From an optimization exercise on the open Yosys and OpenROAD flow, aimed at small area, a short achievable clock period and few clock cycles per item; shortcuts taken in it are not production practice. At most, simulation tests tie the RTL to the original design; equivalence was not proved. The series may have gaps, and a smaller design here may also do less where the tests do not look. Only the layout flow was run in runs 3 to 10; the RTL was not checked for function there.

Fig. 1: run 1, signal wires on met2
Drawn at 3 px/micron. Cells faint in the background.
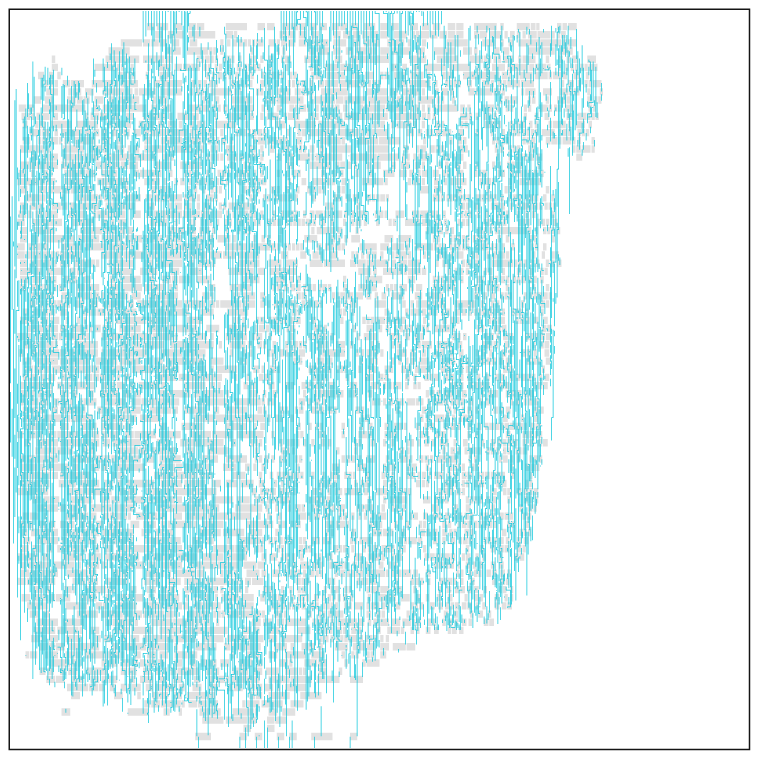
Fig. 2: run 1, zoomed window
Window x 49 to 74, y 172 to 197 microns. Cells in gray, sequential cells in the stronger gray; small squares are vias.
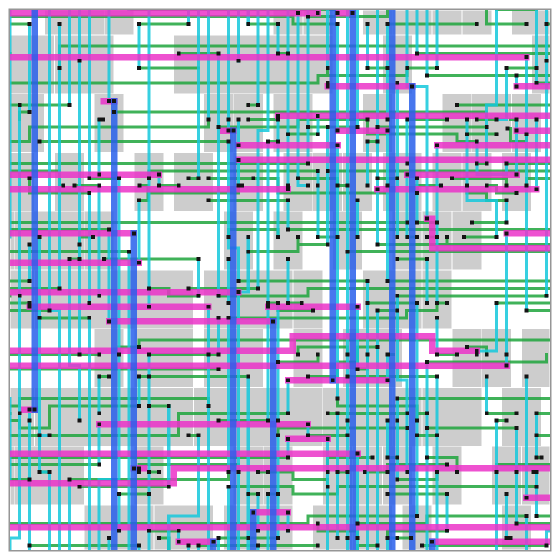
Fig. 3: run 1, nets reached from selected ports
Drawn at 2 px/micron.
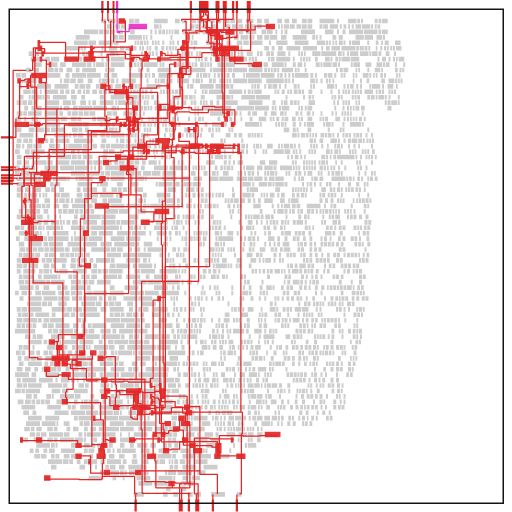
==> flow/design.v, too long to show whole: its modules and the start of the top module <==
// module f32_mult: 117 lines
// module f32_mult_mul24: 799 lines
// module f32_mult_fa: 7 lines
module f32_mult (
  input logic clk, rst_n,
  input logic [31:0] a, b,
  input logic start,
  output logic done,
  output logic [31:0] p
);
  // ...
==> flow/flow/run.sh <==
#!/bin/bash
# The standard layout, with the input/output port buffers made from plain
# buf cells (buffer_ports otherwise picks a slow delay cell for them).
set -euo pipefail
bash standard.sh "BUFFER_PORTS_ARGS=-buffer_cell sky130_fd_sc_hd__buf_4" finish > standard_flow.log 2>&1
==> flow/standard.sh <==
#!/bin/bash
# synth_recipe.tcl (not shown) runs the flow's synth.tcl, then flattens the netlist and writes it again
# the make line also repeats each setting of config.mk as NAME=value (left out here)
make -C /OpenROAD-flow-scripts/flow DESIGN_CONFIG=/design/flow/config.mk WORK_HOME=/design/flow/orfs CLKGATE_MAP_FILE= SYNTH_SCRIPT=/design/flow/synth_recipe.tcl "${@:-finish}"
==> flow/config.mk <==
export PLATFORM = sky130hd
export DESIGN_NAME = f32_mult
export DESIGN_NICKNAME = f32_mult
export VERILOG_FILES = /design/flow/design.v
export SDC_FILE = /design/flow/constraint.sdc
export NUM_CORES = 4
export LEC_CHECK = 0
export ABC_AREA = 1
export CAP_MARGIN = 20
export CORE_MARGIN = 2
export CORE_UTILIZATION = 40
export PLACE_DENSITY = 0.75
export SETUP_SLACK_MARGIN = 1.5
export SLEW_MARGIN = 20
export SYNTH_HIERARCHICAL = 1
export SYNTH_MINIMUM_KEEP_SIZE = 0
==> flow/constraint.sdc <==
create_clock -name core_clock -period 12.0 [get_ports {clk}]
set_input_delay 2.4000 -clock core_clock [delete_from_list [all_inputs] [get_ports {clk}]]
set_output_delay 2.4000 -clock core_clock [all_outputs]
set_load 0.01 [all_outputs]
==> summary.txt, run 1 <==
Global routing
  • Tot GR Track Use: a little under a third
  • Largest net degree at the start of global routing: 56
  • First-pass GRT wire length: 143 mm
  • Vias in the first global route: 24,900
  • Total grt overflow: 0
  • Antenna violations before repair: 1

Yosys
  • Top-area cell type share of the netlist area: ~22%
  • Top cells by count, synth: 724 x nand2_1, 409 x nand3_1, 395 x inv_1
  • Sequential fraction of the synthesis area: around 2.8%
  • XOR/XNOR Fraction of Synth Area: 12.5%
  • Adder-Cell Fraction of Synth Area: between 20% and 30%
  • Synth area leader: fa_1
  • Simple-Gate Fraction of Synth Area: 29.5%
  • Cell Area, Synth: 0.0235 sq mm
  • Syn nets: 4,018
  • Main combinational cell family by area after synthesis: simple AND/OR/NAND/NOR gates
  • Fraction of registers with async set/reset: 3.03%
  • Syn Inst Count: 3,565
  • Synth Register Bits: 33
  • Synth area leaders: fa_1 22%, nand2_1 12%, xor2_1 11%
  • Number of synthesized flops with an enable pin: 0
  • Top-count cell post-synth: nand2_1
  • Synth Area in Compound Gates: 15.1%
  • Multiplexer share of the synthesized area: 0%
  • Syn Area/Cell: around 6.6 sq um
  • Synth Flop Type: dfxtp_1
  • Synth warn: 7
  • Yosys cell types: 60

Cells and area
  • FILL cells: roughly 6,000
  • Final #Nets: between 4,000 and 5,000
  • Final Non-Filler Cells: 4,341
  • Area growth syn-to-layout: 9.17%
  • Layout cell share with drive strength beyond 1: 11.0%
  • Util after Layout: between 40 and 50%
  • Max reg flops: 32
  • Antenna Cells: 0

Worst setup path
  • Slowest cell on the critical path: fa_1
  • Largest delay contributor family on the critical path: adder cells
  • Crit Path Category: in -> reg
  • CP required: 12.21 ns
  • CP Max Fanout: 24
  • Stages on worst setup path: approximately 40
  • Crit-path most repeated cell: nand2_1
  • Critical Path Sink Type: flip-flop
  • Arr. time, crit path: 10.40 ns
  • CP startpoint kind: primary input

Route
  • Vias/cell: 6.01
  • Initial DRC Count: 3,356
  • WL final: 93.8 mm
  • Final ANT Viol Nets: 0
  • Vias: 26,100
  • DRC violations left: 0
  • Drt first pass iters: 8

Worst hold path
  • Worst min-delay path category: in -> async

Clock network
  • CTS Buf Count: 5
  • Clock buffer depth: 2
  • Clk sinks: 33
  • Clock Pin Slew Worst Setup and Hold Paths: 0.05 ns
  • H-tree depth: 2
  • CTS tree: yes
  • Root Buffer: clkbuf_16
  • Hold Buf Count CTS: 0

Status
  • Outcome: no timing/DRC/antenna violations

STA
  • Tightest Pin Transition: 0.983 ns
  • Final Slew Violations: 0
  • Hold slack: 1.88 ns
  • Relative slew slack: 34.4%
  • Part of the cycle the worst path needs: 84.9%
  • Unrepaired setup endpoints after global routing: false
  • Final setup violating endpoints: 0
  • Tmin final: 10.19 ns
  • Setup TNS: 0 ns
  • Fmax: 0.0981 GHz
  • Hold Fails Final Rpt: 0

Die
  • I/O Pins: 100
  • Core area: 0.0578 sq mm
  • Die height: 246 microns
  • Die width: 246 microns
  • FP Rows: 88
  • Initial Util: 40.6%
  • Area of the die: 0.0606 sq mm

Place
  • IO Port Bufs: 99
  • Dpl hpwl: 72.6 mm
  • Placed cell count: roughly 4,300
  • GPL Wtd Cong: a little over 1
Testbench counts for the RTL of run 1, summed over its fixed seeds: cycles 12,000, ops 12,000.
-- Fig. 1 (at the start) --
longest straight run: 88.7 microns
nets with wire on the layer: 3,321

-- Fig. 2 (at the start) --
[cyan] met2
[green] met1
[magenta] met3
[blue] met4
most frequent: nand2_1 (15), nor2_1 (13), inv_1 (11)
sequential cells in the window: 0
cells with their middle in the window: 66

-- Fig. 3 (at the start) --
[red] b | bits: 32 | direction: input | end cells: 195 | buffers: 32 | wire: 6,440 microns
[magenta] done | bits: 1 | direction: output | end cells: 1 | buffers: 1 | wire: 28.1 microns

[run 1: metal layers]
| layer | GRT usage (%) | routed length, microns |
|---|---|---|
| met3 | 5.90 | 10400 |
| met1 | 37.8 | 35400 |
| met4 | 17.0 | 6590 |
| met2 | 47.9 | 41400 |
| met5 | 0 | 12 |
[run 1: stage by stage]
step	setup WS (ns)
floorplan	2.73
detailed placement	0.754
CTS	1.51
global placement	0.724
global route	1.50
finish	1.81
[run 1: logic make-up after synthesis]
| kind of cell | count (synthesis) |
|---|---|
| simple gates | 1590 |
| buf+inv | 624 |
| compound gates | 598 |
| fa+ha+maj | 386 |
| xor+xnor | 334 |
| flops | 33 |
[run 1: cell usage in the layout, fill, tap and decap left out, types with 5 or more instances in the layout]
master	count
ha_4	5
a21oi_4	6
nand3_1	402
dfxtp_1	32
buf_6	9
clkbuf_16	6
nand3_2	21
nor2_1	308
clkinvlp_4	19
clkinv_1	5
nor2_4	11
o21ai_1	25
inv_1	375
nor4_1	9
o21bai_1	10
nand2_1	723
fa_1	260
o21ai_0	93
xnor2_1	31
a31oi_1	16
nand3b_1	10
a21oi_1	130
buf_4	177
nand2_2	26
nand4_1	18
nor2_2	28
xor2_1	298
a21oi_2	9
ha_1	115
o22ai_1	275
inv_2	28
nor3_1	18
buf_12	7
[run 1: timing repair]
action                                 4_1_cts  5_1_grt
cloned                                       4        4
setup endpoints to repair                   31       31
endpoints found under the hold margin        0        0
gates resized for setup                     13      105
buffers inserted                             8       27
pin swaps                                    2       19
[run 1: area by class of cell]
cell class / instances / area [sq um] / share of cell area (%)
clock buffers: 6 / 129 / 0.503
clock inverters: 2 / 10.0 / 0.0391
inverters: 424 / 1650 / 6.44
multi-input cells: 2911 / 20600 / 80.2
flip-flops and latches: 33 / 666 / 2.60
well taps: 765 / 957 / 3.74
repair buffers: 196 / 1630 / 6.34
repair inverters: 4 / 30.0 / 0.117
Fig. 4: run 1, cell density map
Drawn at 1.5 px/micron. 25 x 25 tiles, from white (low) to dark blue (high), 0 to 100% covered.
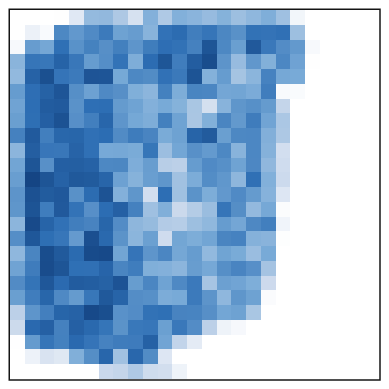

==> run 2: changes to the inputs <==
--- a/flow/config.mk
+++ b/flow/config.mk
@@ -11,3 +11,2 @@
 export CORE_UTILIZATION = 40
-export PLACE_DENSITY = 0.75
 export SETUP_SLACK_MARGIN = 1.5
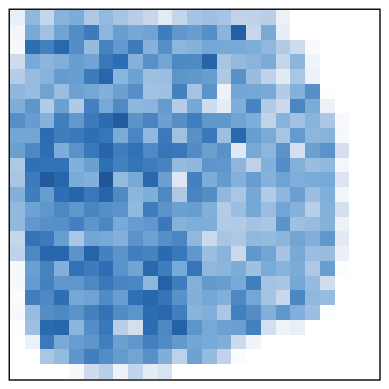
Fig. 5. Cell density map (run 2).
Drawn at 1.5 px/micron. 25 x 25 tiles, from white (low) to dark blue (high), 0 to 100% covered.
mean over tiles: 41%
tiles over 75% full: 5.1%
emptiest ninth of the die: south-east
densest ninth of the die: west
fullest tile: 85%
nearly empty tiles: 17%
core area: 0.0578 sq mm
Util after Layout: 44.7%

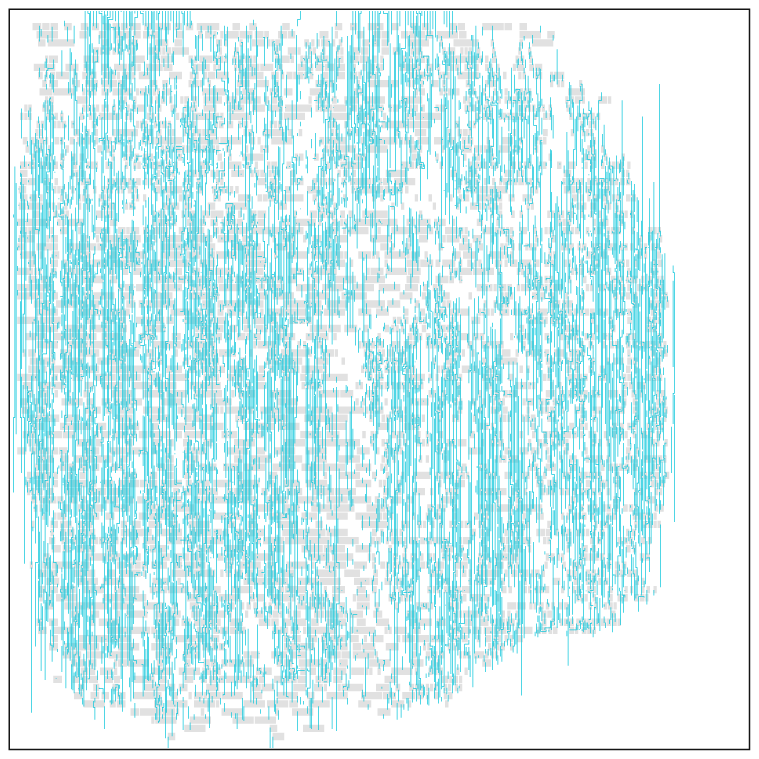
Fig. 6. Signal wires on met2 (run 2).
Drawn at 3 px/micron. Cells faint in the background.
wire length on this layer: 42.0 mm
longest straight run: 128 microns

==> summary.txt, run 2 <==
Status
  • Outcome: no timing/DRC/antenna violations

STA
  • Part of the cycle the worst path needs: 84.7%
  • Hold Fails Final Rpt: 0
  • Final Slew Violations: 0
  • Setup TNS: 0 ns
  • Final setup violating endpoints: 0
  • Tmin final: approximately 10 ns
  • Relative slew slack: 36.4%
  • Unrepaired setup endpoints after global routing: false
  • Tightest Pin Transition: 0.954 ns
  • Fmax: 0.0984 GHz

Yosys
  • Sequential fraction of the synthesis area: 2.84%
  • Synth warn: 7
  • Top cells by count, synth: 724 x nand2_1, 409 x nand3_1, 395 x inv_1
  • Syn Inst Count: 3,565
  • Synth area leader: fa_1
  • Syn nets: 4,018
  • Syn Area/Cell: roughly 6.6 sq um
  • Fraction of registers with async set/reset: between 3 and 4%
  • Synth area leaders: fa_1 22%, nand2_1 12%, xor2_1 11%
  • Synth Register Bits: 33
  • Synth Flop Type: dfxtp_1
  • Cell Area, Synth: between 0.02 and 0.025 sq mm
  • Top-area cell type share of the netlist area: roughly 22%
  • Top-count cell post-synth: nand2_1
  • Yosys cell types: 60
  • Number of synthesized flops with an enable pin: 0

Global routing
  • Tot GR Track Use: 31.8%
  • Antenna violations before repair: 0
  • First-pass GRT wire length: 148 mm
  • Largest net degree at the start of global routing: between 50 and 60
  • Vias in the first global route: 24,300
  • Total grt overflow: 0

Clock network
  • Clk sinks: 33
  • CTS tree: yes
  • H-tree depth: 2
  • Root Buffer: clkbuf_16
  • CTS Buf Count: 5
  • Clock Pin Slew Worst Setup and Hold Paths: 0.06 ns
  • Hold Buf Count CTS: 0
  • Clock buffer depth: 2

Worst setup path
  • Stages on worst setup path: 40
  • CP startpoint kind: primary input
  • Slowest cell on the critical path: fa_1
  • Crit-path max cell delay: 0.57 ns
  • Crit-path most repeated cell: nand2_1
  • Crit Path Category: in -> reg
  • Largest delay contributor family on the critical path: simple AND/OR/NAND/NOR gates
  • CP required: 12.18 ns
  • CP Max Fanout: 16
  • CP bufs+invs: 8
  • Arr. time, crit path: approximately 10 ns
  • Critical Path Sink Type: flip-flop

Die
  • FP Rows: 88
  • I/O Pins: 100
  • Initial Util: slightly above 40%
  • Area of the die: 0.0606 sq mm
  • Die height: 246 microns
  • Die width: 246 microns

Cells and area
  • FILL cells: 6,129
  • Max reg flops: 32
  • Commonest non-fill, non-tap cell in the layout: nand2_1
  • Area growth syn-to-layout: 10.1%
  • Final #Nets: 4,052
  • Antenna Cells: 0
  • Layout cell share with drive strength beyond 1: 12.0%
  • Most frequent cells in the layout: 722 x nand2_1, 405 x nand3_1, 377 x inv_1
  • Post-route cell area: 0.0258 sq mm

Place
  • DP Area: 0.0247 sq mm
  • GPL Wtd Cong: 0.999
  • IO Port Bufs: between 90 and 100
  • Dpl hpwl: roughly 78 mm

Route
  • Final ANT Viol Nets: 0
  • Avg WL per Cell: roughly 23 microns
  • Initial DRC Count: just over 3,000
  • DRC violations left: 0
  • Vias: between 20,000 and 30,000
  • Drt first pass iters: 6
  • WL final: 99.4 mm
  • Vias/cell: between 5 and 6

Worst hold path
  • Worst min-delay path category: in -> async

Flow run
  • Max cap viols: 0
==> run 2: cell count changes in the layout (fill, tap and decap cells not counted), sizes merged <==
cell      delta
clkinv       -3
clkinvlp     +6
clkbuf       -2
a21oi        +1
buf         +21
inv          +1
==> run 2: per-layer routing <==
metal | vias to the layer above | global-route usage, % | routed length (microns)
met1 | 12100 | 45.0 | 42500
met5 | - | 0 | 0
li1 | 11800 | - | -
met3 | 199 | 7.51 | 11000
met4 | 0 | 9.23 | 3820
met2 | 1491 | 48.0 | 42000
==> run 2: repair_timing <==
action                                  4_1_cts  5_1_grt
hold endpoints to repair                      0        0
endpoints found under the setup margin       30       31
setup buffers                                11       32
pin swaps                                     1       13
cloned                                        5        6
resized for setup                            18      118
==> run 2: cell type report <==
type | instances | area (sq um) | share of cell area (%)
well taps | 765 | 957 | 3.70
inverters | 424 | 1660 | 6.42
flip-flops and latches | 33 | 666 | 2.58
repair inverters | 7 | 47.5 | 0.184
clock buffers | 5 | 125 | 0.484
clock inverters | 3 | 17.5 | 0.0678
multi-input cells | 2912 | 20600 | 79.8
repair buffers | 216 | 1750 | 6.76
==> run 2: per-stage QoR <==
step,hold slack (ns),utilization (%),cells,setup slack (ns)
final,1.87,44.7,4365,1.84
after global routing,1.86,44.7,4365,1.43
after global placement,2.18,42.8,4303,0.835
after CTS,1.86,43.4,4327,1.51
after detailed placement,2.18,42.8,4303,0.933
after floorplan,2.10,-,3565,2.73
==> run 2: logic make-up after synthesis <==
| group | count (synthesis) | synth area share, % |
|---|---|---|
| flip-flops | 33 | 2.84 |
| AO/OA/AOI/OAI | 598 | 15.1 |
| buffers and inverters | 624 | 11.1 |
| AND/OR/NAND/NOR | 1590 | 29.5 |
| XOR/XNOR | 334 | 12.5 |
| adder cells (fa/ha/maj) | 386 | 29.0 |
Fig. 7: run 2, zoomed window
Window x 49 to 74, y 172 to 197 microns. Cells in gray, sequential cells in the stronger gray; small squares are vias.
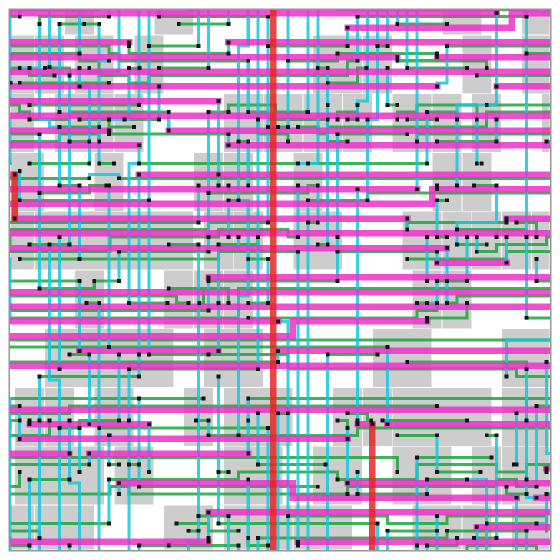

==> run 3: changes to the inputs <==
--- a/flow/design.v
+++ b/flow/design.v
@@ -68,3 +68,18 @@
 logic [30:0] rounded;
-assign win = 26'({prod, 1'b0} >> sh);
+logic [3:0] d0, d1, d2;
+logic [95:0] v0;
+logic [40:0] v1;
+logic [28:0] v2;
+assign d0 = 4'b1 << sh[1:0];
+assign d1 = 4'b1 << sh[3:2];
+assign d2 = 4'b1 << sh[5:4];
+assign v0 = {47'b0, prod, 1'b0};
+always_comb begin
+  for (int i = 0; i < 41; i++)
+    v1[i] = (d2[0] & v0[i]) | (d2[1] & v0[i + 16]) | (d2[2] & v0[i + 32]) | (d2[3] & v0[i + 48]);
+  for (int i = 0; i < 29; i++)
+    v2[i] = (d1[0] & v1[i]) | (d1[1] & v1[i + 4]) | (d1[2] & v1[i + 8]) | (d1[3] & v1[i + 12]);
+  for (int i = 0; i < 26; i++)
+    win[i] = (d0[0] & v2[i]) | (d0[1] & v2[i + 1]) | (d0[2] & v2[i + 2]) | (d0[3] & v2[i + 3]);
+end
 assign top = win[25];
--- a/flow/config.mk
+++ b/flow/config.mk
@@ -11,2 +11,3 @@
 export CORE_UTILIZATION = 40
+export PLACE_DENSITY = 0.75
 export SETUP_SLACK_MARGIN = 1.5
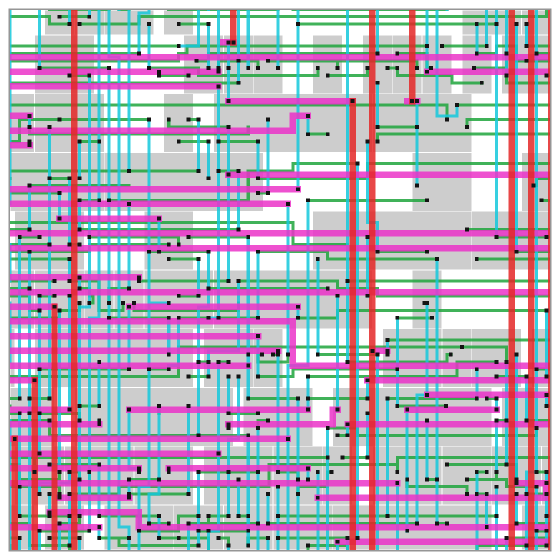
Fig. 8. Zoomed window (run 3).
Window x 49 to 74, y 172 to 197 microns. Cells in gray, sequential cells in the stronger gray; small squares are vias.
[magenta] met3
[red] met4
[cyan] met2
[green] met1
most frequent: o22ai_1 (12)
sequential cells in the window: 0
cells with their middle in the window: 55

==> summary.txt, run 3 <==
Die
  • I/O Pins: 100
  • Area of the die: 0.0603 sq mm
  • Die height: 246 microns
  • Initial Util: about two fifths
  • Core area: 0.0577 sq mm
  • Die width: roughly 250 microns
  • FP Rows: 88

Yosys
  • Synth Register Bits: 33
  • Syn Inst Count: about 3,500
  • Synth area leader: fa_1
  • Top cells by count, synth: 797 x nand2_1, 408 x inv_1, 309 x nor2_1
  • Synth Flop Type: dfxtp_1
  • Syn nets: 3,982
  • Fraction of registers with async set/reset: 3.03%
  • Yosys cell types: 61
  • Synth area leaders: fa_1 22%, nand2_1 13%, xor2_1 11%
  • Synth warn: 7
  • Sequential fraction of the synthesis area: 2.85%
  • Top-area cell type share of the netlist area: between 20% and 30%
  • Cell Area, Synth: 0.0233 sq mm
  • Syn Area/Cell: 6.61 sq um
  • Top-count cell post-synth: nand2_1
  • Number of synthesized flops with an enable pin: 0

Route
  • Final ANT Viol Nets: 0
  • Drt first pass iters: 9
  • WL final: 92.7 mm
  • Vias: 25,400
  • Avg WL per Cell: 21.5 microns
  • Initial DRC Count: about 3,200
  • Vias/cell: between 5 and 6
  • DRC violations left: 0

Place
  • Placed cell count: 4,267
  • IO Port Bufs: 99
  • DP Area: 0.0246 sq mm
  • GPL Wtd Cong: 1.06
  • Dpl hpwl: approximately 72 mm

Clock network
  • H-tree depth: 2
  • Clock Pin Slew Worst Setup and Hold Paths: 0.06 ns
  • Hold Buf Count CTS: 0
  • Clock buffer depth: 2
  • Clk sinks: 33
  • CTS tree: yes
  • CTS Buf Count: 5
  • Root Buffer: clkbuf_16

STA
  • Final Slew Violations: 0
  • Hold Fails Final Rpt: 0
  • Relative slew slack: 30.1%
  • Unrepaired setup endpoints after global routing: false
  • Tmin final: 10.26 ns
  • Hold slack: 1.88 ns
  • Fmax: 0.0975 GHz
  • Tightest Pin Transition: around 1.0 ns
  • Setup TNS: 0 ns
  • Final setup violating endpoints: 0
  • Part of the cycle the worst path needs: ~85%

Worst hold path
  • Worst min-delay path category: in -> async

Cells and area
  • Antenna Cells: 0
  • Post-route cell area: about 0.025 sq mm
  • Final #Nets: 3,991
  • Multi-input logic area: 0.0202 sq mm
  • Layout cell share with drive strength beyond 1: about 12%
  • FILL cells: 6,045
  • FF+latch area: 666 sq um
  • Commonest non-fill, non-tap cell in the layout: nand2_1
  • Final Non-Filler Cells: 4,306
  • Util after Layout: 44.0%
  • Area growth syn-to-layout: 8.74%
  • Most frequent cells in the layout: 793 x nand2_1, 387 x inv_1, 299 x xor2_1
  • Max reg flops: 32

Global routing
  • Total grt overflow: 0
  • Largest net degree at the start of global routing: 56
  • Antenna violations before repair: 0
  • Tot GR Track Use: 29.5%
  • First-pass GRT wire length: 139 mm
  • Vias in the first global route: 23,600

Worst setup path
  • Critical Path Sink Type: flip-flop
  • Crit-path most repeated cell: nand2_1
  • CP startpoint kind: primary input
  • Stages on worst setup path: 40
  • Crit-path max cell delay: 0.52 ns
  • Arr. time, crit path: 10.42 ns
  • CP required: 12.17 ns
  • CP Max Fanout: 29
  • Slowest cell on the critical path: fa_1
  • Largest delay contributor family on the critical path: adder cells
  • CP bufs+invs: 6
  • Crit Path Category: in -> reg

Flow run
  • Max cap viols: 0

Status
  • Outcome: no timing/DRC/antenna violations
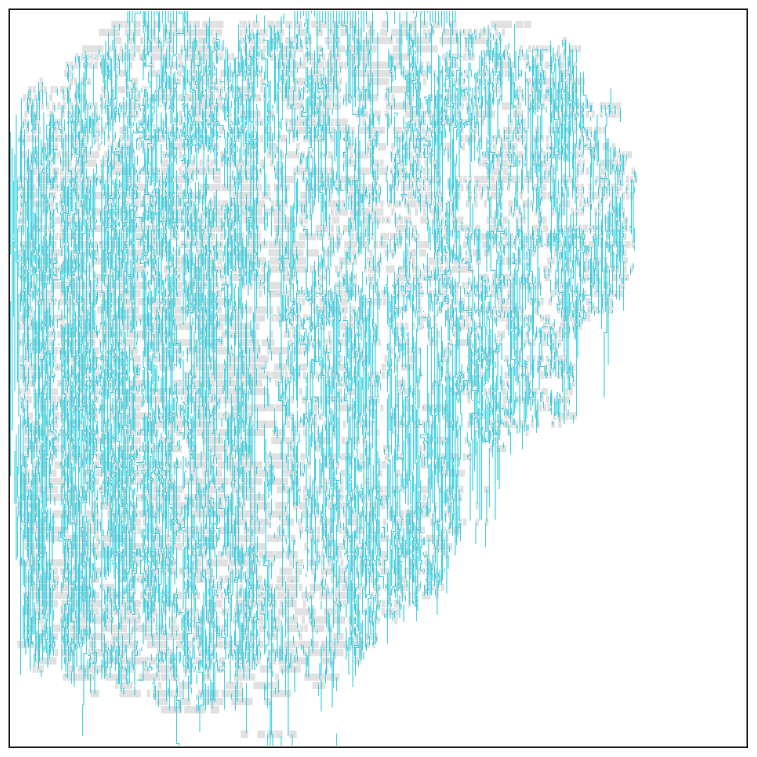
Fig. 9. Signal wires on met2 (run 3).
Drawn at 3 px/micron. Cells faint in the background.
wire length on this layer: 39.2 mm
longest straight run: 95.0 microns
share of all routed wire: 42%

-- run 3: cell count changes after synthesis, moves of 17 or more --
cell / delta
inv_2: +17
nand2_1: +73
nand3_1: -209
nand4_1: +71
nor2_1: -18
-- run 3: per-stage QoR --
step | worst slack [ns]
3_3_place_gp | 0.944
5_1_grt | 1.45
2_1_floorplan | 2.81
3_5_place_dp | 0.936
4_1_cts | 1.54
6_report | 1.74
-- run 3: routing by layer --
layer	GRT usage, %	vias up	part of all wire [%]
met5	0	-	0
met4	12.4	0	5.9
met3	7.75	353	13
met2	45.2	1845	42
met1	39.2	11800	39
li1	-	11500	-
-- run 3: repair_timing --
action / CTS / global route
endpoints found under the setup margin: 14 / 31
gates resized for setup: 18 / 88
buffers inserted: 12 / 12
pin swaps: 1 / 10
gates cloned: 2 / 5
-- run 3: area by class of cell --
class                   instances  share of cell area (%)
repair inverters                6                   0.138
multi-input cells            2844                    79.7
clock buffers                   5                   0.493
flip-flops and latches         33                    2.62
clock inverters                 3                   0.256
well taps                     765                    3.77
repair buffers                194                    6.05
inverters                     456                    7.01
-- run 3: cells by family (layout without fill, tap and decap cells) --
family | after synthesis | in the layout | share of synthesized area (%)
xor+xnor | 333 | 333 | 12.6
buf+inv | 654 | 664 | 11.5
flops | 33 | 33 | 2.85
simple gates | 1524 | 1524 | 28.7
compound gates | 603 | 603 | 15.3
fa+ha+maj | 384 | 384 | 29.0
Fig. 10: run 3, nets reached from selected ports
Drawn at 2 px/micron.
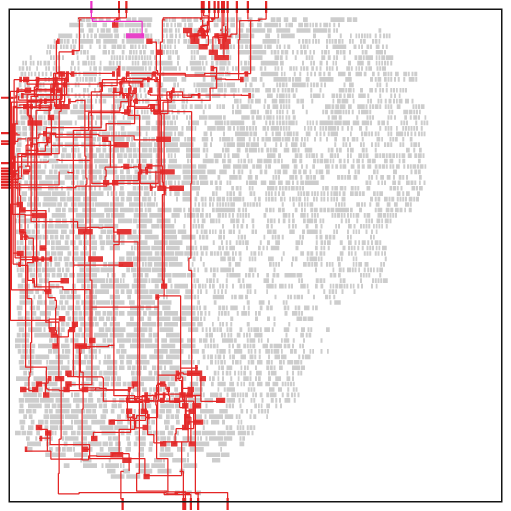

==> run 4: changes to the inputs <==
--- a/flow/config.mk
+++ b/flow/config.mk
@@ -12,3 +12,3 @@
 export PLACE_DENSITY = 0.75
-export SETUP_SLACK_MARGIN = 1.5
+export SETUP_SLACK_MARGIN = 1.2
 export SLEW_MARGIN = 20
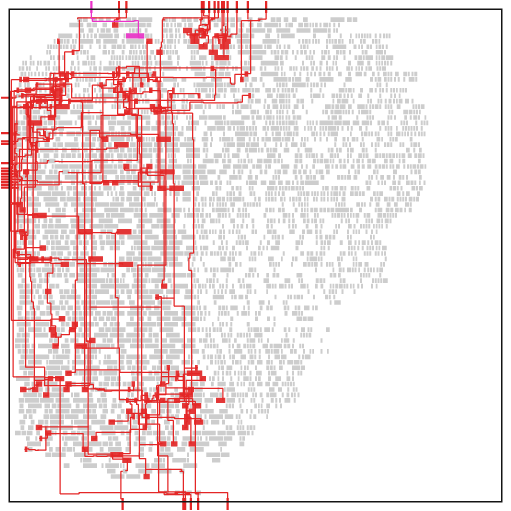
Fig. 11. Nets reached from selected ports (run 4).
Drawn at 2 px/micron.
[red] b | bits: 32 | direction: input | end cells: 196 | buffers: 33 | wire: 6,540 microns
[magenta] done | bits: 1 | direction: output | end cells: 1 | buffers: 1 | wire: 41.4 microns
IO Port Bufs: 99
I/O Pins: 100

==> summary.txt, run 4 <==
Status
  • Outcome: no timing/DRC/antenna violations

Worst hold path
  • Worst min-delay path category: in -> async

Worst setup path
  • Slowest cell on the critical path: fa_1
  • Crit-path most repeated cell: fa_1
  • Crit Path Category: in -> reg
  • CP Max Fanout: 29
  • Critical Path Sink Type: flip-flop
  • Crit-path max cell delay: 0.57 ns
  • CP required: 12.22 ns
  • CP startpoint kind: primary input
  • Arr. time, crit path: ~11 ns

Clock network
  • Clk sinks: 33
  • Root Buffer: clkbuf_16
  • Clock buffer depth: 2
  • CTS Buf Count: 5
  • CTS tree: yes
  • H-tree depth: 2

Yosys
  • Synth area leaders: fa_1 22%, nand2_1 13%, xor2_1 11%
  • Top-area cell type share of the netlist area: ~22%
  • Top cells by count, synth: 797 x nand2_1, 408 x inv_1, 309 x nor2_1
  • Number of synthesized flops with an enable pin: 0
  • Synth Register Bits: 33
  • Sequential fraction of the synthesis area: approximately 2.9%
  • Yosys cell types: 61
  • Top-count cell post-synth: nand2_1
  • Syn Area/Cell: 6.61 sq um
  • XOR/XNOR Fraction of Synth Area: 12.6%
  • Main combinational cell family by area after synthesis: adder cells
  • Synth Flop Type: dfxtp_1
  • Cell Area, Synth: ~0.023 sq mm
  • Synth Area in Compound Gates: between 10% and 20%
  • Adder-Cell Fraction of Synth Area: 29.0%
  • Synth warn: 7
  • Syn nets: 3,982
  • Fraction of registers with async set/reset: 3.03%

Die
  • Die height: 246 microns
  • FP Rows: ~90
  • Die width: 246 microns
  • Core area: roughly 0.058 sq mm

STA
  • Unrepaired setup endpoints after global routing: true
  • Hold Fails Final Rpt: 0
  • Final setup violating endpoints: 0
  • Fmax: 0.0949 GHz
  • Tightest Pin Transition: 1.05 ns
  • Part of the cycle the worst path needs: 87.8%
  • Tmin final: 10.53 ns
  • Final Slew Violations: 0
  • Relative slew slack: 29.3%
  • Setup TNS: 0 ns

Global routing
  • GR Util met1: roughly two fifths
  • Largest net degree at the start of global routing: 56
  • Total grt overflow: 0
  • Gr busiest metal: met2
  • GRT met2 Usage: around 45%
  • First-pass GRT wire length: around 140 mm
  • Antenna violations before repair: 0
  • Grt met3 use: 7.37%
  • Tot GR Track Use: 29.4%

Place
  • Dpl hpwl: 72.2 mm
  • GPL Wtd Cong: about 1.1

Cells and area
  • Most frequent cells in the layout: 797 x nand2_1, 398 x inv_1, 304 x nor2_1
  • Commonest non-fill, non-tap cell in the layout: nand2_1
  • Final #Nets: 3,975
  • FILL cells: 6,071
  • Max reg flops: 32
  • Antenna Cells: 0
  • Layout cell share with drive strength beyond 1: 10.6%
  • Area growth syn-to-layout: 7.37%

Route
  • Drt first pass iters: 8
  • Vias/cell: 5.90
  • Vias: ~25,000
  • Initial DRC Count: 3,350
  • WL final: 91.7 mm
  • Avg WL per Cell: 21.4 microns

Flow run
  • Max cap viols: 0
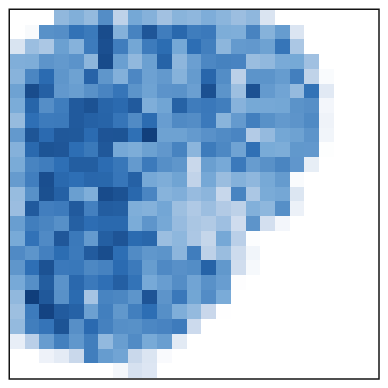
Fig. 12. Cell density map (run 4).
Drawn at 1.5 px/micron. 25 x 25 tiles, from white (low) to dark blue (high), 0 to 100% covered.
Initial Util: 40.4%
Util after Layout: 43.4%

==> run 4: cell counts after synthesis <==
No cell type changed its count.
==> run 4: cell type report <==
| type | count | area [sq um] | area share [%] |
|---|---|---|---|
| inverter | 456 | 1760 | 7.01 |
| timing repair inverter | 3 | 17.5 | 0.0699 |
| timing repair buffer | 180 | 1400 | 5.57 |
| multi-input combinational | 2845 | 20100 | 80.1 |
| sequential | 33 | 666 | 2.66 |
| clock buffer | 5 | 125 | 0.500 |
| clock inverter | 3 | 65.1 | 0.260 |
| tap | 765 | 957 | 3.82 |
==> run 4: worst max-delay path, delay by kind of cell <==
kind	cells	cell delay [ns]
AND/OR/NAND/NOR	14	1.95
XOR/XNOR	2	0.58
buffers and inverters	6	1.15
adder cells (fa/ha/maj)	6	2.82
AO/OA/AOI/OAI	7	1.81
==> run 4: per-layer routing <==
| metal | vias to the layer above | routed length [microns] |
|---|---|---|
| li1 | 11500 | - |
| met1 | 11800 | 35900 |
| met2 | 1754 | 39000 |
| met3 | 309 | 11800 |
| met4 | 0 | 5060 |
| met5 | - | 0 |
==> run 4: cells by family after synthesis <==
kind of cell,count (synthesis)
simple gates,1524
buf+inv,654
compound gates,603
fa+ha+maj,384
xor+xnor,333
flops,33
==> run 4: through the flow <==
stage	setup slack (ns)	hold slack [ns]	instances	area, sq um
final	1.47	1.87	4290	25000
after detailed placement	0.936	2.18	4267	24600
after global routing	1.17	1.88	4290	25000
after floorplan	2.81	2.10	3531	23300
after CTS	1.21	1.88	4275	24800
after global placement	0.944	2.18	4267	24600
==> run 4: timing repair <==
action | 4_1_cts | 5_1_grt
hold buffers | 0 | 0
hold endpoints to repair | 0 | 0
resized for setup | 0 | 42
endpoints found under the setup margin | 0 | 31
buffers inserted | 0 | 11
Fig. 13: run 4, signal routing as the flow saved it
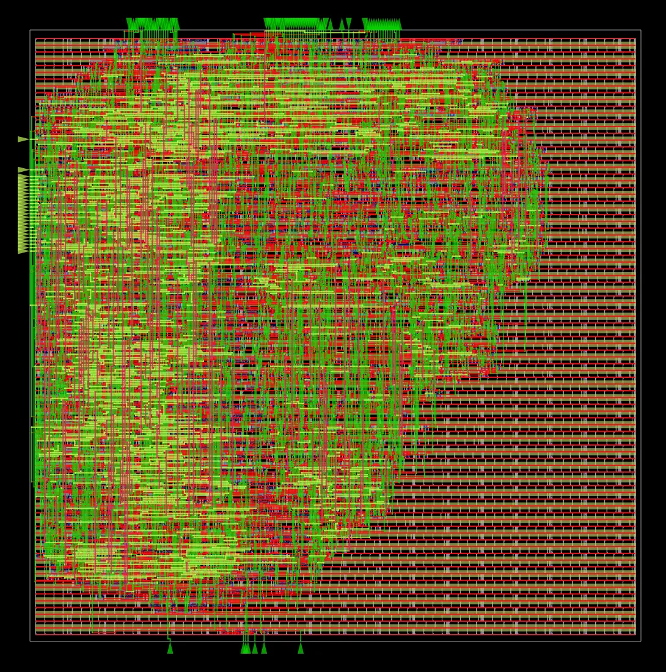

==> run 5: changes to the inputs <==
--- a/flow/design.v
+++ b/flow/design.v
@@ -68,2 +68,4 @@
 logic [30:0] rounded;
+logic [22:0] ones;
+logic [8:0] e_pre1;
 logic [3:0] d0, d1, d2;
@@ -98,2 +100,8 @@
   if (!nr)
+    e_pre1 = {8'b0, mant[23]} + 9'd1;
+  else if (top)
+    e_pre1 = e2 + 9'd1;
+  else
+    e_pre1 = e1 + 9'd1;
+  if (!nr)
     e_pre = {8'b0, mant[23]};
@@ -104,5 +112,17 @@
   ovf = nr & (e_pre >= 9'd255);
-  round_up = guard & (sticky | mant[0]);
-  rounded = {e_pre[7:0], mant[22:0]} + {30'h0, round_up};
 end
+logic [22:0] po [0:5];
+always_comb begin
+  po[0] = mant[22:0];
+  for (int l = 0; l < 5; l++)
+    for (int i = 0; i < 23; i++)
+      if ((i >> l) & 1)
+        po[l + 1][i] = po[l][i] & po[l][((i >> l) << l) - 1];
+      else
+        po[l + 1][i] = po[l][i];
+  ones = po[5];
+end
+assign round_up = guard & (sticky | mant[0]);
+assign rounded = {(round_up & ones[22]) ? e_pre1[7:0] : e_pre[7:0],
+                  mant[22:0] ^ ({ones[21:0], 1'b1} & {23{round_up}})};
 logic [31:0] result;
--- a/flow/config.mk
+++ b/flow/config.mk
@@ -12,3 +12,3 @@
 export PLACE_DENSITY = 0.75
-export SETUP_SLACK_MARGIN = 1.2
+export SETUP_SLACK_MARGIN = 1.5
 export SLEW_MARGIN = 20
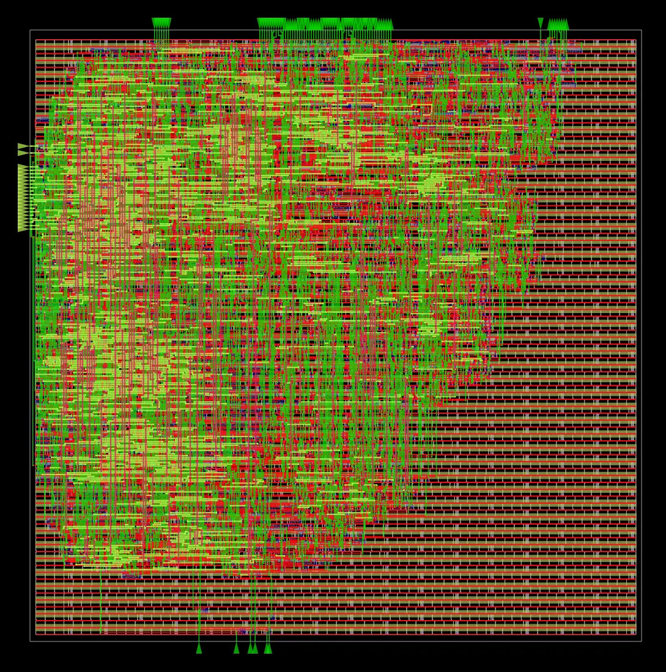
Fig. 14. Signal routing as the flow saved it (run 5).
Tot GR Track Use: 29.4%
WL final: 88.2 mm
met3 routed WL: 11.0 mm

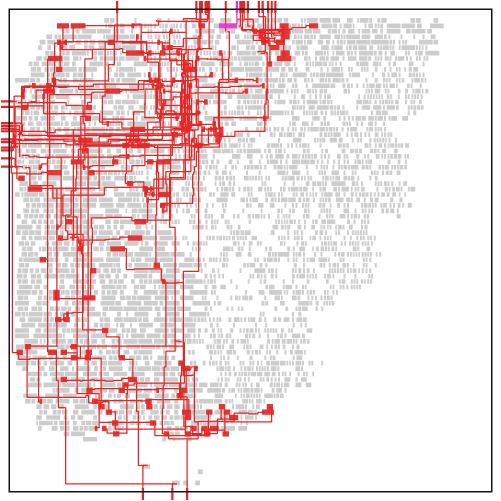
Fig. 15. Nets reached from selected ports (run 5).
Drawn at 2 px/micron.

==> summary.txt, run 5 <==
Status
  • Outcome: no timing/DRC/antenna violations

Cells and area
  • Final Non-Filler Cells: 4,101
  • Area growth syn-to-layout: 9.55%
  • FILL cells: 5,647
  • Layout cell share with drive strength beyond 1: between 10% and 20%
  • Antenna Cells: 0
  • Most frequent cells in the layout: 763 x nand2_1, 365 x inv_1, 291 x xor2_1

Route
  • Vias/cell: approximately 6
  • Avg WL per Cell: 21.5 microns
  • Drt first pass iters: 6
  • Vias: 24,500
  • DRC violations left: 0
  • Initial DRC Count: 3,404

Global routing
  • Vias in the first global route: ~23,000
  • Antenna violations before repair: 0
  • Total grt overflow: 0
  • First-pass GRT wire length: 131 mm

STA
  • Setup TNS: 0 ns
  • Final Slew Violations: 0
  • Hold slack: 1.88 ns
  • Part of the cycle the worst path needs: 85.7%
  • Unrepaired setup endpoints after global routing: false
  • Tmin final: 10.28 ns
  • Hold Fails Final Rpt: 0
  • Relative slew slack: between 40% and 50%

Yosys
  • Syn Area/Cell: 6.72 sq um
  • Synth Area in Compound Gates: 16.2%
  • Syn Inst Count: 3,329
  • Main combinational cell family by area after synthesis: adder cells
  • Cell Area, Synth: 0.0224 sq mm
  • Synth warn: 8
  • Syn nets: approximately 3,800
  • Synth area leaders: fa_1 23%, nand2_1 13%, xor2_1 12%
  • Multiplexer share of the synthesized area: 0%
  • Number of synthesized flops with an enable pin: 0
  • Fraction of registers with async set/reset: 3.03%
  • Top cells by count, synth: 768 x nand2_1, 376 x inv_1, 294 x xor2_1
  • XOR/XNOR Fraction of Synth Area: 13.0%
  • Top-area cell type share of the netlist area: 23.4%
  • Yosys cell types: 61
  • Top-count cell post-synth: nand2_1
  • Sequential fraction of the synthesis area: 2.98%
  • Adder-Cell Fraction of Synth Area: a little under a third

Place
  • Placed cell count: 4,069
  • IO Port Bufs: 99
  • DP Area: 0.0238 sq mm
  • GPL Wtd Cong: around 1.1
  • Dpl hpwl: 69.9 mm

Worst setup path
  • Arr. time, crit path: around 10 ns
  • Crit-path most repeated cell: nand2_1
  • CP Max Fanout: 15
  • CP required: around 12 ns
  • Crit Path Category: in -> reg
  • Critical Path Sink Type: flip-flop
  • Crit-path max cell delay: 0.55 ns

Clock network
  • CTS tree: yes
  • CTS Buf Count: 5
  • Clock buffer depth: 2
  • Clock Pin Slew Worst Setup and Hold Paths: about 0.060 ns

Die
  • Core area: approximately 0.055 sq mm
  • Initial Util: around two fifths
  • FP Rows: 86

Worst hold path
  • Worst min-delay path category: in -> async
## run 5: cells by family after synthesis
family          Yosys count
compound gates          610
xor+xnor                330
fa+ha+maj               385
buf+inv                 604
flops                    33
simple gates           1367
## run 5: routing by layer
metal	share of wire, %	GRT usage (%)
met2	44	46.9
met4	5.8	13.1
met3	12	6.27
met1	37	38.2
met5	0	0
## run 5: final cells by class
type / count / area, sq um / share of cell area (%)
Tap cell: 748 / 936 / 3.82
Sequential cell: 33 / 666 / 2.72
Timing Repair Buffer: 201 / 1570 / 6.39
Inverter: 416 / 1600 / 6.52
Clock inverter: 3 / 46.3 / 0.189
Multi-Input combinational cell: 2695 / 19600 / 79.9
Clock buffer: 5 / 125 / 0.511
## run 5: per-stage QoR
stage	util (%)	setup WS (ns)
after CTS	43.5	1.52
after floorplan	-	2.93
after global routing	44.4	1.41
after detailed placement	43.1	0.789
final	44.4	1.72
after global placement	43.1	0.522
## run 5: worst max-delay path, delay by kind of cell
family	cells	cell delay, ns
XOR/XNOR	1	0.26
buffers and inverters	6	1.08
AND/OR/NAND/NOR	21	2.78
adder cells (fa/ha/maj)	6	2.77
AO/OA/AOI/OAI	6	1.18
## run 5: repair_timing
action                     in CTS  in global routing
gates resized for setup         8                 89
gates cloned                    0                  3
hold buffers                    0                  0
setup buffers                   0                 21
pin swaps                       0                 15
setup endpoints to repair      31                 31
Fig. 16: run 5, cell density map
Drawn at 1.5 px/micron. 24 x 24 tiles, from white (low) to dark blue (high), 0 to 100% covered.
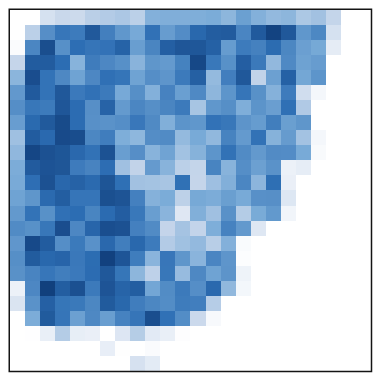

==> run 6: changes to the inputs <==
--- a/flow/design.v
+++ b/flow/design.v
@@ -68,4 +68,2 @@
 logic [30:0] rounded;
-logic [22:0] ones;
-logic [8:0] e_pre1;
 logic [3:0] d0, d1, d2;
@@ -100,8 +98,2 @@
   if (!nr)
-    e_pre1 = {8'b0, mant[23]} + 9'd1;
-  else if (top)
-    e_pre1 = e2 + 9'd1;
-  else
-    e_pre1 = e1 + 9'd1;
-  if (!nr)
     e_pre = {8'b0, mant[23]};
@@ -112,17 +104,5 @@
   ovf = nr & (e_pre >= 9'd255);
+  round_up = guard & (sticky | mant[0]);
+  rounded = {e_pre[7:0], mant[22:0]} + {30'h0, round_up};
 end
-logic [22:0] po [0:5];
-always_comb begin
-  po[0] = mant[22:0];
-  for (int l = 0; l < 5; l++)
-    for (int i = 0; i < 23; i++)
-      if ((i >> l) & 1)
-        po[l + 1][i] = po[l][i] & po[l][((i >> l) << l) - 1];
-      else
-        po[l + 1][i] = po[l][i];
-  ones = po[5];
-end
-assign round_up = guard & (sticky | mant[0]);
-assign rounded = {(round_up & ones[22]) ? e_pre1[7:0] : e_pre[7:0],
-                  mant[22:0] ^ ({ones[21:0], 1'b1} & {23{round_up}})};
 logic [31:0] result;
@@ -948,3 +928,323 @@
   assign ry = {hs39, fs256, fs255, fs254, fs253, fs252, fs251, fs250, fs249, fs248, fs247, fs246, fs245, fs244, fs243, fs242, fs241, fs240, fs239, fs238, fs237, fs236, fs235, fs234, fs233, fs232, fs231, fs230, fs229, fs228, fs227, fs226, fs225, fs224, fs223, fs222, fs221, fs220, fs219, fs218, fs217, fs216, fs215, fs214, hs38, bp_1_0, 1'b1, bp_0_0};
-  assign sum = {rx, 1'b1} + {ry, 1'b1};
+  logic [48:0] ax, ay, g0, p0;
+  assign ax = {rx, 1'b1};
+  assign ay = {ry, 1'b1};
+  assign g0 = ax & ay;
+  assign p0 = ax ^ ay;
+  logic cg0, cp0;
+  assign cg0 = g0[1] | (p0[1] & g0[0]);
+  assign cp0 = p0[1] & p0[0];
+  logic cg1, cp1;
+  assign cg1 = g0[3] | (p0[3] & g0[2]);
+  assign cp1 = p0[3] & p0[2];
+  logic cg2, cp2;
+  assign cg2 = g0[5] | (p0[5] & g0[4]);
+  assign cp2 = p0[5] & p0[4];
+  logic cg3, cp3;
+  assign cg3 = g0[7] | (p0[7] & g0[6]);
+  assign cp3 = p0[7] & p0[6];
+  logic cg4, cp4;
+  assign cg4 = g0[9] | (p0[9] & g0[8]);
+  assign cp4 = p0[9] & p0[8];
+  logic cg5, cp5;
+  assign cg5 = g0[11] | (p0[11] & g0[10]);
+  assign cp5 = p0[11] & p0[10];
+  logic cg6, cp6;
+  assign cg6 = g0[13] | (p0[13] & g0[12]);
+  assign cp6 = p0[13] & p0[12];
+  logic cg7, cp7;
+  assign cg7 = g0[15] | (p0[15] & g0[14]);
+  assign cp7 = p0[15] & p0[14];
+  logic cg8, cp8;
+  assign cg8 = g0[17] | (p0[17] & g0[16]);
+  assign cp8 = p0[17] & p0[16];
+  logic cg9, cp9;
+  assign cg9 = g0[19] | (p0[19] & g0[18]);
+  assign cp9 = p0[19] & p0[18];
+  logic cg10, cp10;
+  assign cg10 = g0[21] | (p0[21] & g0[20]);
+  assign cp10 = p0[21] & p0[20];
+  logic cg11, cp11;
+  assign cg11 = g0[23] | (p0[23] & g0[22]);
+  assign cp11 = p0[23] & p0[22];
+  logic cg12, cp12;
+  assign cg12 = g0[25] | (p0[25] & g0[24]);
+  assign cp12 = p0[25] & p0[24];
+  logic cg13, cp13;
+  assign cg13 = g0[27] | (p0[27] & g0[26]);
+  assign cp13 = p0[27] & p0[26];
+  logic cg14, cp14;
+  assign cg14 = g0[29] | (p0[29] & g0[28]);
+  assign cp14 = p0[29] & p0[28];
+  logic cg15, cp15;
+  assign cg15 = g0[31] | (p0[31] & g0[30]);
+  assign cp15 = p0[31] & p0[30];
+  logic cg16, cp16;
+  assign cg16 = g0[33] | (p0[33] & g0[32]);
+  assign cp16 = p0[33] & p0[32];
+  logic cg17, cp17;
+  assign cg17 = g0[35] | (p0[35] & g0[34]);
+  assign cp17 = p0[35] & p0[34];
+  logic cg18, cp18;
+  assign cg18 = g0[37] | (p0[37] & g0[36]);
+  assign cp18 = p0[37] & p0[36];
+  logic cg19, cp19;
+  assign cg19 = g0[39] | (p0[39] & g0[38]);
+  assign cp19 = p0[39] & p0[38];
+  logic cg20, cp20;
+  assign cg20 = g0[41] | (p0[41] & g0[40]);
+  assign cp20 = p0[41] & p0[40];
+  logic cg21, cp21;
+  assign cg21 = g0[43] | (p0[43] & g0[42]);
+  assign cp21 = p0[43] & p0[42];
+  logic cg22, cp22;
+  assign cg22 = g0[45] | (p0[45] & g0[44]);
+  assign cp22 = p0[45] & p0[44];
+  logic cg23, cp23;
+  assign cg23 = g0[47] | (p0[47] & g0[46]);
+  assign cp23 = p0[47] & p0[46];
+  logic cg24, cp24;
+  assign cg24 = cg1 | (cp1 & cg0);
+  assign cp24 = cp1 & cp0;
+  logic cg25, cp25;
+  assign cg25 = cg3 | (cp3 & cg2);
+  assign cp25 = cp3 & cp2;
+  logic cg26, cp26;
+  assign cg26 = cg5 | (cp5 & cg4);
+  assign cp26 = cp5 & cp4;
+  logic cg27, cp27;
+  assign cg27 = cg7 | (cp7 & cg6);
+  assign cp27 = cp7 & cp6;
+  logic cg28, cp28;
+  assign cg28 = cg9 | (cp9 & cg8);
+  assign cp28 = cp9 & cp8;
+  logic cg29, cp29;
+  assign cg29 = cg11 | (cp11 & cg10);
+  assign cp29 = cp11 & cp10;
+  logic cg30, cp30;
+  assign cg30 = cg13 | (cp13 & cg12);
+  assign cp30 = cp13 & cp12;
+  logic cg31, cp31;
+  assign cg31 = cg15 | (cp15 & cg14);
+  assign cp31 = cp15 & cp14;
+  logic cg32, cp32;
+  assign cg32 = cg17 | (cp17 & cg16);
+  assign cp32 = cp17 & cp16;
+  logic cg33, cp33;
+  assign cg33 = cg19 | (cp19 & cg18);
+  assign cp33 = cp19 & cp18;
+  logic cg34, cp34;
+  assign cg34 = cg21 | (cp21 & cg20);
+  assign cp34 = cp21 & cp20;
+  logic cg35, cp35;
+  assign cg35 = cg23 | (cp23 & cg22);
+  assign cp35 = cp23 & cp22;
+  logic cg36, cp36;
+  assign cg36 = cg25 | (cp25 & cg24);
+  assign cp36 = cp25 & cp24;
+  logic cg37, cp37;
+  assign cg37 = cg27 | (cp27 & cg26);
+  assign cp37 = cp27 & cp26;
+  logic cg38, cp38;
+  assign cg38 = cg29 | (cp29 & cg28);
+  assign cp38 = cp29 & cp28;
+  logic cg39, cp39;
+  assign cg39 = cg31 | (cp31 & cg30);
+  assign cp39 = cp31 & cp30;
+  logic cg40, cp40;
+  assign cg40 = cg33 | (cp33 & cg32);
+  assign cp40 = cp33 & cp32;
+  logic cg41, cp41;
+  assign cg41 = cg35 | (cp35 & cg34);
+  assign cp41 = cp35 & cp34;
+  logic cg42, cp42;
+  assign cg42 = cg37 | (cp37 & cg36);
+  assign cp42 = cp37 & cp36;
+  logic cg43, cp43;
+  assign cg43 = cg39 | (cp39 & cg38);
+  assign cp43 = cp39 & cp38;
+  logic cg44, cp44;
+  assign cg44 = cg41 | (cp41 & cg40);
+  assign cp44 = cp41 & cp40;
+  logic cg45, cp45;
+  assign cg45 = cg43 | (cp43 & cg42);
+  assign cp45 = cp43 & cp42;
+  logic cg46, cp46;
+  assign cg46 = cg44 | (cp44 & cg45);
+  assign cp46 = cp44 & cp45;
+  logic cg47, cp47;
+  assign cg47 = cg38 | (cp38 & cg42);
+  assign cp47 = cp38 & cp42;
+  logic cg48, cp48;
+  assign cg48 = cg40 | (cp40 & cg45);
+  assign cp48 = cp40 & cp45;
+  logic cg49, cp49;
+  assign cg49 = cg26 | (cp26 & cg36);
+  assign cp49 = cp26 & cp36;
+  logic cg50, cp50;
+  assign cg50 = cg28 | (cp28 & cg42);
+  assign cp50 = cp28 & cp42;
+  logic cg51, cp51;
+  assign cg51 = cg30 | (cp30 & cg47);
+  assign cp51 = cp30 & cp47;
+  logic cg52, cp52;
+  assign cg52 = cg32 | (cp32 & cg45);
+  assign cp52 = cp32 & cp45;
+  logic cg53, cp53;
+  assign cg53 = cg34 | (cp34 & cg48);
+  assign cp53 = cp34 & cp48;
+  logic cg54, cp54;
+  assign cg54 = cg2 | (cp2 & cg24);
+  assign cp54 = cp2 & cp24;
+  logic cg55, cp55;
+  assign cg55 = cg4 | (cp4 & cg36);
+  assign cp55 = cp4 & cp36;
+  logic cg56, cp56;
+  assign cg56 = cg6 | (cp6 & cg49);
+  assign cp56 = cp6 & cp49;
+  logic cg57, cp57;
+  assign cg57 = cg8 | (cp8 & cg42);
+  assign cp57 = cp8 & cp42;
+  logic cg58, cp58;
+  assign cg58 = cg10 | (cp10 & cg50);
+  assign cp58 = cp10 & cp50;
+  logic cg59, cp59;
+  assign cg59 = cg12 | (cp12 & cg47);
+  assign cp59 = cp12 & cp47;
+  logic cg60, cp60;
+  assign cg60 = cg14 | (cp14 & cg51);
+  assign cp60 = cp14 & cp51;
+  logic cg61, cp61;
+  assign cg61 = cg16 | (cp16 & cg45);
+  assign cp61 = cp16 & cp45;
+  logic cg62, cp62;
+  assign cg62 = cg18 | (cp18 & cg52);
+  assign cp62 = cp18 & cp52;
+  logic cg63, cp63;
+  assign cg63 = cg20 | (cp20 & cg48);
+  assign cp63 = cp20 & cp48;
+  logic cg64, cp64;
+  assign cg64 = cg22 | (cp22 & cg53);
+  assign cp64 = cp22 & cp53;
+  logic cg65, cp65;
+  assign cg65 = g0[2] | (p0[2] & cg0);
+  assign cp65 = p0[2] & cp0;
+  logic cg66, cp66;
+  assign cg66 = g0[4] | (p0[4] & cg24);
+  assign cp66 = p0[4] & cp24;
+  logic cg67, cp67;
+  assign cg67 = g0[6] | (p0[6] & cg54);
+  assign cp67 = p0[6] & cp54;
+  logic cg68, cp68;
+  assign cg68 = g0[8] | (p0[8] & cg36);
+  assign cp68 = p0[8] & cp36;
+  logic cg69, cp69;
+  assign cg69 = g0[10] | (p0[10] & cg55);
+  assign cp69 = p0[10] & cp55;
+  logic cg70, cp70;
+  assign cg70 = g0[12] | (p0[12] & cg49);
+  assign cp70 = p0[12] & cp49;
+  logic cg71, cp71;
+  assign cg71 = g0[14] | (p0[14] & cg56);
+  assign cp71 = p0[14] & cp56;
+  logic cg72, cp72;
+  assign cg72 = g0[16] | (p0[16] & cg42);
+  assign cp72 = p0[16] & cp42;
+  logic cg73, cp73;
+  assign cg73 = g0[18] | (p0[18] & cg57);
+  assign cp73 = p0[18] & cp57;
+  logic cg74, cp74;
+  assign cg74 = g0[20] | (p0[20] & cg50);
+  assign cp74 = p0[20] & cp50;
+  logic cg75, cp75;
+  assign cg75 = g0[22] | (p0[22] & cg58);
+  assign cp75 = p0[22] & cp58;
+  logic cg76, cp76;
+  assign cg76 = g0[24] | (p0[24] & cg47);
+  assign cp76 = p0[24] & cp47;
+  logic cg77, cp77;
+  assign cg77 = g0[26] | (p0[26] & cg59);
+  assign cp77 = p0[26] & cp59;
+  logic cg78, cp78;
+  assign cg78 = g0[28] | (p0[28] & cg51);
+  assign cp78 = p0[28] & cp51;
+  logic cg79, cp79;
+  assign cg79 = g0[30] | (p0[30] & cg60);
+  assign cp79 = p0[30] & cp60;
+  logic cg80, cp80;
+  assign cg80 = g0[32] | (p0[32] & cg45);
+  assign cp80 = p0[32] & cp45;
+  logic cg81, cp81;
+  assign cg81 = g0[34] | (p0[34] & cg61);
+  assign cp81 = p0[34] & cp61;
+  logic cg82, cp82;
+  assign cg82 = g0[36] | (p0[36] & cg52);
+  assign cp82 = p0[36] & cp52;
+  logic cg83, cp83;
+  assign cg83 = g0[38] | (p0[38] & cg62);
+  assign cp83 = p0[38] & cp62;
+  logic cg84, cp84;
+  assign cg84 = g0[40] | (p0[40] & cg48);
+  assign cp84 = p0[40] & cp48;
+  logic cg85, cp85;
+  assign cg85 = g0[42] | (p0[42] & cg63);
+  assign cp85 = p0[42] & cp63;
+  logic cg86, cp86;
+  assign cg86 = g0[44] | (p0[44] & cg53);
+  assign cp86 = p0[44] & cp53;
+  logic cg87, cp87;
+  assign cg87 = g0[46] | (p0[46] & cg64);
+  assign cp87 = p0[46] & cp64;
+  logic cg88, cp88;
+  assign cg88 = g0[48] | (p0[48] & cg46);
+  assign cp88 = p0[48] & cp46;
+  assign sum[0] = p0[0];
+  assign sum[1] = p0[1] ^ g0[0];
+  assign sum[2] = p0[2] ^ cg0;
+  assign sum[3] = p0[3] ^ cg65;
+  assign sum[4] = p0[4] ^ cg24;
+  assign sum[5] = p0[5] ^ cg66;
+  assign sum[6] = p0[6] ^ cg54;
+  assign sum[7] = p0[7] ^ cg67;
+  assign sum[8] = p0[8] ^ cg36;
+  assign sum[9] = p0[9] ^ cg68;
+  assign sum[10] = p0[10] ^ cg55;
+  assign sum[11] = p0[11] ^ cg69;
+  assign sum[12] = p0[12] ^ cg49;
+  assign sum[13] = p0[13] ^ cg70;
+  assign sum[14] = p0[14] ^ cg56;
+  assign sum[15] = p0[15] ^ cg71;
+  assign sum[16] = p0[16] ^ cg42;
+  assign sum[17] = p0[17] ^ cg72;
+  assign sum[18] = p0[18] ^ cg57;
+  assign sum[19] = p0[19] ^ cg73;
+  assign sum[20] = p0[20] ^ cg50;
+  assign sum[21] = p0[21] ^ cg74;
+  assign sum[22] = p0[22] ^ cg58;
+  assign sum[23] = p0[23] ^ cg75;
+  assign sum[24] = p0[24] ^ cg47;
+  assign sum[25] = p0[25] ^ cg76;
+  assign sum[26] = p0[26] ^ cg59;
+  assign sum[27] = p0[27] ^ cg77;
+  assign sum[28] = p0[28] ^ cg51;
+  assign sum[29] = p0[29] ^ cg78;
+  assign sum[30] = p0[30] ^ cg60;
+  assign sum[31] = p0[31] ^ cg79;
+  assign sum[32] = p0[32] ^ cg45;
+  assign sum[33] = p0[33] ^ cg80;
+  assign sum[34] = p0[34] ^ cg61;
+  assign sum[35] = p0[35] ^ cg81;
+  assign sum[36] = p0[36] ^ cg52;
+  assign sum[37] = p0[37] ^ cg82;
+  assign sum[38] = p0[38] ^ cg62;
+  assign sum[39] = p0[39] ^ cg83;
+  assign sum[40] = p0[40] ^ cg48;
+  assign sum[41] = p0[41] ^ cg84;
+  assign sum[42] = p0[42] ^ cg63;
+  assign sum[43] = p0[43] ^ cg85;
+  assign sum[44] = p0[44] ^ cg53;
+  assign sum[45] = p0[45] ^ cg86;
+  assign sum[46] = p0[46] ^ cg64;
+  assign sum[47] = p0[47] ^ cg87;
+  assign sum[48] = p0[48] ^ cg46;
   assign prod = ~sum[48:1];
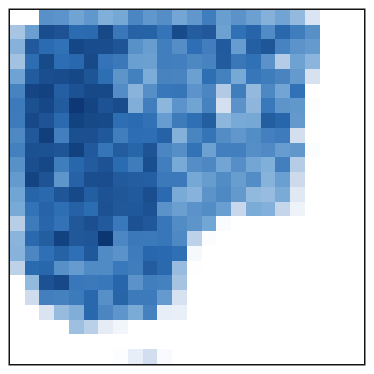
Fig. 17. Cell density map (run 6).
Drawn at 1.5 px/micron. 24 x 24 tiles, from white (low) to dark blue (high), 0 to 100% covered.
emptiest ninth of the die: south-east
fullest tile: 98%
nearly empty tiles: 35%
mean over tiles: 43%
Initial Util: 40.2%
Util after Layout: 46.0%

==> summary.txt, run 6 <==
Worst setup path
  • Arr. time, crit path: 10.79 ns
  • CP Max Fanout: 7
  • Crit-path most repeated cell: nand2_1
  • CP required: 12.21 ns
  • Crit-path max cell delay: 0.59 ns
  • Crit Path Category: in -> reg
  • CP startpoint kind: primary input

Route
  • Initial DRC Count: 3,364
  • Vias/cell: 6.10
  • Final ANT Viol Nets: 0
  • WL final: 84.2 mm
  • Avg WL per Cell: 22.0 microns
  • Drt first pass iters: 8
  • DRC violations left: 0

Clock network
  • H-tree depth: 2
  • CTS tree: yes
  • Hold Buf Count CTS: 0
  • Clk sinks: 33
  • Clock Pin Slew Worst Setup and Hold Paths: 0.06 ns
  • CTS Buf Count: 5
  • Root Buffer: clkbuf_16

Yosys
  • Synth area leaders: fa_1 26%, xor2_1 12%, nand2_1 11%
  • Top-area cell type share of the netlist area: a little over a quarter
  • Syn Area/Cell: 7.08 sq um
  • Number of synthesized flops with an enable pin: 0
  • Yosys cell types: between 60 and 70
  • Syn nets: 3,513
  • Top-count cell post-synth: nand2_1
  • Cell Area, Synth: 0.0215 sq mm
  • Synth Register Bits: 33
  • Syn Inst Count: between 3,000 and 4,000
  • Sequential fraction of the synthesis area: 3.09%
  • Synth area leader: fa_1

Die
  • I/O Pins: 100
  • Die height: 236 microns
  • Area of the die: 0.0557 sq mm
  • Core area: about 0.053 sq mm

Cells and area
  • Area growth syn-to-layout: 14.4%
  • FILL cells: between 5,000 and 6,000
  • Layout cell share with drive strength beyond 1: between 10% and 20%
  • Commonest non-fill, non-tap cell in the layout: nand2_1
  • Most frequent cells in the layout: 624 x nand2_1, 295 x inv_1, 283 x xor2_1
  • Final #Nets: 3,595
  • Post-route cell area: 0.0246 sq mm
  • Max reg flops: 32

Place
  • Placed cell count: 3,733
  • Dpl hpwl: around 64 mm
  • IO Port Bufs: 99
  • GPL Wtd Cong: 1.04

Global routing
  • Vias in the first global route: around 21,000
  • First-pass GRT wire length: ~120 mm
  • Tot GR Track Use: between 20% and 30%
  • Total grt overflow: 0
  • Antenna violations before repair: 1
  • Largest net degree at the start of global routing: 56

STA
  • Hold Fails Final Rpt: 0
  • Setup TNS: 0 ns
  • Hold slack: 1.88 ns
  • Unrepaired setup endpoints after global routing: true
  • Final Slew Violations: 0
  • Relative slew slack: 24.7%
  • Fmax: 0.0946 GHz
  • Final setup violating endpoints: 0

Worst hold path
  • Worst min-delay path category: in -> async

Flow run
  • Max cap viols: 0

Status
  • Outcome: no timing/DRC/antenna violations
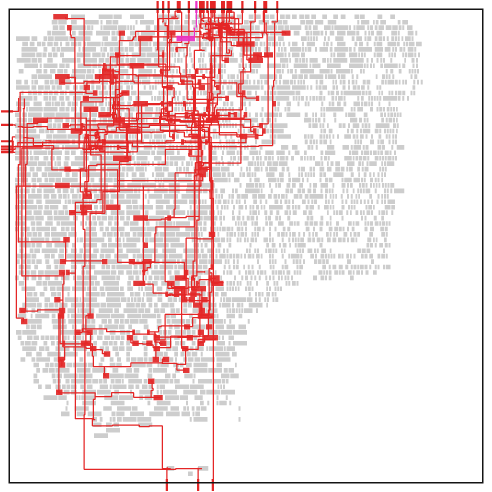
Fig. 18. Nets reached from selected ports (run 6).
Drawn at 2 px/micron.
[magenta] done | bits: 1 | direction: output | end cells: 1 | buffers: 1 | wire: 13.6 microns
[red] b | bits: 32 | direction: input | end cells: 203 | buffers: 35 | wire: 7,040 microns

-- run 6: cell types whose count changed in the layout (fill, tap and decap cells not counted), sizes merged, moves of 23 or more --
cell	delta
a21oi	-41
inv	-79
nand4	+29
nand3	+23
nor2	-56
buf	+65
nand2	-115
o21ai	-52
-- run 6: layout make-up --
type / instances / share of cell area (%)
inverters: 349 / 5.67
repair inverters: 1 / 0.0305
clock inverters: 3 / 0.0915
multi-input cells: 2466 / 78.6
diodes: 1 / 0.0102
flip-flops and latches: 33 / 2.70
repair buffers: 266 / 8.87
clock buffers: 5 / 0.508
well taps: 696 / 3.54
-- run 6: kinds of logic (layout without fill, tap and decap cells) --
family / Yosys count / in the layout / synth area share (%)
buffers and inverters: 545 / 624 / 10.5
flip-flops: 33 / 33 / 3.09
AND/OR/NAND/NOR: 1230 / 1233 / 25.7
XOR/XNOR: 321 / 321 / 13.1
other: 0 / 1 / 0
adder cells (fa/ha/maj): 406 / 406 / 33.5
AO/OA/AOI/OAI: 505 / 506 / 14.1
-- run 6: per-layer routing --
| metal | global-route usage, % | wire [microns] | up-vias |
|---|---|---|---|
| met5 | 0 | 0 | - |
| met4 | 14.7 | 6320 | 0 |
| met3 | 5.42 | 10700 | 481 |
| met2 | 44.1 | 36400 | 1854 |
| met1 | 36.7 | 30700 | 10800 |
| li1 | - | - | 10200 |
-- run 6: timing repair --
item / 4_1_cts / 5_1_grt
hold endpoints to repair: 0 / 0
gates cloned: 0 / 5
gates resized for setup: 27 / 183
setup buffers: 6 / 67
pin swaps: 1 / 74
endpoints found under the setup margin: 30 / 31
-- run 6: metrics by stage --
step	utilization, %	worst slack (ns)
after floorplan	-	2.03
after global placement	42.9	0.959
after detailed placement	42.9	0.755
after CTS	43.5	1.47
after global routing	46.0	1.24
final	46.0	1.43
-- run 6: critical path, delay by kind of cell --
family	cells	cell delay, ns
AO/OA/AOI/OAI	4	0.75
XOR/XNOR	2	0.73
adder cells (fa/ha/maj)	8	3.37
buffers and inverters	8	1.15
AND/OR/NAND/NOR	23	2.37
Fig. 19: run 6, zoomed window
Window x 46 to 71, y 164 to 189 microns. Cells in gray, sequential cells in the stronger gray; small squares are vias.
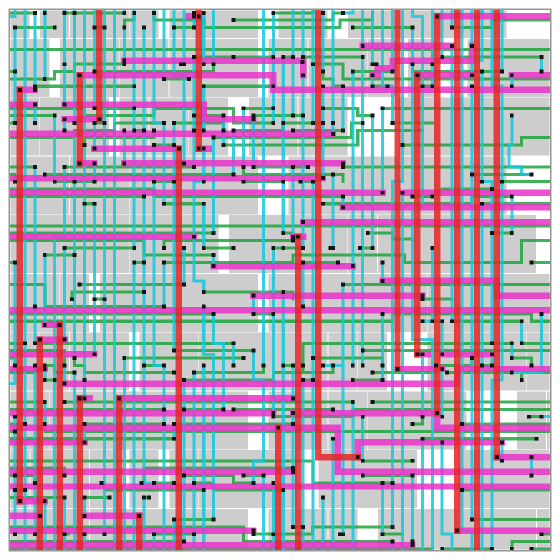

--- run 7: outline of the changes from run 6 ---
flow/design.v: 1258 -> 1446 lines; modules unchanged: 1
  f32_mult: edited, 132 -> 152 lines
  f32_mult_mul24: edited, 1119 -> 1287 lines
==> module f32_mult as of run 7 <==
module f32_mult (
  input logic clk, rst_n,
  input logic [31:0] a, b,
  input logic start,
  output logic done,
  output logic [31:0] p
);
function automatic logic [4:0] lzc24(input logic [23:0] x);
  lzc24 = 5'd23;
  for (int i = 0; i < 24; i++)
    if (x[i]) lzc24 = 5'(23 - i);
endfunction
function automatic logic [4:0] tzc24(input logic [23:0] x);
  tzc24 = 5'd23;
  for (int i = 23; i >= 0; i--)
    if (x[i]) tzc24 = 5'(i);
endfunction
logic s_r;
logic a_ez, b_ez, a_fz, b_fz, a_emax, b_emax;
logic a_nan, b_nan, a_inf, b_inf, a_zero, b_zero, a_den, b_den;
assign s_r    = a[31] ^ b[31];
assign a_ez   = (a[30:23] == 8'h00);
assign b_ez   = (b[30:23] == 8'h00);
assign a_fz   = (a[22:0] == 23'h0);
assign b_fz   = (b[22:0] == 23'h0);
assign a_emax = (a[30:23] == 8'hFF);
assign b_emax = (b[30:23] == 8'hFF);
assign a_nan  = a_emax & ~a_fz;
assign b_nan  = b_emax & ~b_fz;
assign a_inf  = a_emax & a_fz;
assign b_inf  = b_emax & b_fz;
assign a_zero = a_ez & a_fz;
assign b_zero = b_ez & b_fz;
assign a_den  = a_ez & ~a_fz;
assign b_den  = b_ez & ~b_fz;
logic [23:0] m_a, m_b;
logic [8:0] x_sum;
assign m_a = {~a_ez, a[22:0]};
assign m_b = {~b_ez, b[22:0]};
assign x_sum = {1'b0, a[30:24], a[23] | a_ez} + {1'b0, b[30:24], b[23] | b_ez};
logic [47:0] prod;
f32_mult_mul24 u_mul (.x(m_a), .y(m_b), .prod(prod));
logic [5:0] lz, tz;             
logic nr;                       
logic [9:0] c_sh;               
logic [5:0] sh;                 
logic [8:0] e_base;
assign lz = {1'b0, lzc24(a_ez ? m_a : m_b)};
assign tz = {1'b0, tzc24(m_a)} + {1'b0, tzc24(m_b)};
assign c_sh = 10'd151 - {1'b0, x_sum};
assign nr = {1'b0, x_sum} >= 10'd128 + {4'b0, lz};
assign e_base = x_sum - 9'd128 - {3'b0, lz};
always_comb begin
  if (nr)
    sh = 6'd23 - lz;
  else if (c_sh[9:6] != 4'd0)
    sh = 6'd63;
  else
    sh = c_sh[5:0];
end
logic [25:0] win;
logic top;
logic [23:0] mant;
logic guard, sticky, round_up;
logic [8:0] e1, e2;
logic [8:0] e_pre;
logic ovf;
logic [30:0] rounded;
logic [22:0] ones;
logic [8:0] e_pre1;
logic [3:0] d0, d1, d2;
logic [95:0] v0;
logic [40:0] v1;
logic [28:0] v2;
assign d0 = 4'b1 << sh[1:0];
assign d1 = 4'b1 << sh[3:2];
assign d2 = 4'b1 << sh[5:4];
assign v0 = {47'b0, prod, 1'b0};
always_comb begin
  for (int i = 0; i < 41; i++)
    v1[i] = (d2[0] & v0[i]) | (d2[1] & v0[i + 16]) | (d2[2] & v0[i + 32]) | (d2[3] & v0[i + 48]);
  for (int i = 0; i < 29; i++)
    v2[i] = (d1[0] & v1[i]) | (d1[1] & v1[i + 4]) | (d1[2] & v1[i + 8]) | (d1[3] & v1[i + 12]);
  for (int i = 0; i < 26; i++)
    win[i] = (d0[0] & v2[i]) | (d0[1] & v2[i + 1]) | (d0[2] & v2[i + 2]) | (d0[3] & v2[i + 3]);
end
assign top = win[25];
assign e1 = e_base + 9'd1;
assign e2 = e_base + 9'd2;
always_comb begin
  if (top) begin
    mant = win[25:2];
    guard = win[1];
    sticky = {1'b0, tz} < {1'b0, sh};
  end else begin
    mant = win[24:1];
    guard = win[0];
    sticky = {1'b0, tz} + 7'd1 < {1'b0, sh};
  end
  if (!nr)
    e_pre1 = {8'b0, mant[23]} + 9'd1;
  else if (top)
    e_pre1 = e2 + 9'd1;
  else
    e_pre1 = e1 + 9'd1;
  if (!nr)
    e_pre = {8'b0, mant[23]};
  else if (top)
    e_pre = e2;
  else
    e_pre = e1;
  ovf = nr & (e_pre >= 9'd255);
end
logic [22:0] po [0:5];
always_comb begin
  po[0] = mant[22:0];
  for (int l = 0; l < 5; l++)
    for (int i = 0; i < 23; i++)
      if ((i >> l) & 1)
        po[l + 1][i] = po[l][i] & po[l][((i >> l) << l) - 1];
      else
        po[l + 1][i] = po[l][i];
  ones = po[5];
end
assign round_up = guard & (sticky | mant[0]);
assign rounded = {(round_up & ones[22]) ? e_pre1[7:0] : e_pre[7:0],
                  mant[22:0] ^ ({ones[21:0], 1'b1} & {23{round_up}})};
logic [31:0] result;
always_comb begin
  if (a_nan)
    result = {s_r, 8'hFF, 1'b1, a[21:0]};
  else if (b_nan)
    result = {s_r, 8'hFF, 1'b1, b[21:0]};
  else if ((a_inf | b_inf) & (a_zero | b_zero))
    result = {s_r, 8'hFF, 1'b1, 22'h0};
  else if (a_inf | b_inf)
    result = {s_r, 8'hFF, 23'h0};
  else if (a_zero | b_zero | (a_den & b_den))
    result = {s_r, 31'h0};
  else if (ovf)
    result = {s_r, 8'hFF, 23'h0};
  else
    result = {s_r, rounded};
end
always_ff @(posedge clk)
  p <= result;
always_ff @(posedge clk or negedge rst_n)
  if (!rst_n)
    done <= 1'b0;
  else
    done <= start;
endmodule
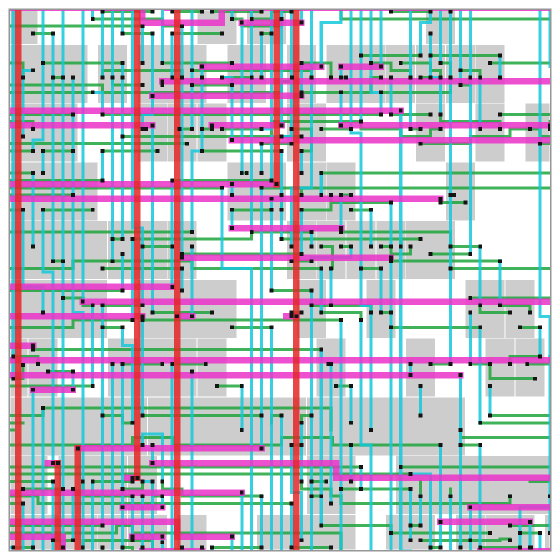
Fig. 20. Zoomed window (run 7).
Window x 47 to 72, y 167 to 192 microns. Cells in gray, sequential cells in the stronger gray; small squares are vias.

==> summary.txt, run 7 <==
Yosys
  • Syn Inst Count: slightly above 3,000
  • Synth Flop Type: dfxtp_1
  • Synth warn: 8
  • Yosys cell types: 65
  • Sequential fraction of the synthesis area: 2.99%
  • Fraction of registers with async set/reset: 3.03%
  • Number of synthesized flops with an enable pin: 0
  • Top cells by count, synth: 784 x nand2_1, 327 x inv_1, 285 x xor2_1
  • Synth area leaders: fa_1 24%, nand2_1 13%, xor2_1 11%
  • Synth Register Bits: 33
  • Syn Area/Cell: between 7 and 8 sq um
  • Top-count cell post-synth: nand2_1
  • Cell Area, Synth: 0.0223 sq mm
  • Syn nets: ~3,600
  • Top-area cell type share of the netlist area: 23.9%
  • Synth area leader: fa_1

Route
  • Vias: ~23,000
  • Highest metal used: met4
  • Vias/cell: 5.83
  • Drt first pass iters: 6
  • WL final: 78.9 mm
  • DRC violations left: 0
  • Initial DRC Count: 2,748
  • Avg WL per Cell: a little over 20 microns
  • Final ANT Viol Nets: 0
  • Met3 routed WL: ~8.9 mm
  • M1 WL: 29.6 mm
  • WL met2: between 30 and 40 mm

Die
  • Die width: 240 microns
  • Die height: approximately 240 microns
  • FP Rows: 86
  • Core area: 0.0551 sq mm
  • Area of the die: 0.0575 sq mm
  • I/O Pins: 100

Cells and area
  • Multi-input logic area: 0.0192 sq mm
  • Antenna Cells: 0
  • Layout cell share with drive strength beyond 1: 13.9%
  • FILL cells: 5,627
  • FF+latch area: 666 sq um
  • Area growth syn-to-layout: 7.16%
  • Commonest non-fill, non-tap cell in the layout: nand2_1
  • Max reg flops: 32
  • Final #Nets: approximately 3,600
  • Most frequent cells in the layout: 773 x nand2_1, 324 x inv_1, 285 x xor2_1
  • Post-route cell area: 0.0238 sq mm

Clock network
  • CTS tree: yes
  • Clock buffer depth: 2
  • Root Buffer: clkbuf_16
  • H-tree depth: 2
  • Clk sinks: 33
  • CTS Buf Count: 5
  • Clock Pin Slew Worst Setup and Hold Paths: 0.06 ns
  • Hold Buf Count CTS: 0

STA
  • Setup TNS: 0 ns
  • Unrepaired setup endpoints after global routing: false
  • Hold Fails Final Rpt: 0
  • Tightest Pin Transition: 1.01 ns
  • Tmin final: about 10 ns
  • Final Slew Violations: 0
  • Relative slew slack: around a third
  • Final setup violating endpoints: 0
  • Part of the cycle the worst path needs: 85.1%
  • Fmax: 0.0979 GHz

Worst setup path
  • Crit Path Category: in -> reg
  • CP Max Fanout: 20
  • CP startpoint kind: primary input
  • Crit-path most repeated cell: nand2_1
  • Arr. time, crit path: about 10 ns
  • Critical Path Sink Type: flip-flop
  • Slowest cell on the critical path: inv_1
  • CP required: 12.20 ns
  • Crit-path max cell delay: 0.67 ns

Flow run
  • Max cap viols: 0

Global routing
  • Total grt overflow: 0
  • Vias in the first global route: 21,200
  • Antenna violations before repair: 0
  • Largest net degree at the start of global routing: 46
  • First-pass GRT wire length: about 120 mm
  • Tot GR Track Use: between 20% and 30%

Place
  • Dpl hpwl: 61.5 mm
  • GPL Wtd Cong: 1.01
  • DP Area: around 0.023 sq mm
  • IO Port Bufs: 99

Status
  • Outcome: no timing/DRC/antenna violations

Worst hold path
  • Worst min-delay path category: in -> async
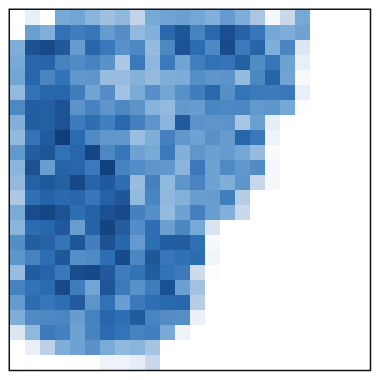
Fig. 21. Cell density map (run 7).
Drawn at 1.5 px/micron. 24 x 24 tiles, from white (low) to dark blue (high), 0 to 100% covered.
Initial Util: 40.4%
Util after Layout: 43.3%

run 7: through the flow:
stage / std cells / hold WS (ns) / worst slack [ns] / utilization [%]
floorplan: 3117 / 2.10 / 3.06 / -
global placement: 3860 / 2.18 / 1.23 / 42.4
detailed placement: 3860 / 2.18 / 1.12 / 42.4
CTS: 3869 / 1.87 / 1.59 / 42.7
global route: 3890 / 1.86 / 1.46 / 43.3
finish: 3890 / 1.87 / 1.78 / 43.3
run 7: routing by layer:
| metal | global-route usage, % | vias to the layer above |
|---|---|---|
| met5 | 0 | - |
| met4 | 13.8 | 0 |
| met3 | 5.65 | 311 |
| met2 | 43.0 | 1459 |
| met1 | 33.5 | 10700 |
| li1 | - | 10200 |
run 7: area by class of cell:
type | instances | area share [%]
timing repair buffer | 198 | 6.43
sequential | 33 | 2.79
clock buffer | 8 | 0.572
tap | 748 | 3.93
timing repair inverter | 1 | 0.0210
multi-input combinational | 2544 | 80.5
inverter | 358 | 5.72
run 7: logic make-up (layout without fill, tap and decap cells):
| logic type | after synthesis | in the layout | share of synthesized area [%] |
|---|---|---|---|
| AOI/OAI and AO/OA | 512 | 512 | 15.8 |
| xor gates and xnor gates | 317 | 317 | 12.6 |
| and+or+nand+nor | 1325 | 1327 | 26.5 |
| buffers and inverters | 542 | 565 | 11.3 |
| DFF | 33 | 33 | 2.99 |
| adders and majority gates | 388 | 388 | 30.8 |
run 7: timing repair:
action,4_1_cts,5_1_grt
gates resized for setup,3,39
setup endpoints to repair,10,31
pin swaps,1,7
gates cloned,1,2
buffers inserted,0,19
run 7: critical path: cells and delay by family:
kind / cells / cell delay [ns]
xor gates and xnor gates: 2 / 0.35
adders and majority gates: 6 / 2.81
AOI/OAI and AO/OA: 5 / 1.01
buffers and inverters: 7 / 1.54
and+or+nand+nor: 17 / 2.26
Fig. 22: run 7, signal routing as the flow saved it
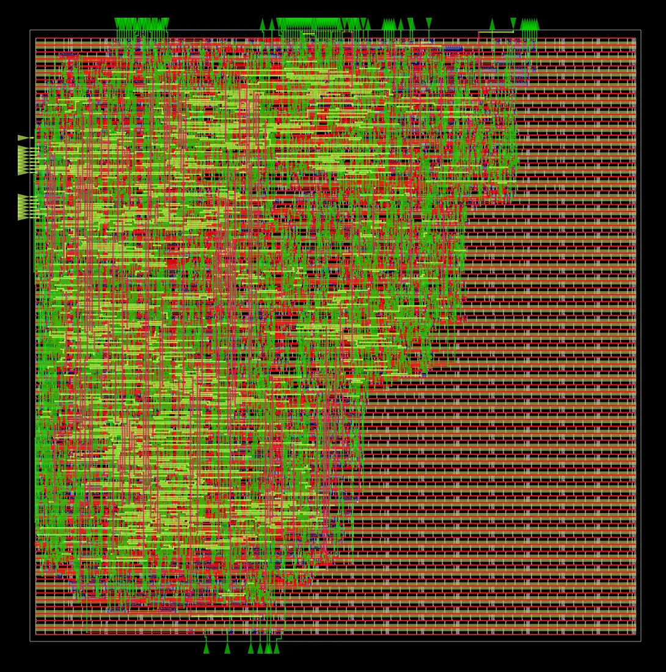

==> run 8: changes to the inputs <==
--- a/flow/config.mk
+++ b/flow/config.mk
@@ -12,3 +12,3 @@
 export PLACE_DENSITY = 0.75
-export SETUP_SLACK_MARGIN = 1.5
+export SETUP_SLACK_MARGIN = 1.2
 export SLEW_MARGIN = 20
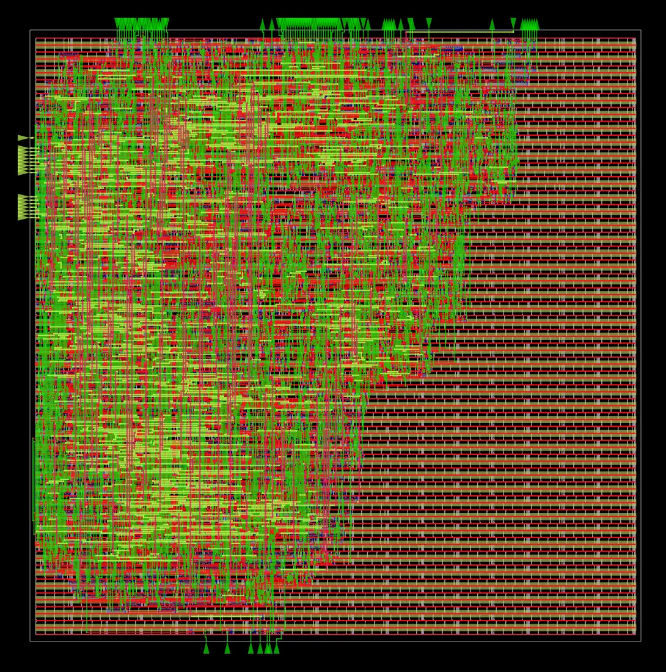
Fig. 23. Signal routing as the flow saved it (run 8).
highest metal used: met4
M1 WL: 29.7 mm

==> summary.txt, run 8 <==
Route
  • Final ANT Viol Nets: 0
  • Drt first pass iters: 7
  • WL final: 78.1 mm
  • Vias/cell: 5.83
  • Vias: 22,600
  • DRC violations left: 0
  • Initial DRC Count: between 2,000 and 3,000
  • Avg WL per Cell: 20.2 microns

Yosys
  • Synth area leaders: fa_1 24%, nand2_1 13%, xor2_1 11%
  • Synth Register Bits: 33
  • Top-count cell post-synth: nand2_1
  • Synth area leader: fa_1
  • Syn Area/Cell: 7.14 sq um
  • Fraction of registers with async set/reset: 3.03%
  • Number of synthesized flops with an enable pin: 0
  • Yosys cell types: 65
  • Top cells by count, synth: 784 x nand2_1, 327 x inv_1, 285 x xor2_1
  • Syn nets: 3,572
  • Syn Inst Count: 3,117
  • Top-area cell type share of the netlist area: 23.9%
  • Synth warn: 8
  • Cell Area, Synth: 0.0223 sq mm
  • Sequential fraction of the synthesis area: 2.99%
  • Synth Flop Type: dfxtp_1

Worst setup path
  • CP startpoint kind: primary input
  • Crit-path max cell delay: between 0.5 and 0.6 ns
  • Critical Path Sink Type: flip-flop
  • Crit-path most repeated cell: nand2_1
  • CP bufs+invs: 7
  • CP Max Fanout: 18
  • Crit Path Category: in -> reg
  • Stages on worst setup path: between 40 and 50
  • Slowest cell on the critical path: fa_1
  • Arr. time, crit path: roughly 11 ns
  • CP required: 12.19 ns
  • Largest delay contributor family on the critical path: simple AND/OR/NAND/NOR gates

Cells and area
  • Area growth syn-to-layout: 5.88%
  • Most frequent cells in the layout: 778 x nand2_1, 327 x inv_1, 285 x xor2_1
  • Antenna Cells: 0
  • Commonest non-fill, non-tap cell in the layout: nand2_1
  • Post-route cell area: roughly 0.024 sq mm
  • Max reg flops: 32
  • Final #Nets: 3,575
  • FILL cells: 5,666
  • Layout cell share with drive strength beyond 1: 12.9%

Place
  • Worst slack at placement: 1.12 ns
  • IO Port Bufs: 99
  • DP Area: 0.0234 sq mm
  • Dpl hpwl: roughly 62 mm
  • GPL Wtd Cong: approximately 1

STA
  • Relative slew slack: between 20% and 30%
  • Hold Fails Final Rpt: 0
  • Tightest Pin Transition: 1.08 ns
  • Tmin final: 10.44 ns
  • Unrepaired setup endpoints after global routing: true
  • Fmax: 0.0958 GHz
  • Setup TNS: 0 ns
  • Final setup violating endpoints: 0
  • Part of the cycle the worst path needs: around 87%
  • Final Worst Setup Slack: 1.56 ns
  • Final Slew Violations: 0

Die
  • Initial Util: 40.4%
  • I/O Pins: 100
  • FP Rows: 86
  • Area of the die: about 0.058 sq mm
  • Die height: 240 microns
  • Die width: ~240 microns

Clock network
  • Root Buffer: clkbuf_16
  • Post-CTS Setup Inserts: 0
  • CTS Buf Count: 5
  • CTS tree: yes
  • H-tree depth: 2
  • Clk sinks: 33
  • Clock Pin Slew Worst Setup and Hold Paths: 0.06 ns
  • Clock buffer depth: 2

Global routing
  • Largest net degree at the start of global routing: between 40 and 50
  • Vias in the first global route: between 20,000 and 25,000
  • First-pass GRT wire length: 120 mm
  • Total grt overflow: 0
  • Antenna violations before repair: 0
  • Tot GR Track Use: about a quarter

Status
  • Outcome: no timing/DRC/antenna violations

Worst hold path
  • Worst min-delay path category: in -> async

Flow run
  • Max cap viols: 0
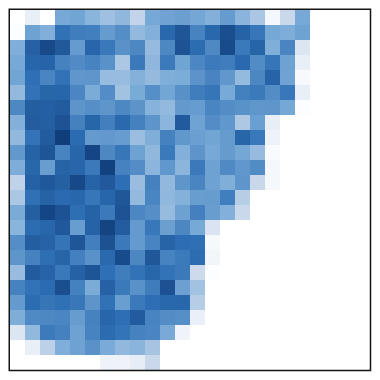
Fig. 24. Cell density map (run 8).
Drawn at 1.5 px/micron. 24 x 24 tiles, from white (low) to dark blue (high), 0 to 100% covered.
nearly empty tiles: 35%
fullest tile: 94%
tiles over 75% full: 16%
core area: 0.0551 sq mm
Util after Layout: 42.8%

run 8: metal layers:
| metal | vias to the layer above | routed length (microns) | GRT usage [%] |
|---|---|---|---|
| li1 | 10200 | - | - |
| met1 | 10600 | 29700 | 33.4 |
| met2 | 1437 | 35200 | 42.9 |
| met3 | 303 | 8520 | 5.61 |
| met4 | 0 | 4790 | 13.7 |
| met5 | - | 0 | 0 |
run 8: layout make-up:
class                      count  area [sq um]  share of cell area, %
multi-input combinational   2543         19100                   81.2
inverter                     358          1350                   5.72
timing repair buffer         179          1340                   5.70
tap                          748           936                   3.97
sequential                    33           666                   2.83
clock buffer                   8           136                  0.579
run 8: stage by stage:
stage	hold slack, ns	std cells
3_5_place_dp	2.18	3860
2_1_floorplan	2.10	3117
3_3_place_gp	2.18	3860
6_report	1.87	3869
4_1_cts	1.87	3868
5_1_grt	1.86	3869
run 8: kinds of logic after synthesis:
kind of cell	synth area share [%]
compound gates	15.8
xor+xnor	12.6
fa+ha+maj	30.8
buf+inv	11.3
flops	2.99
simple gates	26.5
run 8: what timing repair did:
item                       4_1_cts  5_1_grt
hold buffers                     0        0
setup endpoints to repair        0       31
resized for setup                0       15
Fig. 25: run 8, zoomed window
Window x 47 to 72, y 167 to 192 microns. Cells in gray, sequential cells in the stronger gray; small squares are vias.
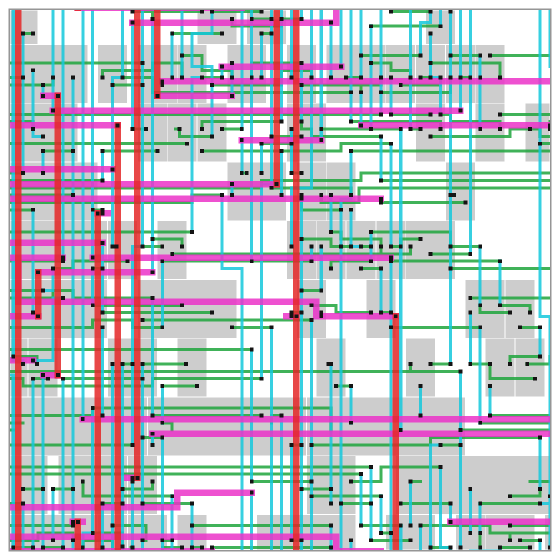

==> run 9: changes to the inputs <==
--- a/flow/config.mk
+++ b/flow/config.mk
@@ -12,3 +12,3 @@
 export PLACE_DENSITY = 0.75
-export SETUP_SLACK_MARGIN = 1.2
+export SETUP_SLACK_MARGIN = 1.8
 export SLEW_MARGIN = 20
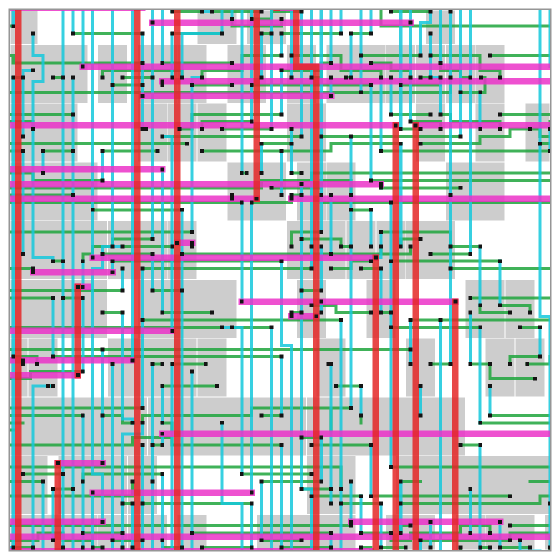
Fig. 26. Zoomed window (run 9).
Window x 47 to 72, y 167 to 192 microns. Cells in gray, sequential cells in the stronger gray; small squares are vias.
[cyan] met2
[magenta] met3
[red] met4
[green] met1
most frequent: nand2_1 (16), nor2_1 (13)
cells with their middle in the window: 65
sequential cells in the window: 0

==> summary.txt, run 9 <==
Status
  • Outcome: no timing/DRC/antenna violations

Global routing
  • Vias in the first global route: 21,300
  • GR Util met1: 33.6%
  • Grt met3 use: 5.67%
  • Total grt overflow: 0
  • Antenna violations before repair: 0
  • Tot GR Track Use: 26.7%
  • Largest net degree at the start of global routing: 46
  • First-pass GRT wire length: 120 mm
  • GRT met2 Usage: a little over two fifths
  • Gr busiest metal: met2

Die
  • Area of the die: about 0.058 sq mm
  • I/O Pins: 100
  • Initial Util: 40.4%
  • Core area: between 0.05 and 0.06 sq mm
  • Die width: 240 microns
  • FP Rows: 86
  • Die height: 240 microns

Route
  • Avg WL per Cell: 20.5 microns
  • Drt first pass iters: 6
  • DRC violations left: 0
  • Vias: 22,800
  • Vias/cell: 5.83
  • Initial DRC Count: approximately 2,800
  • WL final: 80.3 mm
  • Final ANT Viol Nets: 0

Worst setup path
  • Crit Path Category: in -> reg
  • CP required: around 12 ns
  • Arr. time, crit path: 10.20 ns
  • CP Max Fanout: 15
  • Slowest cell on the critical path: inv_1
  • Crit-path most repeated cell: nand2_1
  • CP startpoint kind: primary input
  • Crit-path max cell delay: between 0.5 and 0.6 ns
  • Critical Path Sink Type: flip-flop

STA
  • Fmax: 0.100 GHz
  • Final Slew Violations: 0
  • Tightest Pin Transition: 0.964 ns
  • Relative slew slack: 35.6%
  • Final setup violating endpoints: 0
  • Setup TNS: 0 ns
  • Unrepaired setup endpoints after global routing: false
  • Tmin final: 9.99 ns
  • Hold Fails Final Rpt: 0
  • Part of the cycle the worst path needs: 83.3%
  • Final Worst Setup Slack: 2.01 ns

Clock network
  • CTS Buf Count: 5
  • Root Buffer: clkbuf_16
  • CTS tree: yes
  • Clock buffer depth: 2
  • Hold Buf Count CTS: 0
  • Clk sinks: 33
  • Clock Pin Slew Worst Setup and Hold Paths: about 0.06 ns
  • H-tree depth: 2

Place
  • DP Area: 0.0234 sq mm
  • GPL Wtd Cong: 1.01
  • Worst slack at placement: 1.12 ns
  • Dpl hpwl: slightly above 60 mm
  • IO Port Bufs: 99

Worst hold path
  • Worst min-delay path category: in -> async

Yosys
  • Cell Area, Synth: around 0.022 sq mm
  • Synth Register Bits: 33
  • Number of synthesized flops with an enable pin: 0
  • Synth area leader: fa_1
  • Synth area leaders: fa_1 24%, nand2_1 13%, xor2_1 11%
  • Synth Flop Type: dfxtp_1
  • Syn Inst Count: approximately 3,100
  • Yosys cell types: 65
  • Top cells by count, synth: 784 x nand2_1, 327 x inv_1, 285 x xor2_1
  • Sequential fraction of the synthesis area: 2.99%
  • Top-count cell post-synth: nand2_1
  • Top-area cell type share of the netlist area: 23.9%
  • Synth warn: 8
  • Syn Area/Cell: 7.14 sq um
  • Syn nets: 3,572
  • Fraction of registers with async set/reset: 3.03%

Cells and area
  • Layout cell share with drive strength beyond 1: 15.6%
  • Area growth syn-to-layout: 9.40%
  • FILL cells: 5,558
  • Post-route cell area: approximately 0.024 sq mm
  • Antenna Cells: 0
  • Most frequent cells in the layout: 767 x nand2_1, 317 x inv_1, 285 x xor2_1
  • Final #Nets: 3,626
  • Commonest non-fill, non-tap cell in the layout: nand2_1
  • Max reg flops: 32

Flow run
  • Max cap viols: 0
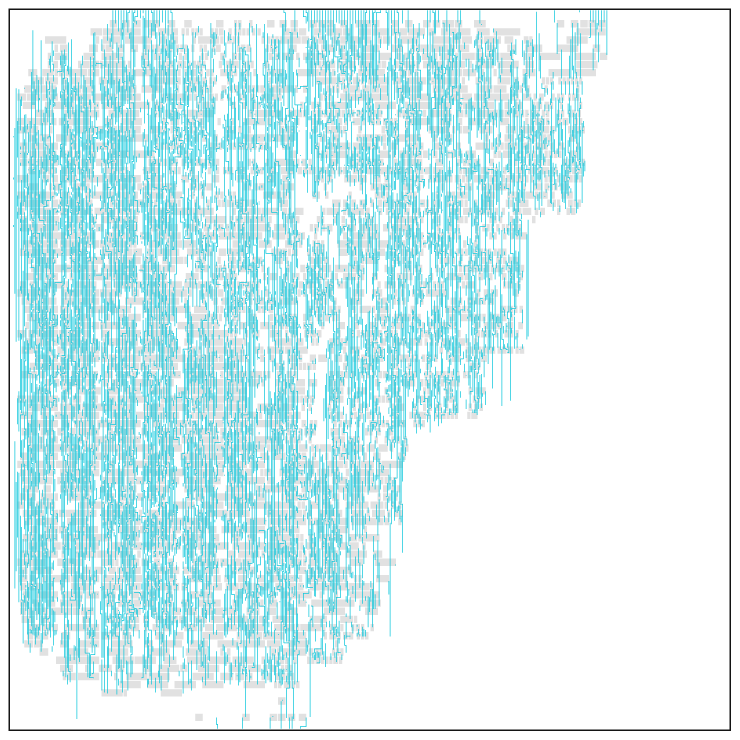
Fig. 27. Signal wires on met2 (run 9).
Drawn at 3 px/micron. Cells faint in the background.
nets with wire on the layer: 2,979
main direction: vertical
wire length on this layer: 36.1 mm
share of all routed wire: 45%

## run 9: final cells by class
cell class	count	area [sq um]	share of cell area [%]
multi-input cells	2546	19400	79.7
repair inverters	3	15.0	0.0617
clock buffers	8	136	0.560
well taps	748	936	3.84
repair buffers	224	1800	7.38
flip-flops and latches	33	666	2.73
inverters	358	1400	5.73
## run 9: repair_timing
action                                  4_1_cts  5_1_grt
buffers inserted                              0       45
gates resized for setup                      14       87
pin swaps                                     1       29
gates cloned                                  1        6
endpoints found under the setup margin       30       31
## run 9: worst max-delay path: cells and delay by family
kind | cells | cell delay [ns]
and+or+nand+nor | 21 | 2.63
AOI/OAI and AO/OA | 4 | 0.90
buffers and inverters | 5 | 1.27
xor gates and xnor gates | 1 | 0.23
adders and majority gates | 6 | 2.76
## run 9: cells by family after synthesis
group	synth area share, %
XOR/XNOR	12.6
AO/OA/AOI/OAI	15.8
AND/OR/NAND/NOR	26.5
flip-flops	2.99
buffers and inverters	11.3
adder cells (fa/ha/maj)	30.8
## run 9: routing by layer
layer	share of wire [%]	vias to the layer above
met1	38	10700
met4	6.0	0
met2	45	1533
li1	-	10300
met5	0	-
met3	11	302
## run 9: through the flow
stage	hold slack (ns)	instances	utilization, %
2_1_floorplan	2.10	3117	-
3_3_place_gp	2.18	3860	42.4
3_5_place_dp	2.18	3860	42.4
4_1_cts	1.87	3869	42.8
5_1_grt	1.86	3920	44.2
6_report	1.87	3920	44.2
Fig. 28: run 9, cell density map
Drawn at 1.5 px/micron. 24 x 24 tiles, from white (low) to dark blue (high), 0 to 100% covered.
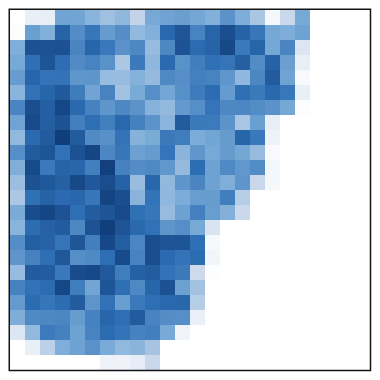

--- run 10: outline of the changes from run 9 ---
flow/design.v: 1446 -> 1381 lines; modules unchanged: 1
  f32_mult: edited, 152 -> 132 lines
  f32_mult_mul24: edited, 1287 -> 1242 lines
==> module f32_mult as of run 10 <==
module f32_mult (
  input logic clk, rst_n,
  input logic [31:0] a, b,
  input logic start,
  output logic done,
  output logic [31:0] p
);
function automatic logic [4:0] lzc24(input logic [23:0] x);
  lzc24 = 5'd23;
  for (int i = 0; i < 24; i++)
    if (x[i]) lzc24 = 5'(23 - i);
endfunction
function automatic logic [4:0] tzc24(input logic [23:0] x);
  tzc24 = 5'd23;
  for (int i = 23; i >= 0; i--)
    if (x[i]) tzc24 = 5'(i);
endfunction
logic s_r;
logic a_ez, b_ez, a_fz, b_fz, a_emax, b_emax;
logic a_nan, b_nan, a_inf, b_inf, a_zero, b_zero, a_den, b_den;
assign s_r    = a[31] ^ b[31];
assign a_ez   = (a[30:23] == 8'h00);
assign b_ez   = (b[30:23] == 8'h00);
assign a_fz   = (a[22:0] == 23'h0);
assign b_fz   = (b[22:0] == 23'h0);
assign a_emax = (a[30:23] == 8'hFF);
assign b_emax = (b[30:23] == 8'hFF);
assign a_nan  = a_emax & ~a_fz;
assign b_nan  = b_emax & ~b_fz;
assign a_inf  = a_emax & a_fz;
assign b_inf  = b_emax & b_fz;
assign a_zero = a_ez & a_fz;
assign b_zero = b_ez & b_fz;
assign a_den  = a_ez & ~a_fz;
assign b_den  = b_ez & ~b_fz;
logic [23:0] m_a, m_b;
logic [8:0] x_sum;
assign m_a = {~a_ez, a[22:0]};
assign m_b = {~b_ez, b[22:0]};
assign x_sum = {1'b0, a[30:24], a[23] | a_ez} + {1'b0, b[30:24], b[23] | b_ez};
logic [47:0] prod;
f32_mult_mul24 u_mul (.x(m_a), .y(m_b), .prod(prod));
logic [5:0] lz, tz;             
logic nr;                       
logic [9:0] c_sh;               
logic [5:0] sh;                 
logic [8:0] e_base;
assign lz = {1'b0, lzc24(a_ez ? m_a : m_b)};
assign tz = {1'b0, tzc24(m_a)} + {1'b0, tzc24(m_b)};
assign c_sh = 10'd151 - {1'b0, x_sum};
assign nr = {1'b0, x_sum} >= 10'd128 + {4'b0, lz};
assign e_base = x_sum - 9'd128 - {3'b0, lz};
always_comb begin
  if (nr)
    sh = 6'd23 - lz;
  else if (c_sh[9:6] != 4'd0)
    sh = 6'd63;
  else
    sh = c_sh[5:0];
end
logic [25:0] win;
logic top;
logic [23:0] mant;
logic guard, sticky, round_up;
logic [8:0] e1, e2;
logic [8:0] e_pre;
logic ovf;
logic [30:0] rounded;
logic [3:0] d0, d1, d2;
logic [95:0] v0;
logic [40:0] v1;
logic [28:0] v2;
assign d0 = 4'b1 << sh[1:0];
assign d1 = 4'b1 << sh[3:2];
assign d2 = 4'b1 << sh[5:4];
assign v0 = {47'b0, prod, 1'b0};
always_comb begin
  for (int i = 0; i < 41; i++)
    v1[i] = (d2[0] & v0[i]) | (d2[1] & v0[i + 16]) | (d2[2] & v0[i + 32]) | (d2[3] & v0[i + 48]);
  for (int i = 0; i < 29; i++)
    v2[i] = (d1[0] & v1[i]) | (d1[1] & v1[i + 4]) | (d1[2] & v1[i + 8]) | (d1[3] & v1[i + 12]);
  for (int i = 0; i < 26; i++)
    win[i] = (d0[0] & v2[i]) | (d0[1] & v2[i + 1]) | (d0[2] & v2[i + 2]) | (d0[3] & v2[i + 3]);
end
assign top = win[25];
assign e1 = e_base + 9'd1;
assign e2 = e_base + 9'd2;
always_comb begin
  if (top) begin
    mant = win[25:2];
    guard = win[1];
    sticky = {1'b0, tz} < {1'b0, sh};
  end else begin
    mant = win[24:1];
    guard = win[0];
    sticky = {1'b0, tz} + 7'd1 < {1'b0, sh};
  end
  if (!nr)
    e_pre = {8'b0, mant[23]};
  else if (top)
    e_pre = e2;
  else
    e_pre = e1;
  ovf = nr & (e_pre >= 9'd255);
  round_up = guard & (sticky | mant[0]);
  rounded = {e_pre[7:0], mant[22:0]} + {30'h0, round_up};
end
logic [31:0] result;
always_comb begin
  if (a_nan)
    result = {s_r, 8'hFF, 1'b1, a[21:0]};
  else if (b_nan)
    result = {s_r, 8'hFF, 1'b1, b[21:0]};
  else if ((a_inf | b_inf) & (a_zero | b_zero))
    result = {s_r, 8'hFF, 1'b1, 22'h0};
  else if (a_inf | b_inf)
    result = {s_r, 8'hFF, 23'h0};
  else if (a_zero | b_zero | (a_den & b_den))
    result = {s_r, 31'h0};
  else if (ovf)
    result = {s_r, 8'hFF, 23'h0};
  else
    result = {s_r, rounded};
end
always_ff @(posedge clk)
  p <= result;
always_ff @(posedge clk or negedge rst_n)
  if (!rst_n)
    done <= 1'b0;
  else
    done <= start;
endmodule
--- a/flow/config.mk
+++ b/flow/config.mk
@@ -11,5 +11,5 @@
 export CORE_UTILIZATION = 40
 export PLACE_DENSITY = 0.75
-export SETUP_SLACK_MARGIN = 1.8
+export SETUP_SLACK_MARGIN = 1.5
 export SLEW_MARGIN = 20
 export SYNTH_HIERARCHICAL = 1
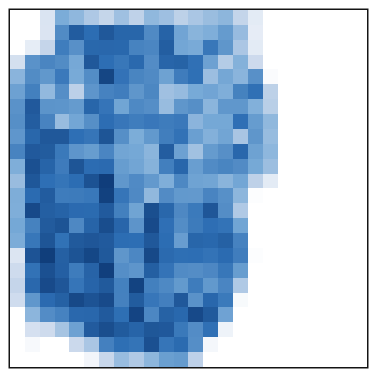
Fig. 29. Cell density map (run 10).
Drawn at 1.5 px/micron. 24 x 24 tiles, from white (low) to dark blue (high), 0 to 100% covered.
densest ninth of the die: west
fullest tile: 95%
emptiest ninth of the die: south-east
tiles over 75% full: 19%
Initial Util: 40.6%
core area: 0.0540 sq mm
Util after Layout: 44.6%

==> summary.txt, run 10 <==
Yosys
  • Top cells by count, synth: 736 x nand2_1, 351 x inv_1, 297 x xor2_1
  • Sequential fraction of the synthesis area: under 10%
  • Fraction of registers with async set/reset: 3.03%
  • Top-count cell post-synth: nand2_1
  • Cell Area, Synth: 0.0219 sq mm
  • Yosys cell types: 59
  • Synth warn: 7
  • Syn nets: 3,668
  • Number of synthesized flops with an enable pin: 0
  • Syn Inst Count: 3,213
  • Syn Area/Cell: roughly 7 sq um
  • Synth Flop Type: dfxtp_1
  • Synth Register Bits: 33
  • Synth area leaders: fa_1 24%, nand2_1 13%, xor2_1 12%
  • Synth area leader: fa_1
  • Top-area cell type share of the netlist area: 24.3%

Global routing
  • Vias in the first global route: around 22,000
  • Total grt overflow: 0
  • Tot GR Track Use: 28.3%
  • Antenna violations before repair: 2
  • First-pass GRT wire length: 126 mm
  • Largest net degree at the start of global routing: 55

Die
  • Die width: 238 microns
  • Area of the die: 0.0567 sq mm
  • I/O Pins: 100
  • Die height: 238 microns
  • FP Rows: 85

Worst setup path
  • Crit-path max cell delay: around 0.53 ns
  • Arr. time, crit path: 10.48 ns
  • CP startpoint kind: primary input
  • Crit Path Category: in -> reg
  • Slowest cell on the critical path: fa_2
  • Critical Path Sink Type: flip-flop
  • CP required: 12.22 ns
  • CP Max Fanout: 12

Clock network
  • Clock Pin Slew Worst Setup and Hold Paths: 0.06 ns
  • Clk sinks: 33
  • Clock buffer depth: 2
  • H-tree depth: 2
  • CTS tree: yes
  • Root Buffer: clkbuf_16
  • CTS Buf Count: 5

Cells and area
  • Area growth syn-to-layout: 9.88%
  • Most frequent cells in the layout: 732 x nand2_1, 337 x inv_1, 291 x xor2_1
  • Max reg flops: 32
  • Final #Nets: 3,693
  • Final Non-Filler Cells: 3,935
  • Commonest non-fill, non-tap cell in the layout: nand2_1
  • Layout cell share with drive strength beyond 1: 12.9%

STA
  • Relative slew slack: 32.0%
  • Final Slew Violations: 0
  • Hold Fails Final Rpt: 0
  • Tmin final: 10.26 ns
  • Setup TNS: 0 ns
  • Fmax: 0.0975 GHz
  • Part of the cycle the worst path needs: a little under nine tenths
  • Unrepaired setup endpoints after global routing: true
  • Tightest Pin Transition: slightly above 1 ns
  • Final setup violating endpoints: 0

Worst hold path
  • Worst min-delay path category: in -> async

Route
  • DRC violations left: 0
  • Vias/cell: about 6
  • WL final: ~83 mm
  • Final ANT Viol Nets: 0
  • Initial DRC Count: 2,933
  • Drt first pass iters: 8
  • Vias: 23,500
  • Avg WL per Cell: 21.2 microns

Place
  • Placed cell count: between 3,000 and 4,000
  • GPL Wtd Cong: 1.04
  • Dpl hpwl: 63.2 mm
  • IO Port Bufs: 99

Flow run
  • Max cap viols: 0

Status
  • Outcome: no timing/DRC/antenna violations
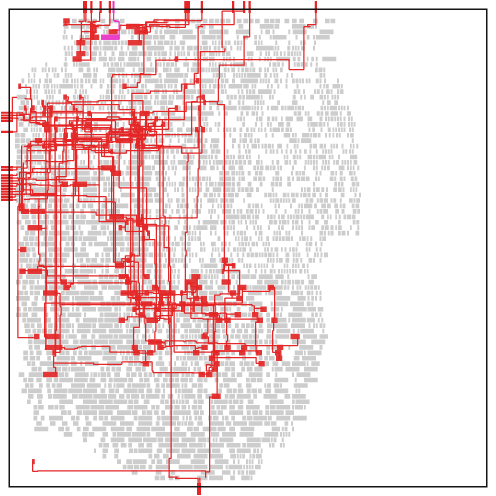
Fig. 30. Nets reached from selected ports (run 10).
Drawn at 2 px/micron.

==> run 10: cell type report <==
class	instances	area, sq um
Timing Repair inverter	3	20.0
Inverter	379	1480
Fill cell	5453	30000
Timing Repair Buffer	210	1670
Sequential cell	33	666
Multi-Input combinational cell	2606	19200
Clock buffer	6	139
Clock inverter	1	7.51
Tap cell	696	871
Antenna cell	1	2.50
==> run 10: logic make-up after synthesis <==
logic type                 share of synthesized area, %
AOI/OAI and AO/OA                                  14.2
xor gates and xnor gates                           12.8
adders and majority gates                          31.3
buffers and inverters                              10.9
DFF                                                3.04
and+or+nand+nor                                    27.8
==> run 10: per-stage QoR <==
stage	instance area [sq um]	hold WS (ns)	setup WS, ns
after floorplan	21900	2.10	2.15
after detailed placement	23100	2.18	0.727
final	24100	1.88	1.74
after global placement	23100	2.18	0.883
after CTS	23300	1.88	1.50
after global routing	24100	1.88	1.39
==> run 10: critical path: cells and delay by family <==
family | cells | cell delay (ns)
AOI/OAI and AO/OA | 4 | 0.68
adders and majority gates | 8 | 3.38
and+or+nand+nor | 22 | 2.85
xor gates and xnor gates | 1 | 0.26
buffers and inverters | 5 | 0.86
==> run 10: layer usage <==
| metal | track usage, % | vias to the layer above | routed length, microns |
|---|---|---|---|
| li1 | - | 10600 | - |
| met2 | 41.8 | 1794 | 34600 |
| met1 | 37.5 | 10900 | 32300 |
| met4 | 14.7 | 2 | 5240 |
| met3 | 8.07 | 328 | 11300 |
| met5 | 0 | - | 13 |
==> run 10: repair_timing <==
action,in CTS,in global routing
resized for setup,11,91
pin swaps,1,27
setup endpoints to repair,31,31
setup buffers,6,38
gates cloned,2,4
hold buffers,0,0
Fig. 31: run 10, signal wires on met2
Drawn at 3 px/micron. Cells faint in the background.
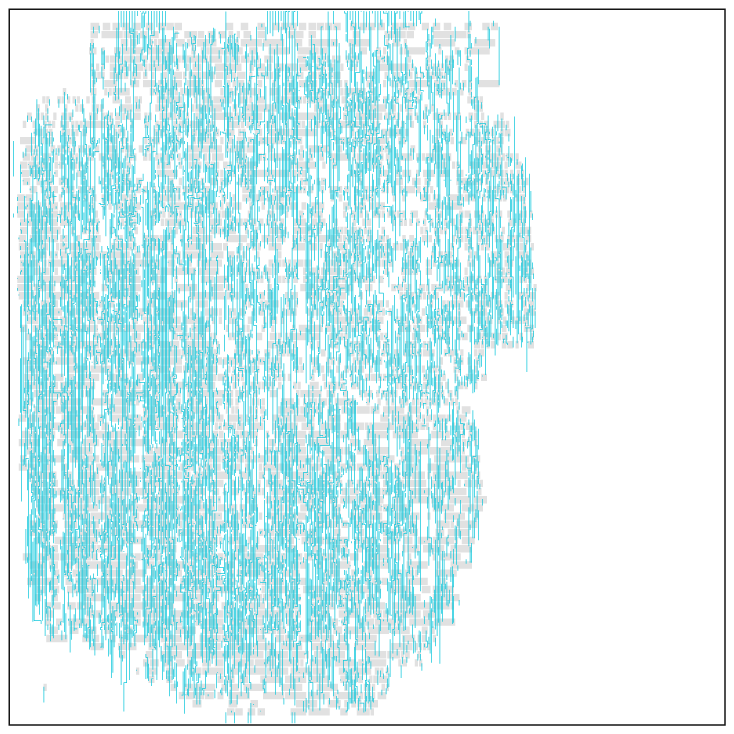

==> run 11: changes to the inputs <==
--- a/flow/design.v
+++ b/flow/design.v
@@ -68,2 +68,4 @@
 logic [30:0] rounded;
+logic [22:0] ones;
+logic [8:0] e_pre1;
 logic [3:0] d0, d1, d2;
@@ -98,2 +100,8 @@
   if (!nr)
+    e_pre1 = {8'b0, mant[23]} + 9'd1;
+  else if (top)
+    e_pre1 = e2 + 9'd1;
+  else
+    e_pre1 = e1 + 9'd1;
+  if (!nr)
     e_pre = {8'b0, mant[23]};
@@ -104,5 +112,17 @@
   ovf = nr & (e_pre >= 9'd255);
-  round_up = guard & (sticky | mant[0]);
-  rounded = {e_pre[7:0], mant[22:0]} + {30'h0, round_up};
 end
+logic [22:0] po [0:5];
+always_comb begin
+  po[0] = mant[22:0];
+  for (int l = 0; l < 5; l++)
+    for (int i = 0; i < 23; i++)
+      if ((i >> l) & 1)
+        po[l + 1][i] = po[l][i] & po[l][((i >> l) << l) - 1];
+      else
+        po[l + 1][i] = po[l][i];
+  ones = po[5];
+end
+assign round_up = guard & (sticky | mant[0]);
+assign rounded = {(round_up & ones[22]) ? e_pre1[7:0] : e_pre[7:0],
+                  mant[22:0] ^ ({ones[21:0], 1'b1} & {23{round_up}})};
 logic [31:0] result;
--- a/flow/config.mk
+++ b/flow/config.mk
@@ -11,3 +11,3 @@
 export CORE_UTILIZATION = 40
-export PLACE_DENSITY = 0.75
+export PLACE_DENSITY = 0.85
 export SETUP_SLACK_MARGIN = 1.5
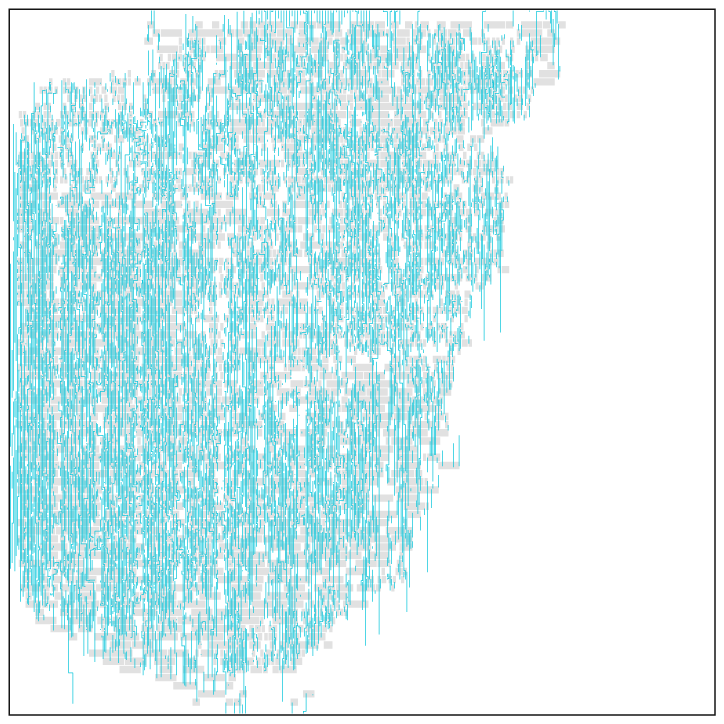
Fig. 32. Signal wires on met2 (run 11).
Drawn at 3 px/micron. Cells faint in the background.
WL final: 81.7 mm
Vias: 23,400
GRT met2 Usage: 39.2%

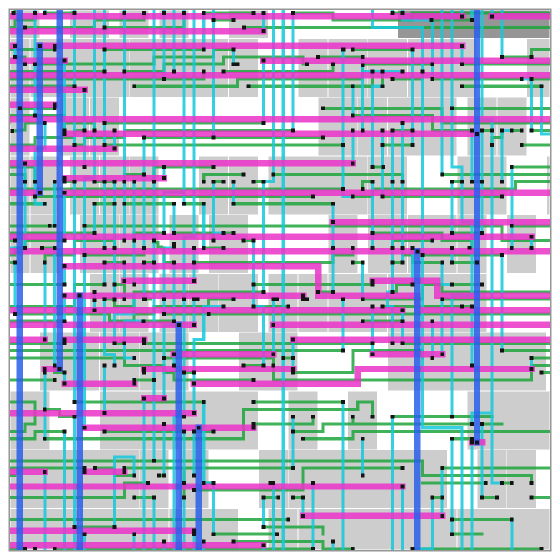
Fig. 33. Zoomed window (run 11).
Window x 46 to 71, y 164 to 189 microns. Cells in gray, sequential cells in the stronger gray; small squares are vias.
[cyan] met2
[blue] met4
[green] met1
[magenta] met3
sequential cells in the window: 0
cells with their middle in the window: 68
most frequent: nand2_1 (17), inv_1 (12)

==> summary.txt, run 11 <==
Worst setup path
  • Crit Path Category: in -> reg
  • CP required: 12.22 ns
  • Critical Path Sink Type: flip-flop
  • CP startpoint kind: primary input
  • Crit-path most repeated cell: nand2_1
  • Crit-path max cell delay: about 0.56 ns
  • Arr. time, crit path: roughly 11 ns
  • Slowest cell on the critical path: fa_2
  • CP Max Fanout: 14

Yosys
  • Yosys cell types: between 50 and 60
  • Synth area leader: fa_1
  • Syn Inst Count: 3,107
  • Synth area leaders: fa_1 25%, nand2_1 13%, xor2_1 12%
  • Sequential fraction of the synthesis area: under 10%
  • Top-count cell post-synth: nand2_1
  • Syn nets: 3,563
  • Top-area cell type share of the netlist area: 25.0%
  • Fraction of registers with async set/reset: 3.03%
  • Number of synthesized flops with an enable pin: 0
  • Syn Area/Cell: just under 7 sq um
  • Cell Area, Synth: 0.0213 sq mm
  • Synth Flop Type: dfxtp_1
  • Top cells by count, synth: 752 x nand2_1, 348 x inv_1, 292 x xor2_1
  • Synth warn: 8
  • Synth Register Bits: 33

Clock network
  • CTS tree: yes
  • H-tree depth: 2
  • Clock Pin Slew Worst Setup and Hold Paths: 0.06 ns
  • Root Buffer: clkbuf_16
  • Hold Buf Count CTS: 0
  • Clock buffer depth: 2
  • CTS Buf Count: 5
  • Clk sinks: 33

Flow run
  • Max cap viols: 0

Cells and area
  • Max reg flops: 32
  • FF+latch area: 666 sq um
  • Final #Nets: 3,631
  • Antenna Cells: 0
  • Layout cell share with drive strength beyond 1: 14.3%
  • FILL cells: 5,046
  • Commonest non-fill, non-tap cell in the layout: nand2_1
  • Multi-input logic area: 0.0188 sq mm
  • Area growth syn-to-layout: 12.5%
  • Most frequent cells in the layout: 740 x nand2_1, 325 x inv_1, 289 x xor2_1

STA
  • Hold Fails Final Rpt: 0
  • Fmax: 0.0967 GHz
  • Relative slew slack: 26.6%
  • Final Slew Violations: 0
  • Part of the cycle the worst path needs: 86.2%
  • Setup TNS: 0 ns
  • Final Worst Setup Slack: about 1.7 ns
  • Tmin final: 10.34 ns
  • Unrepaired setup endpoints after global routing: false
  • Final setup violating endpoints: 0
  • Tightest Pin Transition: 1.10 ns

Place
  • IO Port Bufs: a little under 100
  • Worst slack at placement: 0.592 ns
  • Dpl hpwl: around 60 mm
  • GPL Wtd Cong: between 1 and 1.5

Global routing
  • Vias in the first global route: approximately 21,000
  • Total grt overflow: 0
  • Antenna violations before repair: 1
  • Largest net degree at the start of global routing: 45
  • First-pass GRT wire length: 120 mm
  • Tot GR Track Use: around 27%

Route
  • Initial DRC Count: 3,942
  • Avg WL per Cell: about 21 microns
  • DRC violations left: 0
  • Drt first pass iters: 9
  • Vias/cell: 6.06
  • Final ANT Viol Nets: 0

Die
  • Core area: 0.0527 sq mm
  • Die height: 235 microns
  • FP Rows: 84
  • I/O Pins: 100
  • Die width: between 200 and 250 microns
  • Area of the die: ~0.055 sq mm
  • Initial Util: 40.5%

Worst hold path
  • Worst min-delay path category: in -> async

Status
  • Outcome: no timing/DRC/antenna violations
Testbench counts for the RTL of run 11, summed over its fixed seeds: cycles 12,000, ops 12,000.
==> run 11: per-layer routing <==
metal,up-vias,track usage [%],wire length [microns]
met5,-,0,13
met4,2,16.5,6210
met3,428,8.11,12300
met2,1962,39.2,33200
met1,10800,36.0,29900
li1,10300,-,-
==> run 11: timing repair <==
item | CTS | global route
gates cloned | 4 | 7
hold endpoints to repair | 0 | 0
endpoints found under the setup margin | 31 | 31
pin swaps | 2 | 52
gates resized for setup | 25 | 125
buffers inserted | 18 | 59
==> run 11: final cells by class <==
type / instances / share of cell area (%)
inverter: 376 / 6.20
timing repair buffer: 235 / 8.07
multi-input combinational: 2517 / 78.5
clock buffer: 6 / 0.538
sequential: 33 / 2.78
timing repair inverter: 7 / 0.209
clock inverter: 2 / 0.146
tap: 688 / 3.59
==> run 11: worst max-delay path: cells and delay by family <==
kind                       cells  cell delay [ns]
AOI/OAI and AO/OA              5             0.95
buffers and inverters          8             1.18
xor gates and xnor gates       2             0.51
adders and majority gates      6             2.78
and+or+nand+nor               22             2.68
==> run 11: stage by stage <==
step	area (sq um)	std cells	hold slack, ns	utilization (%)
after global routing	24000	3864	1.88	45.5
after detailed placement	22500	3768	2.18	42.7
after floorplan	21300	3107	2.10	-
final	24000	3864	1.88	45.5
after CTS	22900	3798	1.88	43.5
after global placement	22500	3768	2.18	42.7
==> run 11: cell families (layout without fill, tap and decap cells) <==
family | Yosys count | count (layout) | share of synthesized area [%]
AO/OA/AOI/OAI | 527 | 527 | 14.6
XOR/XNOR | 316 | 316 | 13.0
flip-flops | 33 | 33 | 3.12
AND/OR/NAND/NOR | 1281 | 1285 | 26.2
adder cells (fa/ha/maj) | 389 | 389 | 32.2
buffers and inverters | 561 | 626 | 10.8

[afterwards: timing with drivers on the ports]
No port has a modelled driver above. Below, the same layouts with a new extraction and two added sets of constraints. Step 1 assumes that a clkbuf_16 drives the clock port and a buf_2 every other input. Step 2, shift: input delay + t, output delay - t, t = (earliest + latest rising clock arrival at the registers) / 2. This alone moves slack from input paths to output paths. Three values: no drivers, after step 1, after step 2; two values: the first two.
| run | t, ns | slack for setup (ns) | worst hold slack (ns) | worst setup path after step 2 | worst slew at a driven data input, ns |
|---|---|---|---|---|---|
| run 1 | 0.304 | 1.811 / 1.802 / 1.497 | 1.883 / 1.886 / 2.191 | input to register | 0.07 |
| run 2 | 0.325 | 1.836 / 1.817 / 1.492 | 1.866 / 1.871 / 2.196 | input to register | 0.07 |
| run 3 | 0.321 | 1.743 / 1.727 / 1.406 | 1.877 / 1.876 / 2.197 | input to register | 0.07 |
| run 4 | 0.322 | 1.465 / 1.451 / 1.129 | 1.875 / 1.873 / 2.195 | input to register | 0.07 |
| run 5 | 0.324 | 1.716 / 1.696 / 1.373 | 1.876 / 1.864 / 2.187 | input to register | 0.06 |
| run 6 | 0.317 | 1.427 / 1.417 / 1.101 | 1.879 / 1.872 / 2.189 | input to register | 0.14 |
| run 7 | 0.328 | 1.784 / 1.800 / 1.472 | 1.872 / 1.855 / 2.183 | input to register | 0.04 |
| run 8 | 0.328 | 1.561 / 1.575 / 1.248 | 1.869 / 1.854 / 2.182 | input to register | 0.05 |
| run 9 | 0.329 | 2.006 / 2.023 / 1.695 | 1.869 / 1.853 / 2.182 | input to register | 0.05 |
| run 10 | 0.316 | 1.741 / 1.739 / 1.423 | 1.883 / 1.874 / 2.190 | input to register | 0.05 |
| run 11 | 0.318 | 1.657 / 1.653 / 1.335 | 1.881 / 1.880 / 2.198 | input to register | 0.08 |
After both steps every run listed still meets setup and hold. For run 2, which loses most, drivers alone change the setup slack by -0.019 ns; drivers and shift together by -0.344 ns.
